Context: an optimization exercise on an open-source flow, tuned for small area, a short achievable clock period and few clock cycles per item. The choices shown serve that exercise and are no tape-out recipe.
Only simulation tests tie the RTL to the original design; equivalence was not proved.
Some runs may be left out. An edit can pass the tests and still lose a function that they never use.

==> run_1/io_fan.png <==
(1 px per um)
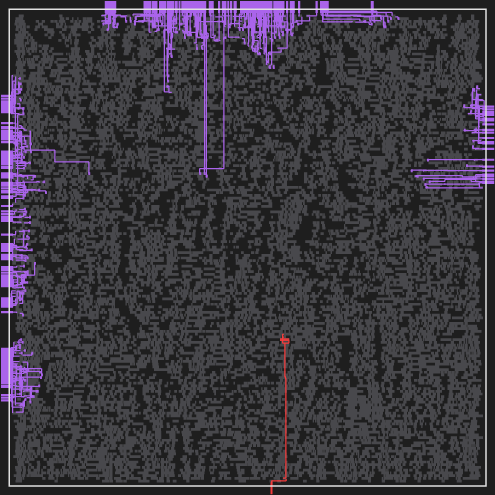
==> run_1/layer_met2.png <==
(1 px per um)
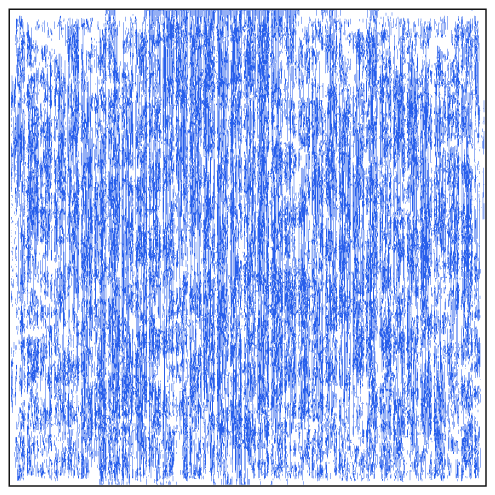
==> run_1/detail.png <==
Region (344, 106) to (369, 131) um. Cells in grey, sequential cells in the stronger grey; small squares are vias.
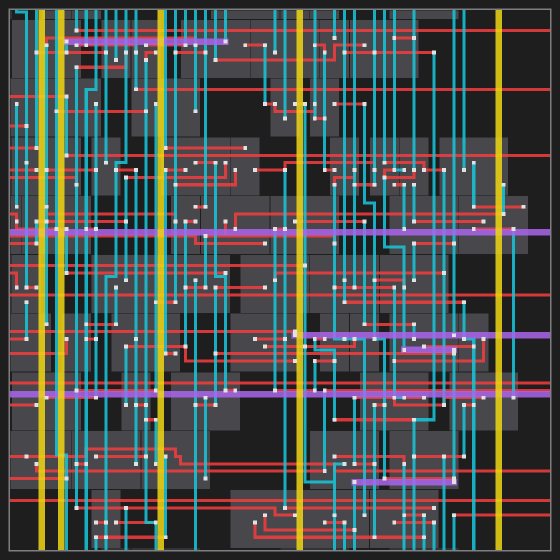
`flow/run.sh`:
```
#!/bin/bash
# synth_recipe.tcl (not shown) runs the flow's synth.tcl, then flattens the netlist and writes it again
# the make line also repeats each setting of config.mk as NAME=value (left out here)
make -C /OpenROAD-flow-scripts/flow DESIGN_CONFIG=/design/flow/config.mk WORK_HOME=/design/flow/orfs CLKGATE_MAP_FILE= SYNTH_SCRIPT=/design/flow/synth_recipe.tcl finish
```
`flow/config.mk`:
```
export PLATFORM = sky130hd
export DESIGN_NAME = haraka_s_core
export DESIGN_NICKNAME = haraka_s_core
export VERILOG_FILES = /design/flow/design.v
export SDC_FILE = /design/flow/constraint.sdc
export NUM_CORES = 4
export LEC_CHECK = 0
export CAP_MARGIN = 20
export CORE_MARGIN = 2
export CORE_UTILIZATION = 50
export SETUP_SLACK_MARGIN = 0.3
export SLEW_MARGIN = 20
export SYNTH_HIERARCHICAL = 1
export SYNTH_MINIMUM_KEEP_SIZE = 0
```
`flow/constraint.sdc`:
```
create_clock -name core_clock -period 7.8 [get_ports {clk}]
set_input_delay 1.5600 -clock core_clock [delete_from_list [all_inputs] [get_ports {clk}]]
set_output_delay 1.5600 -clock core_clock [all_outputs]
set_load 0.01 [all_outputs]
```
`flow/design.v`:
```
module g_xor (a, b, y);
	input a, b;
	output y;
	assign y = a ^ b;
endmodule
module g_xnor (a, b, y);
	input a, b;
	output y;
	assign y = ~(a ^ b);
endmodule
module g_nand (a, b, y);
	input a, b;
	output y;
	assign y = ~(a & b);
endmodule
module g_andn (a, b, y);
	input a, b;
	output y;
	assign y = a & ~b;
endmodule
module haraka_s_core (clk, reset, in_valid, in_ready, in_first, in_block, out_valid, out_rate);
	input clk;
	input reset;
	input in_valid;
	output in_ready;
	input in_first;
	input [256-1:0] in_block;
	output out_valid;
	output [256-1:0] out_rate;
	logic [511:0] st;         
	logic [3:0] rnd;
	logic active;             
	logic ready_q;            
	logic take_q;             
	logic self_q;             
	logic sell_q;             
	logic valid_q;
	logic [511:0] sr;
	wire [511:0] lin, fin, m, nxt, sb, dm;
	wire [3:0] dsel;
	wire acc = take_q & in_valid;
	always_comb
		for (int l = 0; l < 4; l++)
			for (int c = 0; c < 4; c++)
				for (int r = 0; r < 4; r++)
					sr[128*l + 8*(4*c + r) +: 8] = st[128*l + 8*(4*((c + r) % 4) + r) +: 8];
	genvar c;
	generate
		for (c = 0; c < 16; c++) begin : mc
			wire [31:0] mi, mo;
			assign mi = sr[32*c +: 32];
			assign lin[32*c +: 32] = mo;
			wire [7:0] t0, t1, t2, t3, u0, u1, u2, u3, x0, x1, x2, x3;
			g_xor gt0_0 (.a(mi[0]), .b(mi[8]), .y(t0[0]));
			g_xor gt0_1 (.a(mi[1]), .b(mi[9]), .y(t0[1]));
			g_xor gt0_2 (.a(mi[2]), .b(mi[10]), .y(t0[2]));
			g_xor gt0_3 (.a(mi[3]), .b(mi[11]), .y(t0[3]));
			g_xor gt0_4 (.a(mi[4]), .b(mi[12]), .y(t0[4]));
			g_xor gt0_5 (.a(mi[5]), .b(mi[13]), .y(t0[5]));
			g_xor gt0_6 (.a(mi[6]), .b(mi[14]), .y(t0[6]));
			g_xor gt0_7 (.a(mi[7]), .b(mi[15]), .y(t0[7]));
			g_xor gt1_0 (.a(mi[8]), .b(mi[16]), .y(t1[0]));
			g_xor gt1_1 (.a(mi[9]), .b(mi[17]), .y(t1[1]));
			g_xor gt1_2 (.a(mi[10]), .b(mi[18]), .y(t1[2]));
			g_xor gt1_3 (.a(mi[11]), .b(mi[19]), .y(t1[3]));
			g_xor gt1_4 (.a(mi[12]), .b(mi[20]), .y(t1[4]));
			g_xor gt1_5 (.a(mi[13]), .b(mi[21]), .y(t1[5]));
			g_xor gt1_6 (.a(mi[14]), .b(mi[22]), .y(t1[6]));
			g_xor gt1_7 (.a(mi[15]), .b(mi[23]), .y(t1[7]));
			g_xor gt2_0 (.a(mi[16]), .b(mi[24]), .y(t2[0]));
			g_xor gt2_1 (.a(mi[17]), .b(mi[25]), .y(t2[1]));
			g_xor gt2_2 (.a(mi[18]), .b(mi[26]), .y(t2[2]));
			g_xor gt2_3 (.a(mi[19]), .b(mi[27]), .y(t2[3]));
			g_xor gt2_4 (.a(mi[20]), .b(mi[28]), .y(t2[4]));
			g_xor gt2_5 (.a(mi[21]), .b(mi[29]), .y(t2[5]));
			g_xor gt2_6 (.a(mi[22]), .b(mi[30]), .y(t2[6]));
			g_xor gt2_7 (.a(mi[23]), .b(mi[31]), .y(t2[7]));
			g_xor gt3_0 (.a(mi[24]), .b(mi[0]), .y(t3[0]));
			g_xor gt3_1 (.a(mi[25]), .b(mi[1]), .y(t3[1]));
			g_xor gt3_2 (.a(mi[26]), .b(mi[2]), .y(t3[2]));
			g_xor gt3_3 (.a(mi[27]), .b(mi[3]), .y(t3[3]));
			g_xor gt3_4 (.a(mi[28]), .b(mi[4]), .y(t3[4]));
			g_xor gt3_5 (.a(mi[29]), .b(mi[5]), .y(t3[5]));
			g_xor gt3_6 (.a(mi[30]), .b(mi[6]), .y(t3[6]));
			g_xor gt3_7 (.a(mi[31]), .b(mi[7]), .y(t3[7]));
			g_xor gu0_0 (.a(mi[8]), .b(t2[0]), .y(u0[0]));
			g_xor gu0_1 (.a(mi[9]), .b(t2[1]), .y(u0[1]));
			g_xor gu0_2 (.a(mi[10]), .b(t2[2]), .y(u0[2]));
			g_xor gu0_3 (.a(mi[11]), .b(t2[3]), .y(u0[3]));
			g_xor gu0_4 (.a(mi[12]), .b(t2[4]), .y(u0[4]));
			g_xor gu0_5 (.a(mi[13]), .b(t2[5]), .y(u0[5]));
			g_xor gu0_6 (.a(mi[14]), .b(t2[6]), .y(u0[6]));
			g_xor gu0_7 (.a(mi[15]), .b(t2[7]), .y(u0[7]));
			g_xor gu1_0 (.a(mi[16]), .b(t3[0]), .y(u1[0]));
			g_xor gu1_1 (.a(mi[17]), .b(t3[1]), .y(u1[1]));
			g_xor gu1_2 (.a(mi[18]), .b(t3[2]), .y(u1[2]));
			g_xor gu1_3 (.a(mi[19]), .b(t3[3]), .y(u1[3]));
			g_xor gu1_4 (.a(mi[20]), .b(t3[4]), .y(u1[4]));
			g_xor gu1_5 (.a(mi[21]), .b(t3[5]), .y(u1[5]));
			g_xor gu1_6 (.a(mi[22]), .b(t3[6]), .y(u1[6]));
			g_xor gu1_7 (.a(mi[23]), .b(t3[7]), .y(u1[7]));
			g_xor gu2_0 (.a(mi[24]), .b(t0[0]), .y(u2[0]));
			g_xor gu2_1 (.a(mi[25]), .b(t0[1]), .y(u2[1]));
			g_xor gu2_2 (.a(mi[26]), .b(t0[2]), .y(u2[2]));
			g_xor gu2_3 (.a(mi[27]), .b(t0[3]), .y(u2[3]));
			g_xor gu2_4 (.a(mi[28]), .b(t0[4]), .y(u2[4]));
			g_xor gu2_5 (.a(mi[29]), .b(t0[5]), .y(u2[5]));
			g_xor gu2_6 (.a(mi[30]), .b(t0[6]), .y(u2[6]));
			g_xor gu2_7 (.a(mi[31]), .b(t0[7]), .y(u2[7]));
			g_xor gu3_0 (.a(mi[0]), .b(t1[0]), .y(u3[0]));
			g_xor gu3_1 (.a(mi[1]), .b(t1[1]), .y(u3[1]));
			g_xor gu3_2 (.a(mi[2]), .b(t1[2]), .y(u3[2]));
			g_xor gu3_3 (.a(mi[3]), .b(t1[3]), .y(u3[3]));
			g_xor gu3_4 (.a(mi[4]), .b(t1[4]), .y(u3[4]));
			g_xor gu3_5 (.a(mi[5]), .b(t1[5]), .y(u3[5]));
			g_xor gu3_6 (.a(mi[6]), .b(t1[6]), .y(u3[6]));
			g_xor gu3_7 (.a(mi[7]), .b(t1[7]), .y(u3[7]));
			assign x0[0] = t0[7];
			assign x0[2] = t0[1];
			assign x0[7:5] = t0[6:4];
			g_xor gx0_1 (.a(t0[0]), .b(t0[7]), .y(x0[1]));
			g_xor gx0_3 (.a(t0[2]), .b(t0[7]), .y(x0[3]));
			g_xor gx0_4 (.a(t0[3]), .b(t0[7]), .y(x0[4]));
			assign x1[0] = t1[7];
			assign x1[2] = t1[1];
			assign x1[7:5] = t1[6:4];
			g_xor gx1_1 (.a(t1[0]), .b(t1[7]), .y(x1[1]));
			g_xor gx1_3 (.a(t1[2]), .b(t1[7]), .y(x1[3]));
			g_xor gx1_4 (.a(t1[3]), .b(t1[7]), .y(x1[4]));
			assign x2[0] = t2[7];
			assign x2[2] = t2[1];
			assign x2[7:5] = t2[6:4];
			g_xor gx2_1 (.a(t2[0]), .b(t2[7]), .y(x2[1]));
			g_xor gx2_3 (.a(t2[2]), .b(t2[7]), .y(x2[3]));
			g_xor gx2_4 (.a(t2[3]), .b(t2[7]), .y(x2[4]));
			assign x3[0] = t3[7];
			assign x3[2] = t3[1];
			assign x3[7:5] = t3[6:4];
			g_xor gx3_1 (.a(t3[0]), .b(t3[7]), .y(x3[1]));
			g_xor gx3_3 (.a(t3[2]), .b(t3[7]), .y(x3[3]));
			g_xor gx3_4 (.a(t3[3]), .b(t3[7]), .y(x3[4]));
			g_xor go0_0 (.a(x0[0]), .b(u0[0]), .y(mo[0]));
			g_xor go0_1 (.a(x0[1]), .b(u0[1]), .y(mo[1]));
			g_xor go0_2 (.a(x0[2]), .b(u0[2]), .y(mo[2]));
			g_xor go0_3 (.a(x0[3]), .b(u0[3]), .y(mo[3]));
			g_xor go0_4 (.a(x0[4]), .b(u0[4]), .y(mo[4]));
			g_xor go0_5 (.a(x0[5]), .b(u0[5]), .y(mo[5]));
			g_xor go0_6 (.a(x0[6]), .b(u0[6]), .y(mo[6]));
			g_xor go0_7 (.a(x0[7]), .b(u0[7]), .y(mo[7]));
			g_xor go1_0 (.a(x1[0]), .b(u1[0]), .y(mo[8]));
			g_xor go1_1 (.a(x1[1]), .b(u1[1]), .y(mo[9]));
			g_xor go1_2 (.a(x1[2]), .b(u1[2]), .y(mo[10]));
			g_xor go1_3 (.a(x1[3]), .b(u1[3]), .y(mo[11]));
			g_xor go1_4 (.a(x1[4]), .b(u1[4]), .y(mo[12]));
			g_xor go1_5 (.a(x1[5]), .b(u1[5]), .y(mo[13]));
			g_xor go1_6 (.a(x1[6]), .b(u1[6]), .y(mo[14]));
			g_xor go1_7 (.a(x1[7]), .b(u1[7]), .y(mo[15]));
			g_xor go2_0 (.a(x2[0]), .b(u2[0]), .y(mo[16]));
			g_xor go2_1 (.a(x2[1]), .b(u2[1]), .y(mo[17]));
			g_xor go2_2 (.a(x2[2]), .b(u2[2]), .y(mo[18]));
			g_xor go2_3 (.a(x2[3]), .b(u2[3]), .y(mo[19]));
			g_xor go2_4 (.a(x2[4]), .b(u2[4]), .y(mo[20]));
			g_xor go2_5 (.a(x2[5]), .b(u2[5]), .y(mo[21]));
			g_xor go2_6 (.a(x2[6]), .b(u2[6]), .y(mo[22]));
			g_xor go2_7 (.a(x2[7]), .b(u2[7]), .y(mo[23]));
			g_xor go3_0 (.a(x3[0]), .b(u3[0]), .y(mo[24]));
			g_xor go3_1 (.a(x3[1]), .b(u3[1]), .y(mo[25]));
			g_xor go3_2 (.a(x3[2]), .b(u3[2]), .y(mo[26]));
			g_xor go3_3 (.a(x3[3]), .b(u3[3]), .y(mo[27]));
			g_xor go3_4 (.a(x3[4]), .b(u3[4]), .y(mo[28]));
			g_xor go3_5 (.a(x3[5]), .b(u3[5]), .y(mo[29]));
			g_xor go3_6 (.a(x3[6]), .b(u3[6]), .y(mo[30]));
			g_xor go3_7 (.a(x3[7]), .b(u3[7]), .y(mo[31]));
		end
	endgenerate
	function automatic [511:0] mix(input [511:0] x);
		mix = {x[32*14 +: 32], x[32*6 +: 32],  x[32*10 +: 32], x[32*2 +: 32],
		       x[32*5 +: 32],  x[32*13 +: 32], x[32*1 +: 32],  x[32*9 +: 32],
		       x[32*4 +: 32],  x[32*12 +: 32], x[32*0 +: 32],  x[32*8 +: 32],
		       x[32*15 +: 32], x[32*7 +: 32],  x[32*11 +: 32], x[32*3 +: 32]};
	endfunction
	assign fin = mix(lin);
	assign m = (fin & {512{self_q}}) | (lin & {512{sell_q}});
	assign nxt = {m[511:256], m[255:0] ^ (in_block & {256{ready_q}})};
	assign dsel = ready_q ? 4'd0 : rnd + 4'd1;
	assign dm =
		({512{dsel == 4'd0}} & 512'h6cbd3a1056f88bd37f93e5573a8401e172bb3bdb34a340318d654cb9723a4f85b7b0e16eac9f6cf7b282fa483014f8150463ef0068803f41d1af2ea4817379b8) |
		({512{dsel == 4'd1}} & 512'heee9fe6d8458f83ada31311a2cb0bc6fd31036feae715e20b7ad24e14a7d94e74e0c88c0c74719b422b1c5bead650113187e0487969f2ddbf97dab0015d3139f) |
		({512{dsel == 4'd2}} & 512'h4f9371844723fa02cd66f286592885f8628046ff804fc3edcf09aa2ba67bba6451e49dbb223e5b8c0b215f7dbcd0afd3dd3ec3f1eb717f7eada5d6cbf8e6cb9c) |
		({512{dsel == 4'd3}} & 512'h6e5d5070d57c8868fffbbbfbd090fb149078fd00435b506539581c270f6b71a9dd4b560aa7abbd9852042e8528b55175fb25906f4a8c70f29955adc000dfafaa) |
		({512{dsel == 4'd4}} & 512'ha7c57bc70bb2564d1eec976b01b23acbedd32858a2d092caa17e2d5b9b159346d4e5c3f25e9ab2469261d5339757b2ad5e67bd4c50cd8732c83b9566f4c7f022) |
		({512{dsel == 4'd5}} & 512'h13e1523c14d001d8f7c5ef8dad36da4a5a77225f4cbd26502dee17623a772cba0945c713de6757f26a638ba23eb02abf8a3c28f1adec5264a2e17eb0e9f97b28) |
		({512{dsel == 4'd6}} & 512'hba28a87f0c1775e30781aedea94ed5d343b6fcaa727163515761df13379d0d329cef74eb6db5675d95bdfa3aef459adf4b55ff9af922e665971a7382bf040559) |
		({512{dsel == 4'd7}} & 512'ha71fc1b246439eaff0280f62de4699df8d9697c90ad1d27ab83ff39a877247c8e1848fcc95f569813241a1e7b38af49bd76bb958d1659fc820ab284ed0d116c6) |
		({512{dsel == 4'd8}} & 512'h694c030ca234f2dd182651196b844b384babefd7bcc9ed94be8bc8d34370be961a54c5b4dcad746ce801c17d9a6f72db679087b8aa9392a522c7ff3d7769f5e6) |
		({512{dsel == 4'd9}} & 512'h223fc0334186fc1100e176b7a8f143c28ceee4986d4bdf43f61d6d90a06cd4d29dfab33e871c3d3a5ef59c85845a0c88e6f5080f17aad3c1f764efceeb1c170f);
	genvar s;
	generate
		for (s = 0; s < 64; s++) begin : sbox
			wire U0, U1, U2, U3, U4, U5, U6, U7, D0, D1, D2, D3, D4, D5, D6, D7;
			wire T1, T2, T3, T4, T5, T6, T7, T8, T9, T10, T11, T12, T13, T14, T15, T16;
			wire T17, T18, T19, T20, T21, T22, T23, T24, T25, T26, T27, M1, M2, M3, M4, M5;
			wire M6, M7, M8, M9, M10, M11, M12, M13, M14, M15, M16, M17, M18, M19, M20, M21;
			wire M22, M23, M24, M25, M26, M27, M28, M29, M30, M31, M32, M33, M34, M35, M36, M37;
			wire M38, M39, M40, M41, M42, M43, M44, M45, M46, M47, M48, M49, M50, M51, M52, M53;
			wire M54, M55, M56, M57, M58, M59, M60, M61, M62, M63, L0, L1, L2, L3, L4, L5;
			wire L6, L7, L8, L9, L10, L11, L12, L13, L14, L15, L16, P5, L17, L18, L19, L20;
			wire L21, L22, L23, L24, L25, L26, L27, L28, L29, P0, P1, P2, P3, P4, P6, P7;
			wire S0, S1, S2, S3, S4, S5, S6, S7;
			assign {U0, U1, U2, U3, U4, U5, U6, U7} = nxt[8*s +: 8];
			assign {D0, D1, D2, D3, D4, D5, D6, D7} = dm[8*s +: 8];
			assign sb[8*s +: 8] = {S0, S1, S2, S3, S4, S5, S6, S7};
			g_xor gT1 (.a(U0), .b(U3), .y(T1));
			g_xor gT2 (.a(U0), .b(U5), .y(T2));
			g_xor gT3 (.a(U0), .b(U6), .y(T3));
			g_xor gT4 (.a(U3), .b(U5), .y(T4));
			g_xor gT5 (.a(U4), .b(U6), .y(T5));
			g_xor gT6 (.a(T1), .b(T5), .y(T6));
			g_xor gT7 (.a(U1), .b(U2), .y(T7));
			g_xor gT8 (.a(U7), .b(T6), .y(T8));
			g_xor gT9 (.a(U7), .b(T7), .y(T9));
			g_xor gT10 (.a(T6), .b(T7), .y(T10));
			g_xor gT11 (.a(U1), .b(U5), .y(T11));
			g_xor gT12 (.a(U2), .b(U5), .y(T12));
			g_xor gT13 (.a(T3), .b(T4), .y(T13));
			g_xor gT14 (.a(T6), .b(T11), .y(T14));
			g_xor gT15 (.a(T5), .b(T11), .y(T15));
			g_xor gT16 (.a(T5), .b(T12), .y(T16));
			g_xor gT17 (.a(T9), .b(T16), .y(T17));
			g_xor gT18 (.a(U3), .b(U7), .y(T18));
			g_xor gT19 (.a(T7), .b(T18), .y(T19));
			g_xor gT20 (.a(T1), .b(T19), .y(T20));
			g_xor gT21 (.a(U6), .b(U7), .y(T21));
			g_xor gT22 (.a(T7), .b(T21), .y(T22));
			g_xor gT23 (.a(T2), .b(T22), .y(T23));
			g_xor gT24 (.a(T2), .b(T10), .y(T24));
			g_xor gT25 (.a(T20), .b(T17), .y(T25));
			g_xor gT26 (.a(T3), .b(T16), .y(T26));
			g_xor gT27 (.a(T1), .b(T12), .y(T27));
			g_nand gM1 (.a(T13), .b(T6), .y(M1));
			g_nand gM2 (.a(T23), .b(T8), .y(M2));
			g_xnor gM3 (.a(T14), .b(M1), .y(M3));
			g_nand gM4 (.a(T19), .b(U7), .y(M4));
			g_xor gM5 (.a(M4), .b(M1), .y(M5));
			g_nand gM6 (.a(T3), .b(T16), .y(M6));
			g_nand gM7 (.a(T22), .b(T9), .y(M7));
			g_xnor gM8 (.a(T26), .b(M6), .y(M8));
			g_nand gM9 (.a(T20), .b(T17), .y(M9));
			g_xor gM10 (.a(M9), .b(M6), .y(M10));
			g_nand gM11 (.a(T1), .b(T15), .y(M11));
			g_nand gM12 (.a(T4), .b(T27), .y(M12));
			g_xor gM13 (.a(M12), .b(M11), .y(M13));
			g_nand gM14 (.a(T2), .b(T10), .y(M14));
			g_xor gM15 (.a(M14), .b(M11), .y(M15));
			g_xnor gM16 (.a(M3), .b(M2), .y(M16));
			g_xor gM17 (.a(M5), .b(T24), .y(M17));
			g_xnor gM18 (.a(M8), .b(M7), .y(M18));
			g_xor gM19 (.a(M10), .b(M15), .y(M19));
			g_xor gM20 (.a(M16), .b(M13), .y(M20));
			g_xor gM21 (.a(M17), .b(M15), .y(M21));
			g_xor gM22 (.a(M18), .b(M13), .y(M22));
			g_xor gM23 (.a(M19), .b(T25), .y(M23));
			g_xor gM24 (.a(M22), .b(M23), .y(M24));
			g_nand gM25 (.a(M22), .b(M20), .y(M25));
			g_xnor gM26 (.a(M21), .b(M25), .y(M26));
			g_xor gM27 (.a(M20), .b(M21), .y(M27));
			g_xnor gM28 (.a(M23), .b(M25), .y(M28));
			g_nand gM29 (.a(M28), .b(M27), .y(M29));
			g_nand gM30 (.a(M26), .b(M24), .y(M30));
			g_nand gM31 (.a(M20), .b(M23), .y(M31));
			g_andn gM32 (.a(M27), .b(M31), .y(M32));
			g_xnor gM33 (.a(M27), .b(M25), .y(M33));
			g_nand gM34 (.a(M21), .b(M22), .y(M34));
			g_andn gM35 (.a(M24), .b(M34), .y(M35));
			g_xnor gM36 (.a(M24), .b(M25), .y(M36));
			g_xnor gM37 (.a(M21), .b(M29), .y(M37));
			g_xor gM38 (.a(M32), .b(M33), .y(M38));
			g_xnor gM39 (.a(M23), .b(M30), .y(M39));
			g_xor gM40 (.a(M35), .b(M36), .y(M40));
			g_xor gM41 (.a(M38), .b(M40), .y(M41));
			g_xor gM42 (.a(M37), .b(M39), .y(M42));
			g_xor gM43 (.a(M37), .b(M38), .y(M43));
			g_xor gM44 (.a(M39), .b(M40), .y(M44));
			g_xor gM45 (.a(M42), .b(M41), .y(M45));
			g_nand gM46 (.a(M44), .b(T6), .y(M46));
			g_nand gM47 (.a(M40), .b(T8), .y(M47));
			g_nand gM48 (.a(M39), .b(U7), .y(M48));
			g_nand gM49 (.a(M43), .b(T16), .y(M49));
			g_nand gM50 (.a(M38), .b(T9), .y(M50));
			g_nand gM51 (.a(M37), .b(T17), .y(M51));
			g_nand gM52 (.a(M42), .b(T15), .y(M52));
			g_nand gM53 (.a(M45), .b(T27), .y(M53));
			g_nand gM54 (.a(M41), .b(T10), .y(M54));
			g_nand gM55 (.a(M44), .b(T13), .y(M55));
			g_nand gM56 (.a(M40), .b(T23), .y(M56));
			g_nand gM57 (.a(M39), .b(T19), .y(M57));
			g_nand gM58 (.a(M43), .b(T3), .y(M58));
			g_nand gM59 (.a(M38), .b(T22), .y(M59));
			g_nand gM60 (.a(M37), .b(T20), .y(M60));
			g_nand gM61 (.a(M42), .b(T1), .y(M61));
			g_nand gM62 (.a(M45), .b(T4), .y(M62));
			g_nand gM63 (.a(M41), .b(T2), .y(M63));
			g_xor gL0 (.a(M61), .b(M62), .y(L0));
			g_xor gL1 (.a(M50), .b(M56), .y(L1));
			g_xor gL2 (.a(M46), .b(M48), .y(L2));
			g_xor gL3 (.a(M47), .b(M55), .y(L3));
			g_xor gL4 (.a(M54), .b(M58), .y(L4));
			g_xor gL5 (.a(M49), .b(M61), .y(L5));
			g_xnor gL6 (.a(M62), .b(L5), .y(L6));
			g_xnor gL7 (.a(M46), .b(L3), .y(L7));
			g_xor gL8 (.a(M51), .b(M59), .y(L8));
			g_xor gL9 (.a(M52), .b(M53), .y(L9));
			g_xnor gL10 (.a(M53), .b(L4), .y(L10));
			g_xnor gL11 (.a(M60), .b(L2), .y(L11));
			g_xor gL12 (.a(M48), .b(M51), .y(L12));
			g_xnor gL13 (.a(M50), .b(L0), .y(L13));
			g_xor gL14 (.a(M52), .b(M61), .y(L14));
			g_xnor gL15 (.a(M55), .b(L1), .y(L15));
			g_xnor gL16 (.a(M56), .b(L0), .y(L16));
			g_xnor gP5 (.a(M57), .b(D5), .y(P5));
			g_xor gL17 (.a(P5), .b(L1), .y(L17));
			g_xnor gL18 (.a(M58), .b(L8), .y(L18));
			g_xnor gL19 (.a(M63), .b(L4), .y(L19));
			g_xor gL20 (.a(L0), .b(L1), .y(L20));
			g_xor gL21 (.a(L1), .b(L7), .y(L21));
			g_xor gL22 (.a(L3), .b(L12), .y(L22));
			g_xor gL23 (.a(L18), .b(L2), .y(L23));
			g_xor gL24 (.a(L15), .b(L9), .y(L24));
			g_xor gL25 (.a(L6), .b(L10), .y(L25));
			g_xor gL26 (.a(L7), .b(L9), .y(L26));
			g_xor gL27 (.a(L8), .b(L10), .y(L27));
			g_xor gL28 (.a(L11), .b(L14), .y(L28));
			g_xor gL29 (.a(L11), .b(L17), .y(L29));
			g_xor gP0 (.a(L6), .b(D0), .y(P0));
			g_xor gS0 (.a(P0), .b(L24), .y(S0));
			g_xor gP1 (.a(L16), .b(D1), .y(P1));
			g_xnor gS1 (.a(P1), .b(L26), .y(S1));
			g_xor gP2 (.a(L19), .b(D2), .y(P2));
			g_xnor gS2 (.a(P2), .b(L28), .y(S2));
			g_xor gP3 (.a(L6), .b(D3), .y(P3));
			g_xor gS3 (.a(P3), .b(L21), .y(S3));
			g_xor gP4 (.a(L20), .b(D4), .y(P4));
			g_xor gS4 (.a(P4), .b(L22), .y(S4));
			g_xor gS5 (.a(L25), .b(L29), .y(S5));
			g_xor gP6 (.a(L13), .b(D6), .y(P6));
			g_xnor gS6 (.a(P6), .b(L27), .y(S6));
			g_xor gP7 (.a(L6), .b(D7), .y(P7));
			g_xnor gS7 (.a(P7), .b(L23), .y(S7));
		end
	endgenerate
	always_ff @(posedge clk)
		if (acc | ~ready_q)
			st <= sb;
	logic [3:0] rnd_n;
	logic active_n, ready_n;
	always_comb begin
		rnd_n = rnd;
		active_n = active;
		if (acc) begin
			active_n = 1'b1;
			rnd_n = 4'd0;
		end else if (active && rnd != 4'd9)
			rnd_n = rnd + 4'd1;
		else
			active_n = 1'b0;
		ready_n = ~active_n | (rnd_n == 4'd9);
	end
	always_ff @(posedge clk or posedge reset) begin
		if (reset) begin
			rnd <= 4'd9;
			active <= 1'b0;
			ready_q <= 1'b1;
			take_q <= 1'b0;
			self_q <= 1'b1;
			sell_q <= 1'b0;
			valid_q <= 1'b0;
		end else begin
			rnd <= rnd_n;
			active <= active_n;
			ready_q <= ready_n;
			take_q <= ready_n & in_valid & ~acc;
			self_q <= rnd_n[0] & ~(ready_n & in_first);
			sell_q <= ~rnd_n[0];
			valid_q <= active_n & (rnd_n == 4'd9);
		end
	end
	assign in_ready = take_q;
	assign out_valid = valid_q;
	assign out_rate = fin[255:0];
endmodule
```
==> flow_summary.json, run 1 <==
{
  "ys_top_cells_by_count": "6977 x xor2_1, 2470 x nand2_1, 1541 x xnor2_1",
  "syn_nets": 13300,
  "cp_max_fo": 6,
  "cp_top_family": "XOR/XNOR gates",
  "yosysUniqueCellTypes": 82,
  "top_regs": "st x512, rnd x4",
  "drt_pass1_iterations": 6,
  "cts_setup_buffers": 0,
  "hp-start": "active",
  "taps": 2958,
  "layout_common_cells": "6891 x xor2_1, 2462 x nand2_1, 1539 x xnor2_1, 583 x buf_4, 517 x clkdlybuf4s50_1",
  "flops_and_latches": 522,
  "gp_congestion": 1.07,
  "critical_path_depth": 20,
  "wl_per_cell_um": 28.4,
  "synth_ff_type": "edfxtp_1",
  "slew_viol_final": 0,
  "use_met1": 0.521,
  "grt_pass1_vias": 90900,
  "buffers": 1119,
  "layout.core_utilization": 0.569,
  "tns_ns": 0,
  "maxCapViolations": 0,
  "status": "no timing/DRC/antenna violations",
  "dp_hpwl_um": 395000,
  "synth_mux_area_frac": 0.000101,
  "worst_pin_slew_ns": 1.27,
  "timing.final.crit_period_ns": 7.22,
  "route.met2.wl_um": 204000
}
Testbench counts for the RTL of run 1, summed over its fixed seeds: cycles 12,816, items 1,280.
About io_fan.png:
legend:
  in_block:
    colour: purple
    bits: 256
    direction: input
    end_cells: 256
    buffers: 256
    wire: 7850 um
  in_ready:
    colour: red
    bits: 1
    direction: output
    end_cells: 1
    buffers: 1
    wire: 179 um

About layer_met2.png:
main direction: vertical
share of all routed wire: 43%
longest straight run: 174 um
Routed WL: 477000 um
via count: 93100
met2 usage: 0.614

About detail.png:
legend:
  metal 1:
    colour: red
  metal 3:
    colour: purple
  metal 4:
    colour: yellow
  metal 2:
    colour: cyan
sequential cells in the window: 0
cells with their middle in the window: 53
most frequent: xor2_1 (28), nand2_1 (18), xnor2_1 (6)

--- run 2 (diff from run 1) ---
--- a/flow/config.mk
+++ b/flow/config.mk
@@ -8,5 +8,5 @@
 export CAP_MARGIN = 20
 export CORE_MARGIN = 2
-export CORE_UTILIZATION = 50
+export CORE_UTILIZATION = 65
 export SETUP_SLACK_MARGIN = 0.3
 export SLEW_MARGIN = 20
==> run 2 against run 1 <==
Largest cell class unchanged. Critical path depth rose by 2. Clock-buffer cell count fell by 8. Maximum frequency fell by 2.6%. Non-clock buffer count fell by 128. Sequential cell count did not move. Register-to-register slack got worse by 0.19 ns. Synthesized cell count did not move. Global-route usage rose by 9.1 points. Final area fell by 1.6%. Sequential share of layout area rose by 0.20 points.
==> flow_summary.json, run 2 <==
{
  "grt_pass1_vias": 93700,
  "use_met1": 0.585,
  "slew_viol_final": 0,
  "synth_mux_area_frac": 0.000101,
  "layout_commonest_cell": "xor2_1",
  "synth_ff_type": "edfxtp_1",
  "drt_pass1_iterations": 12,
  "dp_hpwl_um": 369000,
  "arrival_ns": 7.85,
  "flops_and_latches": 522,
  "taps": 2218,
  "status": "no timing/DRC/antenna violations",
  "largest_register_ffs": 512,
  "via_per_inst": 6.09,
  "cp_cell_sequence": "xor2_1, xor2_1, xor2_1, a22oi_1, xor2_1, xor2_1, xor2_1, xor2_1, nand2_1, xor2_1, xor2_1, xor2_1, xor2_1, nor2b_4, xor2_1, xor2_1, xor2_1, nand2_1, xor2_1, xor2_1, xor2_1, xor2_1",
  "syn_to_final_growth_pct": 11.1,
  "die_x_um": 417,
  "timing.final.crit_period_ns": 7.41,
  "worst_pin_slew_ns": 1.36,
  "cp_top_family": "XOR/XNOR gates",
  "tns_ns": 0,
  "yosys.area.top_type": "xor2_1",
  "syn_nets": 13300,
  "initial_core_util": 0.655,
  "ys_top_cells_by_count": "6977 x xor2_1, 2470 x nand2_1, 1541 x xnor2_1",
  "route.met2.wl_um": 185000,
  "grt.overflow.total": 0,
  "critical_path_depth": 22,
  "cp_max_fo": 4,
  "maxCapViolations": 0,
  "comb.multi_input.count": 12000,
  "met3WireLength_um": 59100,
  "gp_congestion": 1.12,
  "layout_common_cells": "6853 x xor2_1, 2463 x nand2_1, 1536 x xnor2_1, 517 x clkdlybuf4s50_1, 512 x edfxtp_1",
  "clock_buffers": 78,
  "r2r-start": "st[198]",
  "buffers": 991,
  "yosysUniqueCellTypes": 82,
  "topRoutingLayerUsed": "met5",
  "max_slew_margin": 0.0909,
  "cts_setup_buffers": 0,
  "layout.core_utilization": 0.728,
  "synth_seq_cells": 522,
  "top_regs": "st x512, rnd x4"
}
==> run_2/wires.png <==
(1.5 px per um)
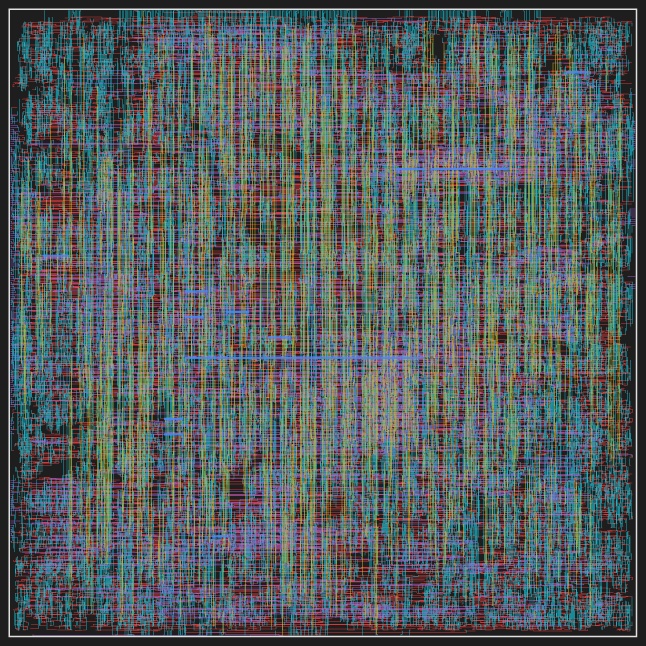
legend:
  metal 1:
    colour: red
    wire_length: 162 mm
  metal 2:
    colour: cyan
    wire_length: 185 mm
  metal 3:
    colour: purple
    wire_length: 59.1 mm
  metal 5:
    colour: blue
    wire_length: 338 um
  metal 4:
    colour: yellow
    wire_length: 50.6 mm
Routed wire per std cell: 28.7 um
Routed WL: 456000 um
GRT Resource Usage Total: 0.496
via count: 97000

==> run_2/congestion.png <==
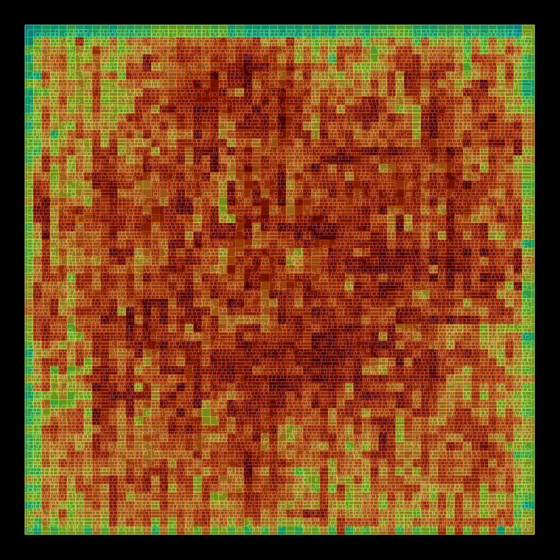
met3 usage: 0.159
met2 usage: 0.719

--- run 3 (diff from run 2) ---
--- a/flow/design.v
+++ b/flow/design.v
@@ -14,8 +14,8 @@
 	assign y = ~(a & b);
 endmodule
-module g_andn (a, b, y);
+module g_nor (a, b, y);
 	input a, b;
 	output y;
-	assign y = a & ~b;
+	assign y = ~(a | b);
 endmodule
 module haraka_s_core (clk, reset, in_valid, in_ready, in_first, in_block, out_valid, out_rate);
@@ -257,10 +257,10 @@
 			g_xnor gM18 (.a(M8), .b(M7), .y(M18));
 			g_xor gM19 (.a(M10), .b(M15), .y(M19));
-			g_xor gM20 (.a(M16), .b(M13), .y(M20));
-			g_xor gM21 (.a(M17), .b(M15), .y(M21));
-			g_xor gM22 (.a(M18), .b(M13), .y(M22));
-			g_xor gM23 (.a(M19), .b(T25), .y(M23));
+			g_xnor gM20 (.a(M16), .b(M13), .y(M20));
+			g_xnor gM21 (.a(M17), .b(M15), .y(M21));
+			g_xnor gM22 (.a(M18), .b(M13), .y(M22));
+			g_xnor gM23 (.a(M19), .b(T25), .y(M23));
 			g_xor gM24 (.a(M22), .b(M23), .y(M24));
-			g_nand gM25 (.a(M22), .b(M20), .y(M25));
+			g_nor gM25 (.a(M22), .b(M20), .y(M25));
 			g_xnor gM26 (.a(M21), .b(M25), .y(M26));
 			g_xor gM27 (.a(M20), .b(M21), .y(M27));
@@ -268,14 +268,14 @@
 			g_nand gM29 (.a(M28), .b(M27), .y(M29));
 			g_nand gM30 (.a(M26), .b(M24), .y(M30));
-			g_nand gM31 (.a(M20), .b(M23), .y(M31));
-			g_andn gM32 (.a(M27), .b(M31), .y(M32));
-			g_xnor gM33 (.a(M27), .b(M25), .y(M33));
-			g_nand gM34 (.a(M21), .b(M22), .y(M34));
-			g_andn gM35 (.a(M24), .b(M34), .y(M35));
-			g_xnor gM36 (.a(M24), .b(M25), .y(M36));
-			g_xnor gM37 (.a(M21), .b(M29), .y(M37));
-			g_xor gM38 (.a(M32), .b(M33), .y(M38));
-			g_xnor gM39 (.a(M23), .b(M30), .y(M39));
-			g_xor gM40 (.a(M35), .b(M36), .y(M40));
+			g_nor gM31 (.a(M20), .b(M23), .y(M31));
+			g_nand gM32 (.a(M27), .b(M31), .y(M32));
+			g_xor gM33 (.a(M27), .b(M25), .y(M33));
+			g_nor gM34 (.a(M21), .b(M22), .y(M34));
+			g_nand gM35 (.a(M24), .b(M34), .y(M35));
+			g_xor gM36 (.a(M24), .b(M25), .y(M36));
+			g_xor gM37 (.a(M21), .b(M29), .y(M37));
+			g_xnor gM38 (.a(M32), .b(M33), .y(M38));
+			g_xor gM39 (.a(M23), .b(M30), .y(M39));
+			g_xnor gM40 (.a(M35), .b(M36), .y(M40));
 			g_xor gM41 (.a(M38), .b(M40), .y(M41));
 			g_xor gM42 (.a(M37), .b(M39), .y(M42));
==> flow/flow/run.sh (new file) <==
#!/bin/bash
set -euo pipefail
export BUFFER_PORTS_ARGS="-buffer_cell sky130_fd_sc_hd__buf_1"
bash standard.sh > standard_flow.log 2>&1
==> flow/standard.sh (new file) <==
#!/bin/bash
# synth_recipe.tcl (not shown) runs the flow's synth.tcl, then flattens the netlist and writes it again
# the make line also repeats each setting of config.mk as NAME=value (left out here)
make -C /OpenROAD-flow-scripts/flow DESIGN_CONFIG=/design/flow/config.mk WORK_HOME=/design/flow/orfs CLKGATE_MAP_FILE= SYNTH_SCRIPT=/design/flow/synth_recipe.tcl "${@:-finish}"
--- a/flow/config.mk
+++ b/flow/config.mk
@@ -8,5 +8,5 @@
 export CAP_MARGIN = 20
 export CORE_MARGIN = 2
-export CORE_UTILIZATION = 65
+export CORE_UTILIZATION = 50
 export SETUP_SLACK_MARGIN = 0.3
 export SLEW_MARGIN = 20
removed: flow/run.sh
==> run 3 against run 2 <==
Still clean on timing, DRC and antenna. Worst hold slack got worse by 0.085 ns. Sequential share of layout area rose by 0.33 points. Synthesized area fell by 1.2%. Global-route usage fell by 8.1 points. Wire length rose by 6.8%. Cell count rose by 4.3%. Clock skew fell by 0.019 ns. Synthesized cell count did not move. Critical path depth did not move.
==> flow_summary.json, run 3 <==
{
  "status": "no timing/DRC/antenna violations",
  "cp_top_family": "XOR/XNOR gates",
  "synth_seq_cells": 522,
  "top_regs": "st x512, rnd x4",
  "worst_r2r_path_depth": 22,
  "layout_commonest_cell": "xor2_1",
  "timing.final.crit_period_ns": 7.42,
  "taps": 2854,
  "die_x_um": 472,
  "initial_core_util": 0.504,
  "synth_mux_area_frac": 0.000103,
  "grt.overflow.total": 0,
  "gp_congestion": 1.08,
  "use_met1": 0.529,
  "arrival_ns": 7.90,
  "syn_nets": 13300,
  "clock_buffers": 87,
  "met3WireLength_um": 45200,
  "tns_ns": 0,
  "met3_usage": 0.0868,
  "maxCapViolations": 0,
  "cts_buffer_depth": 3,
  "layout_common_cells": "6749 x xor2_1, 2399 x nand2_1, 1655 x xnor2_1, 517 x buf_1, 512 x edfxtp_1",
  "max_slew_margin": 0.197,
  "flops_and_latches": 522,
  "largest_register_ffs": 512,
  "topRoutingLayerUsed": "met5",
  "route.met2.wl_um": 204000,
  "grt_usage": 0.415,
  "syn_to_final_growth_pct": 9.53,
  "critical_path_depth": 22,
  "yosys.area.top_type": "xor2_1",
  "via_per_inst": 5.63,
  "slew_viol_final": 0,
  "worst_pin_slew_ns": 1.20,
  "cts_setup_buffers": 0,
  "yosysUniqueCellTypes": 81,
  "routed_wl_um": 487000,
  "multi_input_area_share": 0.766,
  "comb.multi_input.count": 12000,
  "drt_pass1_iterations": 8
}
Testbench counts for the RTL of run 3, summed over its fixed seeds: cycles 12,816, items 1,280.
==> run_3/layer_met2.png <==
(1 px per um)
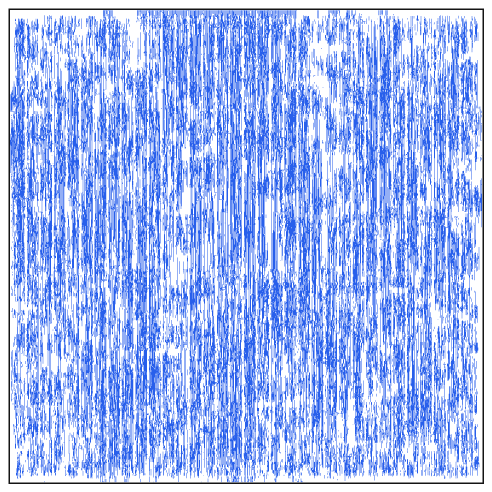
longest straight run: 212 um
nets with wire on the layer: 12111
main direction: vertical
share of all routed wire: 42%

==> run_3/congestion.png <==
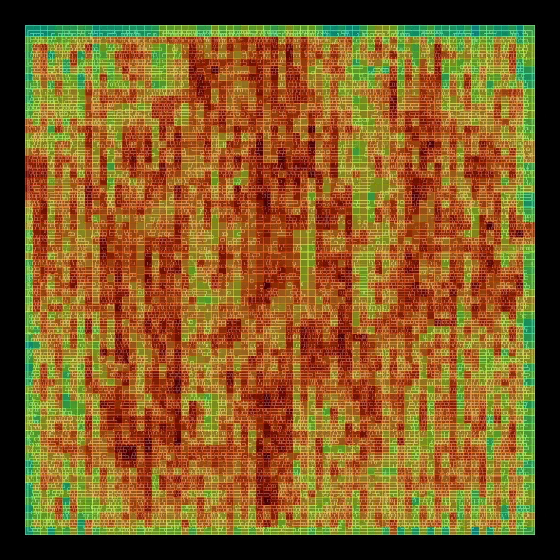
Util after Layout: 0.552
Routed wire per std cell: 29.4 um

--- run 4 (diff from run 3) ---
==> flow/run.sh (new file) <==
#!/bin/bash
# synth_recipe.tcl (not shown) runs the flow's synth.tcl, then flattens the netlist and writes it again
# the make line also repeats each setting of config.mk as NAME=value (left out here)
make -C /OpenROAD-flow-scripts/flow DESIGN_CONFIG=/design/flow/config.mk WORK_HOME=/design/flow/orfs CLKGATE_MAP_FILE= SYNTH_SCRIPT=/design/flow/synth_recipe.tcl finish
removed: flow/flow/run.sh
removed: flow/standard.sh
==> run 4 against run 3 <==
Still clean. Die area stayed put. Via count hardly changed. Synthesized area stayed put. Core utilization is 1.5 points higher. Clock skew is 0.016 ns higher. Wire length is 1.7% lower. Register-to-register slack better by 0.17 ns.
==> flow_summary.json, run 4 <==
{
  "worst_r2r_path_depth": 23,
  "largest_register_ffs": 512,
  "tns_ns": 0,
  "cts_buffer_depth": 3,
  "maxCapViolations": 0,
  "clock_buffers": 86,
  "dp_hpwl_um": 399000,
  "synth_seq_cells": 522,
  "grt_pass1_vias": 90900,
  "synth_ff_type": "edfxtp_1",
  "cts_setup_buffers": 0,
  "route.met2.wl_um": 204000,
  "met3_usage": 0.0814,
  "status": "no timing/DRC/antenna violations",
  "timing.final.crit_period_ns": 7.25,
  "topRoutingLayerUsed": "met5",
  "syn_to_final_growth_pct": 12.6,
  "comb.multi_input.count": 12000,
  "drt_pass1_iterations": 6,
  "cp_top_family": "XOR/XNOR gates",
  "layout_common_cells": "6783 x xor2_1, 2400 x nand2_1, 1661 x xnor2_1, 560 x buf_4, 517 x clkdlybuf4s50_1",
  "use_met1": 0.521,
  "slew_viol_final": 0,
  "cp_max_fo": 5,
  "critical_path_depth": 23
}
==> run_4/layer_met2.png <==
(1 px per um)
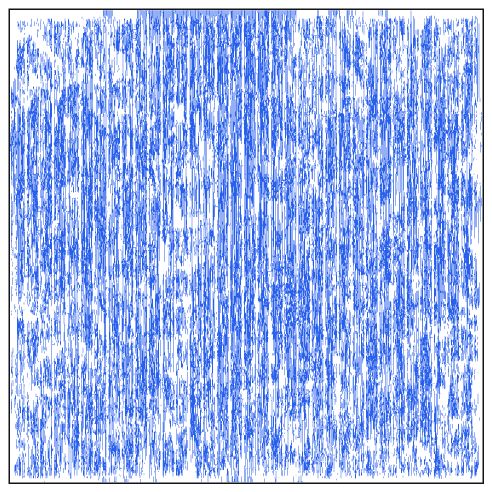
Routed WL: 479000 um
via count: 93500

==> run_4/detail.png <==
Region (342, 106) to (367, 131) um. Cells in grey, sequential cells in the stronger grey; small squares are vias.
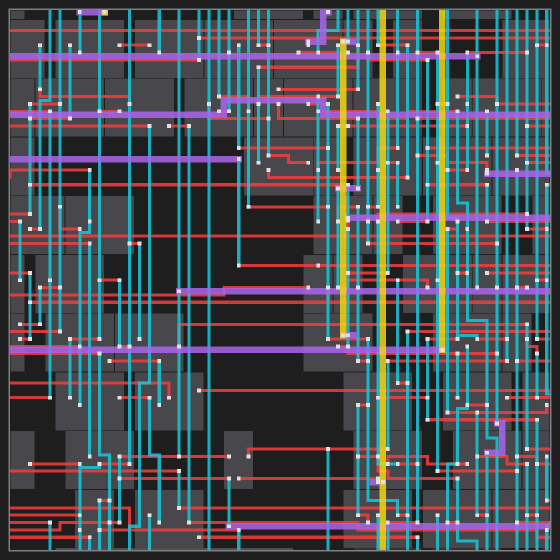
legend:
  metal 4:
    colour: yellow
  metal 2:
    colour: cyan
  metal 3:
    colour: purple
  metal 1:
    colour: red
sequential cells in the window: 0
most frequent: xor2_1 (33), nand2_1 (14), xnor2_1 (4)
cells with their middle in the window: 52

--- run 5 (diff from run 4) ---
==> flow/flow/run.sh (new file) <==
#!/bin/bash
set -euo pipefail
export BUFFER_PORTS_ARGS="-buffer_cell sky130_fd_sc_hd__buf_1"
sed 's/SETUP_SLACK_MARGIN=[0-9.]*/SETUP_SLACK_MARGIN=1.0/' standard.sh > standard_to_cts.sh
grep -q 'SETUP_SLACK_MARGIN=1.0' standard_to_cts.sh
bash standard_to_cts.sh cts > flow_to_cts.log 2>&1
bash standard.sh > flow_to_finish.log 2>&1
==> flow/standard.sh (new file) <==
#!/bin/bash
# synth_recipe.tcl (not shown) runs the flow's synth.tcl, then flattens the netlist and writes it again
# the make line also repeats each setting of config.mk as NAME=value (left out here)
make -C /OpenROAD-flow-scripts/flow DESIGN_CONFIG=/design/flow/config.mk WORK_HOME=/design/flow/orfs CLKGATE_MAP_FILE= SYNTH_SCRIPT=/design/flow/synth_recipe.tcl "${@:-finish}"
--- a/flow/config.mk
+++ b/flow/config.mk
@@ -9,5 +9,5 @@
 export CORE_MARGIN = 2
 export CORE_UTILIZATION = 50
-export SETUP_SLACK_MARGIN = 0.3
+export SETUP_SLACK_MARGIN = 0.5
 export SLEW_MARGIN = 20
 export SYNTH_HIERARCHICAL = 1
removed: flow/run.sh
==> run 5 against run 4 <==
Still clean. Via count is 0.20% lower. Synthesized cell count stayed put. Non-clock buffer count shrank 56. Cell count fell by 0.28%.
==> flow_summary.json, run 5 <==
{
  "worst_pin_slew_ns": 1.26,
  "die_x_um": 472,
  "comb.multi_input.count": 12000,
  "syn_to_final_growth_pct": 10.8,
  "layout_common_cells": "6611 x xor2_1, 2399 x nand2_1, 1642 x xnor2_1, 517 x buf_1, 512 x edfxtp_1",
  "topRoutingLayerUsed": "met5",
  "grt_usage": 0.419,
  "r2r-start": "st[168]",
  "yosysUniqueCellTypes": 81,
  "status": "no timing/DRC/antenna violations",
  "routed_wl_um": 488000,
  "cts_setup_buffers": 17,
  "maxCapViolations": 0,
  "tns_ns": 0,
  "vias": 93300,
  "met2_usage": 0.626,
  "cp_top_family": "XOR/XNOR gates",
  "route.met2.wl_um": 206000,
  "hp-start": "active",
  "synth_ff_type": "edfxtp_1",
  "critical_path_depth": 22,
  "slew_viol_final": 0,
  "ys_top_cells_by_count": "6849 x xor2_1, 2406 x nand2_1, 1669 x xnor2_1",
  "buffers": 1044,
  "cp_cell_sequence": "xor2_1, xor2_1, xor2_1, a22oi_1, xor2_1, xor2_1, xor2_1, xor2_1, nand2_1, xor2_1, xor2_1, xnor2_1, xor2_1, xor2_1, xnor2_1, xor2_1, xor2_1, nand2_1, xor2_1, xor2_1, xor2_1, xor2_1",
  "synth_mux_area_frac": 0.000103,
  "cts_buffer_depth": 3
}
==> run_5/congestion.png <==
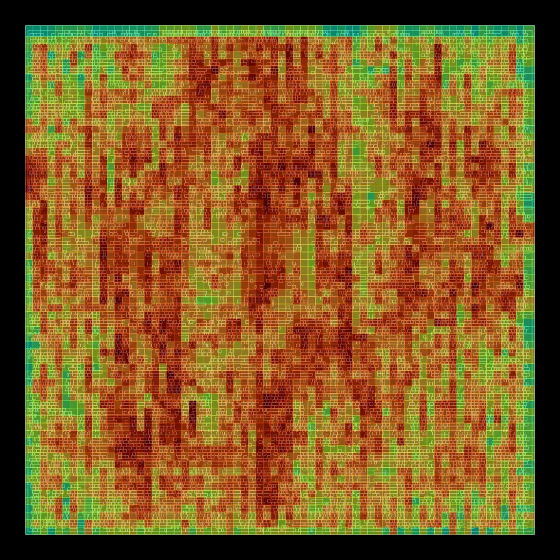
Util after Layout: 0.559
Routed wire per std cell: 29.4 um

==> run_5/detail.png <==
Region (342, 106) to (367, 131) um. Cells in grey, sequential cells in the stronger grey; small squares are vias.
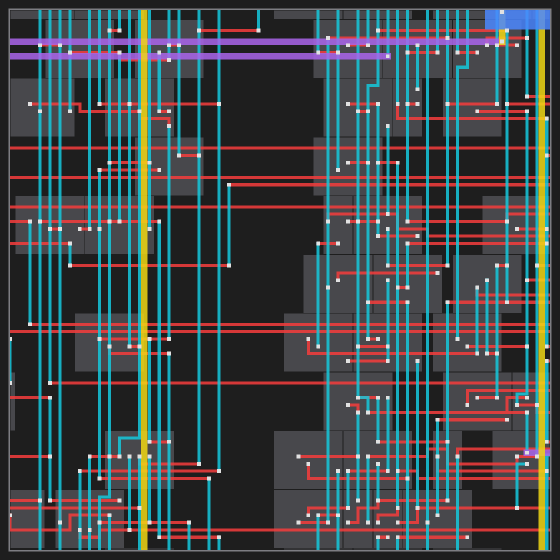
legend:
  metal 3:
    colour: purple
  metal 2:
    colour: cyan
  metal 5:
    colour: blue
  metal 4:
    colour: yellow
  metal 1:
    colour: red
sequential cells in the window: 0
most frequent: xor2_1 (25), nand2_1 (5), xnor2_1 (5)
cells with their middle in the window: 38

--- run 6 (diff from run 5) ---
==> flow/flow/run.sh (replaced) <==
#!/bin/bash
set -euo pipefail
export BUFFER_PORTS_ARGS="-buffer_cell sky130_fd_sc_hd__buf_1"
sed 's/SETUP_SLACK_MARGIN=[0-9.]*/SETUP_SLACK_MARGIN=1.5/' standard.sh > standard_to_cts.sh
grep -q 'SETUP_SLACK_MARGIN=1.5' standard_to_cts.sh
bash standard_to_cts.sh cts > flow_to_cts.log 2>&1
bash standard.sh > flow_to_finish.log 2>&1
==> run 6 against run 5 <==
Wire length up 1.1%. Critical path depth unchanged. Worst hold slack better by 0.0029 ns. Critical endpoint is now st[44]. Clock-buffer cell count unchanged. First-iteration DRC count up 3.6%. Via count grew 1.0%. Final area is 4.2% higher. Die area stayed put. Sequential cell count did not move. Clock skew increased by 0.0036 ns.
==> flow_summary.json, run 6 <==
{
  "arrival_ns": 7.29,
  "grt_pass1_vias": 93100,
  "drtAntennaViolNets": 0,
  "dp_hpwl_um": 404000,
  "grt.overflow.total": 0,
  "die_x_um": 472,
  "use_met1": 0.533,
  "met3WireLength_um": 46600,
  "vias": 94200,
  "synth_ff_type": "edfxtp_1",
  "met2_usage": 0.632,
  "synth_mux_area_frac": 0.000103,
  "max_slew_margin": 0.165,
  "drt_pass1_iterations": 6,
  "clock_buffers": 87,
  "cp_max_fo": 4,
  "topRoutingLayerUsed": "met5",
  "layout.core_utilization": 0.582,
  "layout_commonest_cell": "xor2_1",
  "syn_nets": 13300,
  "yosysUniqueCellTypes": 81,
  "taps": 2854,
  "worst_pin_slew_ns": 1.25,
  "r2r-start": "st[37]",
  "cp_top_family": "XOR/XNOR gates",
  "cp_cell_sequence": "xor2_1, xor2_1, xor2_1, a22oi_1, xor2_1, xor2_1, xor2_1, xor2_1, nand2_1, xor2_1, xor2_1, xnor2_2, xor2_1, xor2_1, xnor2_1, xor2_1, xor2_1, nand2_1, xnor2_1, buf_4, xor2_1, xor2_2",
  "wl_per_cell_um": 29.4,
  "top_regs": "st x512, rnd x4",
  "multi_input_area_sq_mm": 0.0971,
  "routed_wl_um": 493000,
  "via_per_inst": 5.62,
  "largest_register_ffs": 512,
  "layout_common_cells": "6261 x xor2_1, 2399 x nand2_1, 1546 x xnor2_1, 620 x buf_4, 550 x xor2_2",
  "grt_usage": 0.425,
  "cts_buffer_depth": 3,
  "comb.multi_input.count": 12000,
  "multi_input_area_share": 0.767,
  "slew_viol_final": 0,
  "critical_path_depth": 22,
  "cts_setup_buffers": 147,
  "ys_top_cells_by_count": "6849 x xor2_1, 2406 x nand2_1, 1669 x xnor2_1",
  "timing.final.crit_period_ns": 6.74,
  "status": "no timing/DRC/antenna violations",
  "tns_ns": 0,
  "worst_r2r_path_depth": 22,
  "synth_seq_cells": 522
}
==> run_6/detail.png <==
Region (342, 106) to (367, 131) um. Cells in grey, sequential cells in the stronger grey; small squares are vias.
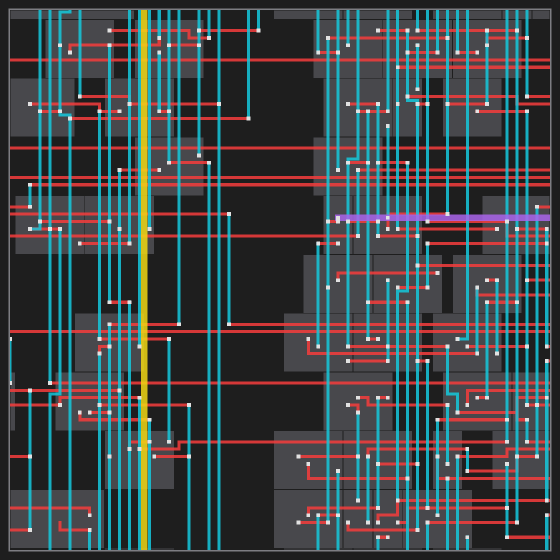
legend:
  metal 3:
    colour: purple
  metal 1:
    colour: red
  metal 2:
    colour: cyan
  metal 4:
    colour: yellow
sequential cells in the window: 0
most frequent: xor2_1 (24), nand2_1 (5), xnor2_1 (5)
cells with their middle in the window: 38

==> run_6/io_fan.png <==
(1 px per um)
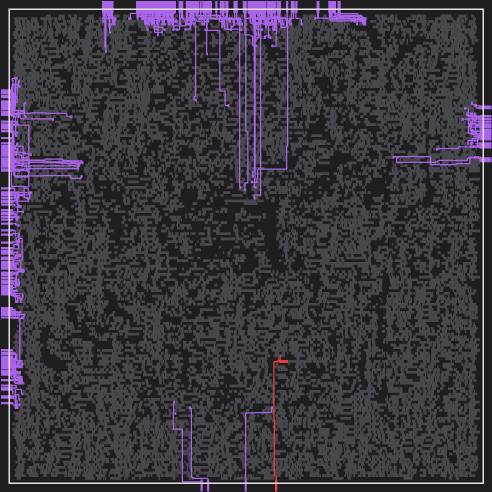
Port Buffer Count: 517
Top Ports: 518

--- run 7 (diff from run 6) ---
--- a/flow/config.mk
+++ b/flow/config.mk
@@ -6,9 +6,9 @@
 export NUM_CORES = 4
 export LEC_CHECK = 0
-export CAP_MARGIN = 20
+export CAP_MARGIN = 10
 export CORE_MARGIN = 2
 export CORE_UTILIZATION = 50
 export SETUP_SLACK_MARGIN = 0.5
-export SLEW_MARGIN = 20
+export SLEW_MARGIN = 10
 export SYNTH_HIERARCHICAL = 1
 export SYNTH_MINIMUM_KEEP_SIZE = 0
==> run 7 against run 6 <==
Still clean. Final area is 0.64% higher. Cell count hardly changed. Sequential cell count stayed put. Via count hardly changed. Core utilization is 0.37 points higher. Clock-buffer cell count is 1 higher. Setup slack better by 0.031 ns. Critical path type unchanged. Largest cell class unchanged. Highest routed layer unchanged.
==> flow_summary.json, run 7 <==
{
  "tns_ns": 0,
  "multi_input_area_sq_mm": 0.0979,
  "synth_mux_area_frac": 0.000103,
  "met2_usage": 0.634,
  "topRoutingLayerUsed": "met5",
  "hp-start": "active",
  "r2r-start": "st[213]",
  "critical_path_depth": 22,
  "comb.multi_input.count": 12000,
  "met3WireLength_um": 46700,
  "largest_register_ffs": 512,
  "ioPinCount": 518,
  "status": "no timing/DRC/antenna violations",
  "yosysUniqueCellTypes": 81,
  "buffers": 1199,
  "die_x_um": 472,
  "grt_pass1_vias": 93100,
  "clock_buffers": 88,
  "top_regs": "st x512, rnd x4",
  "layout.core_utilization": 0.586,
  "timing.final.crit_period_ns": 6.71,
  "drtAntennaViolNets": 0,
  "cts_buffer_depth": 3,
  "multi_input_area_share": 0.769
}
==> run_7/wires.png <==
(1.5 px per um)
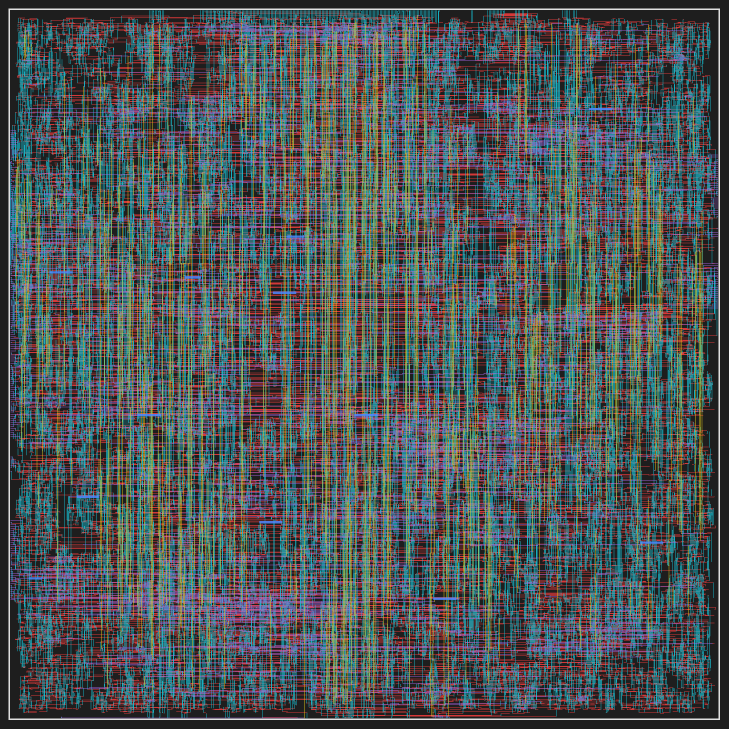
Routed WL: 494000 um
GRT Resource Usage Total: 0.427
via count: 94300
Routed wire per std cell: 29.5 um

==> run_7/io_fan.png <==
(1 px per um)
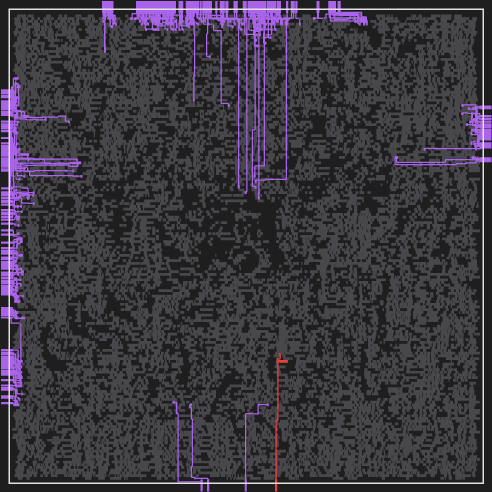
legend:
  in_block:
    colour: purple
    bits: 256
    direction: input
    end_cells: 256
    buffers: 256
    wire: 7490 um
  in_ready:
    colour: red
    bits: 1
    direction: output
    end_cells: 1
    buffers: 1
    wire: 146 um

--- run 8 (diff from run 7) ---
--- a/flow/design.v
+++ b/flow/design.v
@@ -32,5 +32,4 @@
 	logic active;             
 	logic ready_q;            
-	logic take_q;             
 	logic self_q;             
 	logic sell_q;             
@@ -39,5 +38,6 @@
 	wire [511:0] lin, fin, m, nxt, sb, dm;
 	wire [3:0] dsel;
-	wire acc = take_q & in_valid;
+	wire acc = ready_q & in_valid;
+	wire sel_fin = self_q & ~(ready_q & in_first);    
 	always_comb
 		for (int l = 0; l < 4; l++)
@@ -181,5 +181,5 @@
 	endfunction
 	assign fin = mix(lin);
-	assign m = (fin & {512{self_q}}) | (lin & {512{sell_q}});
+	assign m = (fin & {512{sel_fin}}) | (lin & {512{sell_q}});
 	assign nxt = {m[511:256], m[255:0] ^ (in_block & {256{ready_q}})};
 	assign dsel = ready_q ? 4'd0 : rnd + 4'd1;
@@ -371,5 +371,4 @@
 			active <= 1'b0;
 			ready_q <= 1'b1;
-			take_q <= 1'b0;
 			self_q <= 1'b1;
 			sell_q <= 1'b0;
@@ -379,11 +378,10 @@
 			active <= active_n;
 			ready_q <= ready_n;
-			take_q <= ready_n & in_valid & ~acc;
-			self_q <= rnd_n[0] & ~(ready_n & in_first);
+			self_q <= rnd_n[0];
 			sell_q <= ~rnd_n[0];
 			valid_q <= active_n & (rnd_n == 4'd9);
 		end
 	end
-	assign in_ready = take_q;
+	assign in_ready = ready_q;
 	assign out_valid = valid_q;
 	assign out_rate = fin[255:0];
--- a/flow/config.mk
+++ b/flow/config.mk
@@ -6,9 +6,9 @@
 export NUM_CORES = 4
 export LEC_CHECK = 0
-export CAP_MARGIN = 10
+export CAP_MARGIN = 20
 export CORE_MARGIN = 2
 export CORE_UTILIZATION = 50
 export SETUP_SLACK_MARGIN = 0.5
-export SLEW_MARGIN = 10
+export SLEW_MARGIN = 20
 export SYNTH_HIERARCHICAL = 1
 export SYNTH_MINIMUM_KEEP_SIZE = 0
==> run 8 against run 7 <==
Clock-buffer cell count increased by 5. Critical path depth increased by 1. Sequential share of layout area shrank 0.41 points. Worst hold slack improved by 0.12 ns. Synthesized area down 0.44%. Via count grew 0.38%. Wire length hardly changed.
==> flow_summary.json, run 8 <==
{
  "worst_r2r_path_depth": 23,
  "r2r-start": "st[141]",
  "die_x_um": 471,
  "max_slew_margin": 0.158,
  "synth_ff_type": "edfxtp_1",
  "synth_seq_cells": 520,
  "arrival_ns": 7.24,
  "gp_congestion": 1.10,
  "topRoutingLayerUsed": "met5",
  "status": "no timing/DRC/antenna violations",
  "initial_core_util": 0.503,
  "timing.final.crit_period_ns": 6.69,
  "syn_to_final_growth_pct": 20.3,
  "numPortBuffers": 517,
  "multi_input_area_sq_mm": 0.100,
  "comb.multi_input.count": 12000,
  "yosysUniqueCellTypes": 65,
  "grt_pass1_vias": 94300,
  "top_regs": "st x512, rnd x4",
  "hp-start": "active",
  "dp_hpwl_um": 405000,
  "grt.overflow.total": 0,
  "syn_nets": 13300,
  "worst_pin_slew_ns": 1.26,
  "layout_commonest_cell": "xor2_1",
  "layout_common_cells": "5943 x xor2_1, 2512 x nand2_1, 1418 x xnor2_1, 855 x xor2_2, 811 x buf_4",
  "layout.core_utilization": 0.605,
  "via_per_inst": 5.58,
  "slew_viol_final": 0,
  "drt_pass1_iterations": 7
}
Testbench counts for the RTL of run 8, summed over its fixed seeds: cycles 12,808, items 1,280.
==> run_8/congestion.png <==
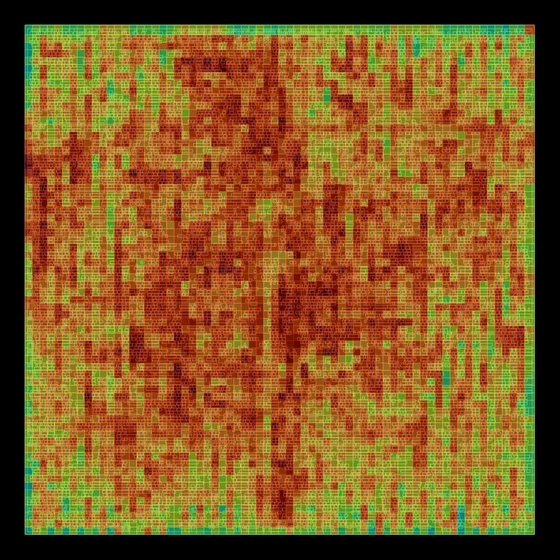
GRT Resource Usage Total: 0.430
met2 usage: 0.637
met3 usage: 0.114
met1 global-route usage: 0.539
GR peak layer: met2

==> run_8/wires.png <==
(1.5 px per um)
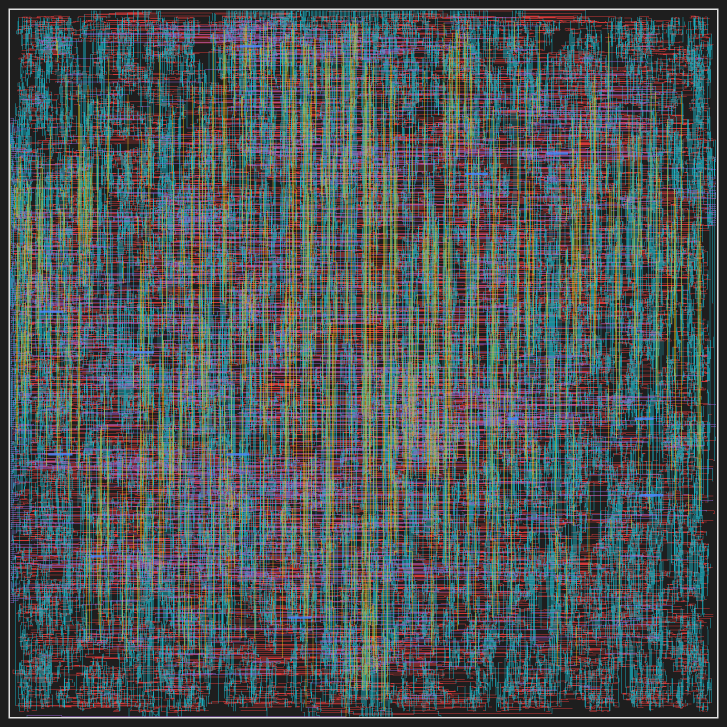
legend:
  metal 3:
    colour: purple
    wire_length: 50.6 mm
  metal 5:
    colour: blue
    wire_length: 147 um
  metal 2:
    colour: cyan
    wire_length: 209 mm
  metal 4:
    colour: yellow
    wire_length: 41.8 mm
  metal 1:
    colour: red
    wire_length: 193 mm
Routed WL: 494000 um
Routed wire per std cell: 29.1 um
via count: 94600

--- run 9 (diff from run 8) ---
==> flow/flow/run.sh (replaced) <==
#!/bin/bash
set -euo pipefail
export BUFFER_PORTS_ARGS="-buffer_cell sky130_fd_sc_hd__buf_1"
sed 's/SETUP_SLACK_MARGIN=[0-9.]*/SETUP_SLACK_MARGIN=1.0/' standard.sh > standard_to_cts.sh
grep -q 'SETUP_SLACK_MARGIN=1.0' standard_to_cts.sh
bash standard_to_cts.sh cts > flow_to_cts.log 2>&1
bash standard.sh > flow_to_finish.log 2>&1
==> run 9 against run 8 <==
Critical path type unchanged. Largest cell class unchanged. Via count grew 0.95%. Final area decreased by 6.5%. Non-clock buffer count shrank 16. Maximum frequency down 7.0%. Still clean. Synthesized area unchanged. Setup slack lost 0.51 ns. Worst hold slack better by 0.027 ns. Cell count shrank 0.10%. First-iteration DRC count up 11%. Clock-buffer cell count down 10.
==> flow_summary.json, run 9 <==
{
  "ys_top_cells_by_count": "6850 x xor2_1, 2515 x nand2_1, 1667 x xnor2_1",
  "comb.multi_input.count": 12000,
  "worst_r2r_path_depth": 23,
  "timing.final.crit_period_ns": 7.19,
  "via_per_inst": 5.63,
  "grt_usage": 0.433,
  "largest_register_ffs": 512,
  "arrival_ns": 7.71,
  "buffers": 1359,
  "max_slew_margin": 0.165,
  "worst_pin_slew_ns": 1.25,
  "drtAntennaViolNets": 0,
  "cts_buffer_depth": 3,
  "use_met1": 0.543,
  "numPortBuffers": 517,
  "layout.core_utilization": 0.565,
  "multi_input_area_sq_mm": 0.0922,
  "yosys.area.top_type": "xor2_1",
  "status": "no timing/DRC/antenna violations",
  "clock_buffers": 83,
  "met2_usage": 0.653,
  "grt.overflow.total": 0,
  "slew_viol_final": 0,
  "cp_top_family": "XOR/XNOR gates",
  "flops_and_latches": 520,
  "cts_setup_buffers": 12,
  "layout_commonest_cell": "xor2_1",
  "cp_max_fo": 4,
  "multi_input_area_share": 0.751,
  "die_x_um": 471,
  "syn_nets": 13300,
  "vias": 95500,
  "layout_common_cells": "6727 x xor2_1, 2512 x nand2_1, 1615 x xnor2_1, 816 x buf_4, 517 x buf_1",
  "synth_mux_area_frac": 0.000389,
  "route.met2.wl_um": 212000,
  "cp_cell_sequence": "xor2_1, xor2_1, xor2_2, a22oi_1, xor2_1, xor2_1, buf_4, xor2_1, xor2_1, nand2_1, xor2_1, xor2_1, xnor2_1, xor2_1, xor2_1, xnor2_1, xor2_1, xor2_1, nand2_1, xor2_1, xor2_1, xor2_1, xor2_1",
  "dp_hpwl_um": 420000,
  "wl_per_cell_um": 29.6,
  "routed_wl_um": 502000,
  "top_regs": "st x512, rnd x4",
  "drt_pass1_iterations": 8
}
==> run_9/io_fan.png <==
(1 px per um)
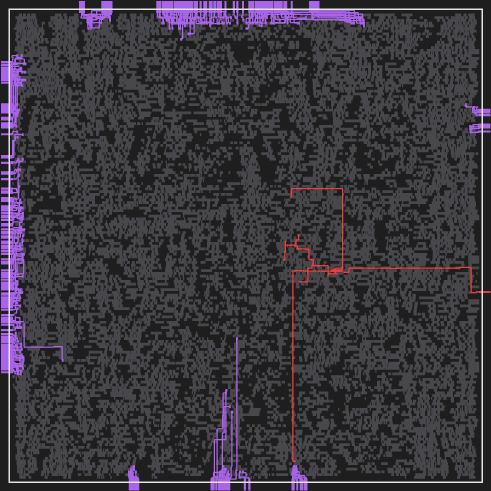
legend:
  in_block:
    colour: purple
    bits: 256
    direction: input
    end_cells: 256
    buffers: 256
    wire: 5850 um
  in_ready:
    colour: red
    bits: 1
    direction: output
    end_cells: 1
    buffers: 3
    wire: 717 um

==> run_9/wires.png <==
(1.5 px per um)
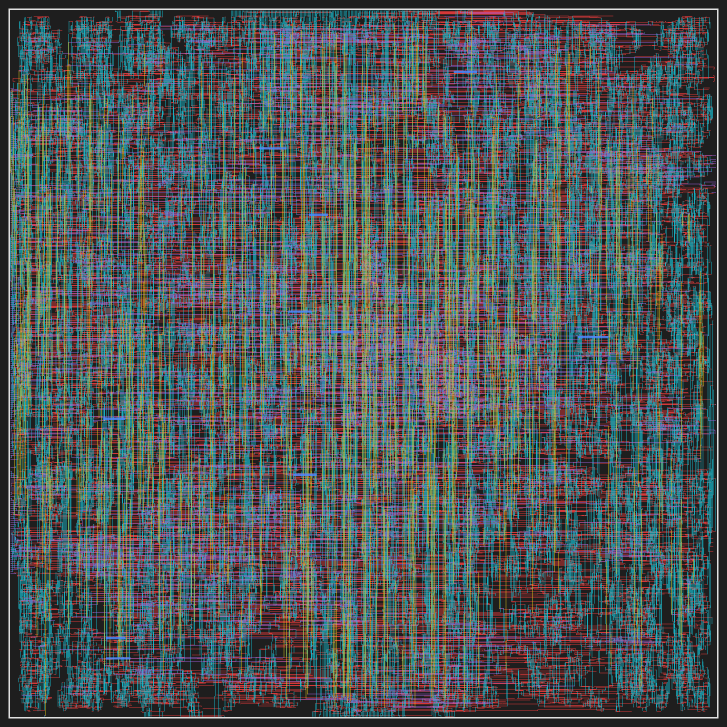
legend:
  metal 2:
    colour: cyan
    wire_length: 212 mm
  metal 1:
    colour: red
    wire_length: 198 mm
  metal 4:
    colour: yellow
    wire_length: 42.3 mm
  metal 3:
    colour: purple
    wire_length: 49.4 mm
  metal 5:
    colour: blue
    wire_length: 139 um


==> notes/layouts.md <==
Pictures saved along the way, in no particular order.

Port wiring.
(a)
(1.5 px per um)
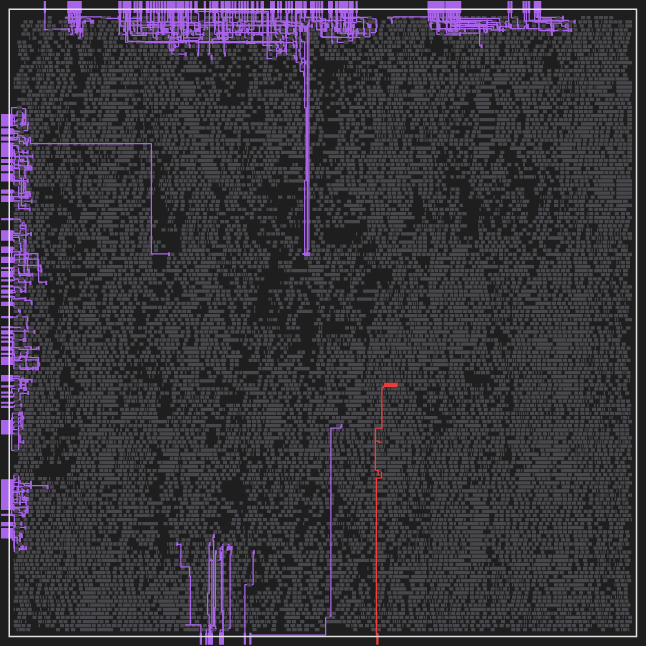
(b)
(1 px per um)
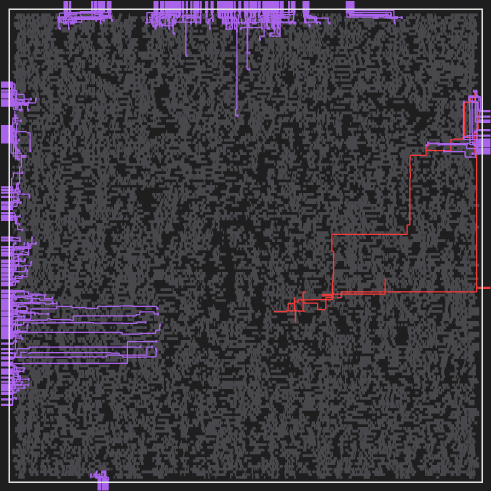
- run 2 = (a)
- run 8 = (b)
- largest die: (b)

Key to (b):
legend:
  in_ready:
    colour: red
    bits: 1
    direction: output
    end_cells: 1
    buffers: 3
    wire: 1030 um
  in_block:
    colour: purple
    bits: 256
    direction: input
    end_cells: 256
    buffers: 256
    wire: 7260 um


==> screenshots <==
Signal wires by layer.
(1.5 px per um)
picture 1
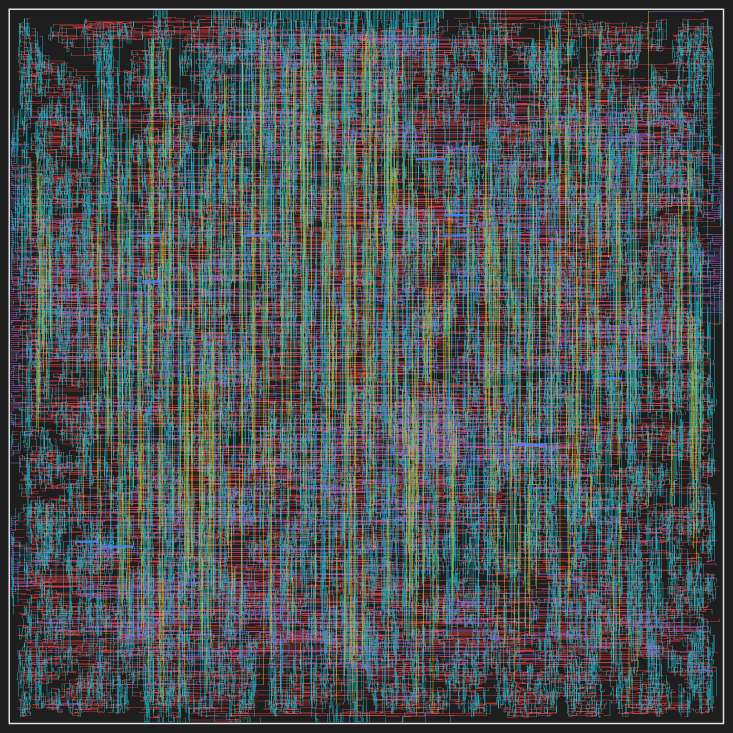
picture 2
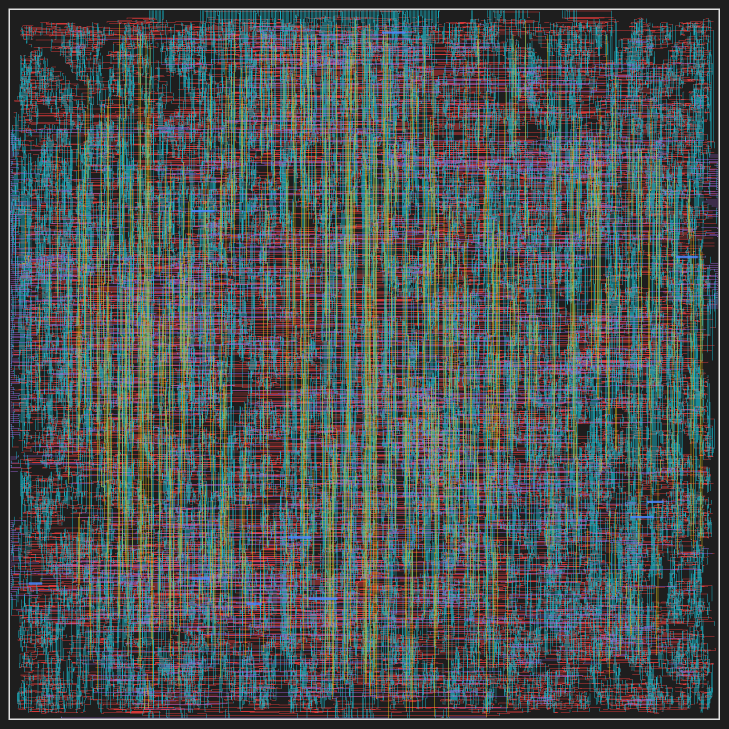
For run 1, see picture 1.
For run 4, see picture 2.

Key to picture 2:
legend:
  metal 2:
    colour: cyan
    wire_length: 204 mm
  metal 5:
    colour: blue
    wire_length: 121 um
  metal 4:
    colour: yellow
    wire_length: 40.3 mm
  metal 3:
    colour: purple
    wire_length: 41.0 mm
  metal 1:
    colour: red
    wire_length: 194 mm

==> re-timing with driven ports <==
The results above use ideal ports. As a check the final layouts listed here were re-extracted and re-timed, cells and wires unchanged.
Step 1: set_driving_cell puts a clkbuf_16 on clk and a buf_2 on each other input, an assumption about the parent block.
Step 2 also shifts input and output timing later by t, the mid clock arrival at the registers, as if the neighbouring blocks saw the same clock.
a / b / c = ideal ports / drivers / drivers and shift; a / b = the first two.
run	t (ns)	slack for setup (ns)	worst hold slack (ns)	latest minus earliest clock arrival (ns)	worst data-port slew with drivers (ns)
run 1	0.820	0.578 / 0.578 / 0.374	0.593 / 0.593 / 0.593	0.039 / 0.040	0.09
run 2	0.791	0.386 / 0.386 / 0.246	0.667 / 0.667 / 0.667	0.059 / 0.060	0.08
run 3	0.833	0.378 / 0.378 / 0.378	0.582 / 0.582 / 0.582	0.038 / 0.038	0.10
run 4	0.821	0.551 / 0.551 / 0.246	0.594 / 0.594 / 0.594	0.051 / 0.051	0.09
run 5	0.830	0.721 / 0.721 / 0.628	0.579 / 0.579 / 0.579	0.041 / 0.041	0.10
run 6	0.830	1.061 / 1.061 / 0.944	0.582 / 0.582 / 0.582	0.043 / 0.043	0.11
run 7	0.826	1.092 / 1.092 / 0.957	0.584 / 0.584 / 0.584	0.040 / 0.041	0.09
run 8	0.809	1.112 / 1.112 / 0.414	0.705 / 0.705 / 0.705	0.037 / 0.036	0.17
run 9	0.851	0.606 / 0.606 / -0.119	0.732 / 0.732 / 0.732	0.030 / 0.029	0.13
With both steps, setup timing fails in run 9, where it was met with ideal ports. For run 9, which loses most, drivers alone change the setup slack by 0.000 ns; drivers and shift together by -0.725 ns.
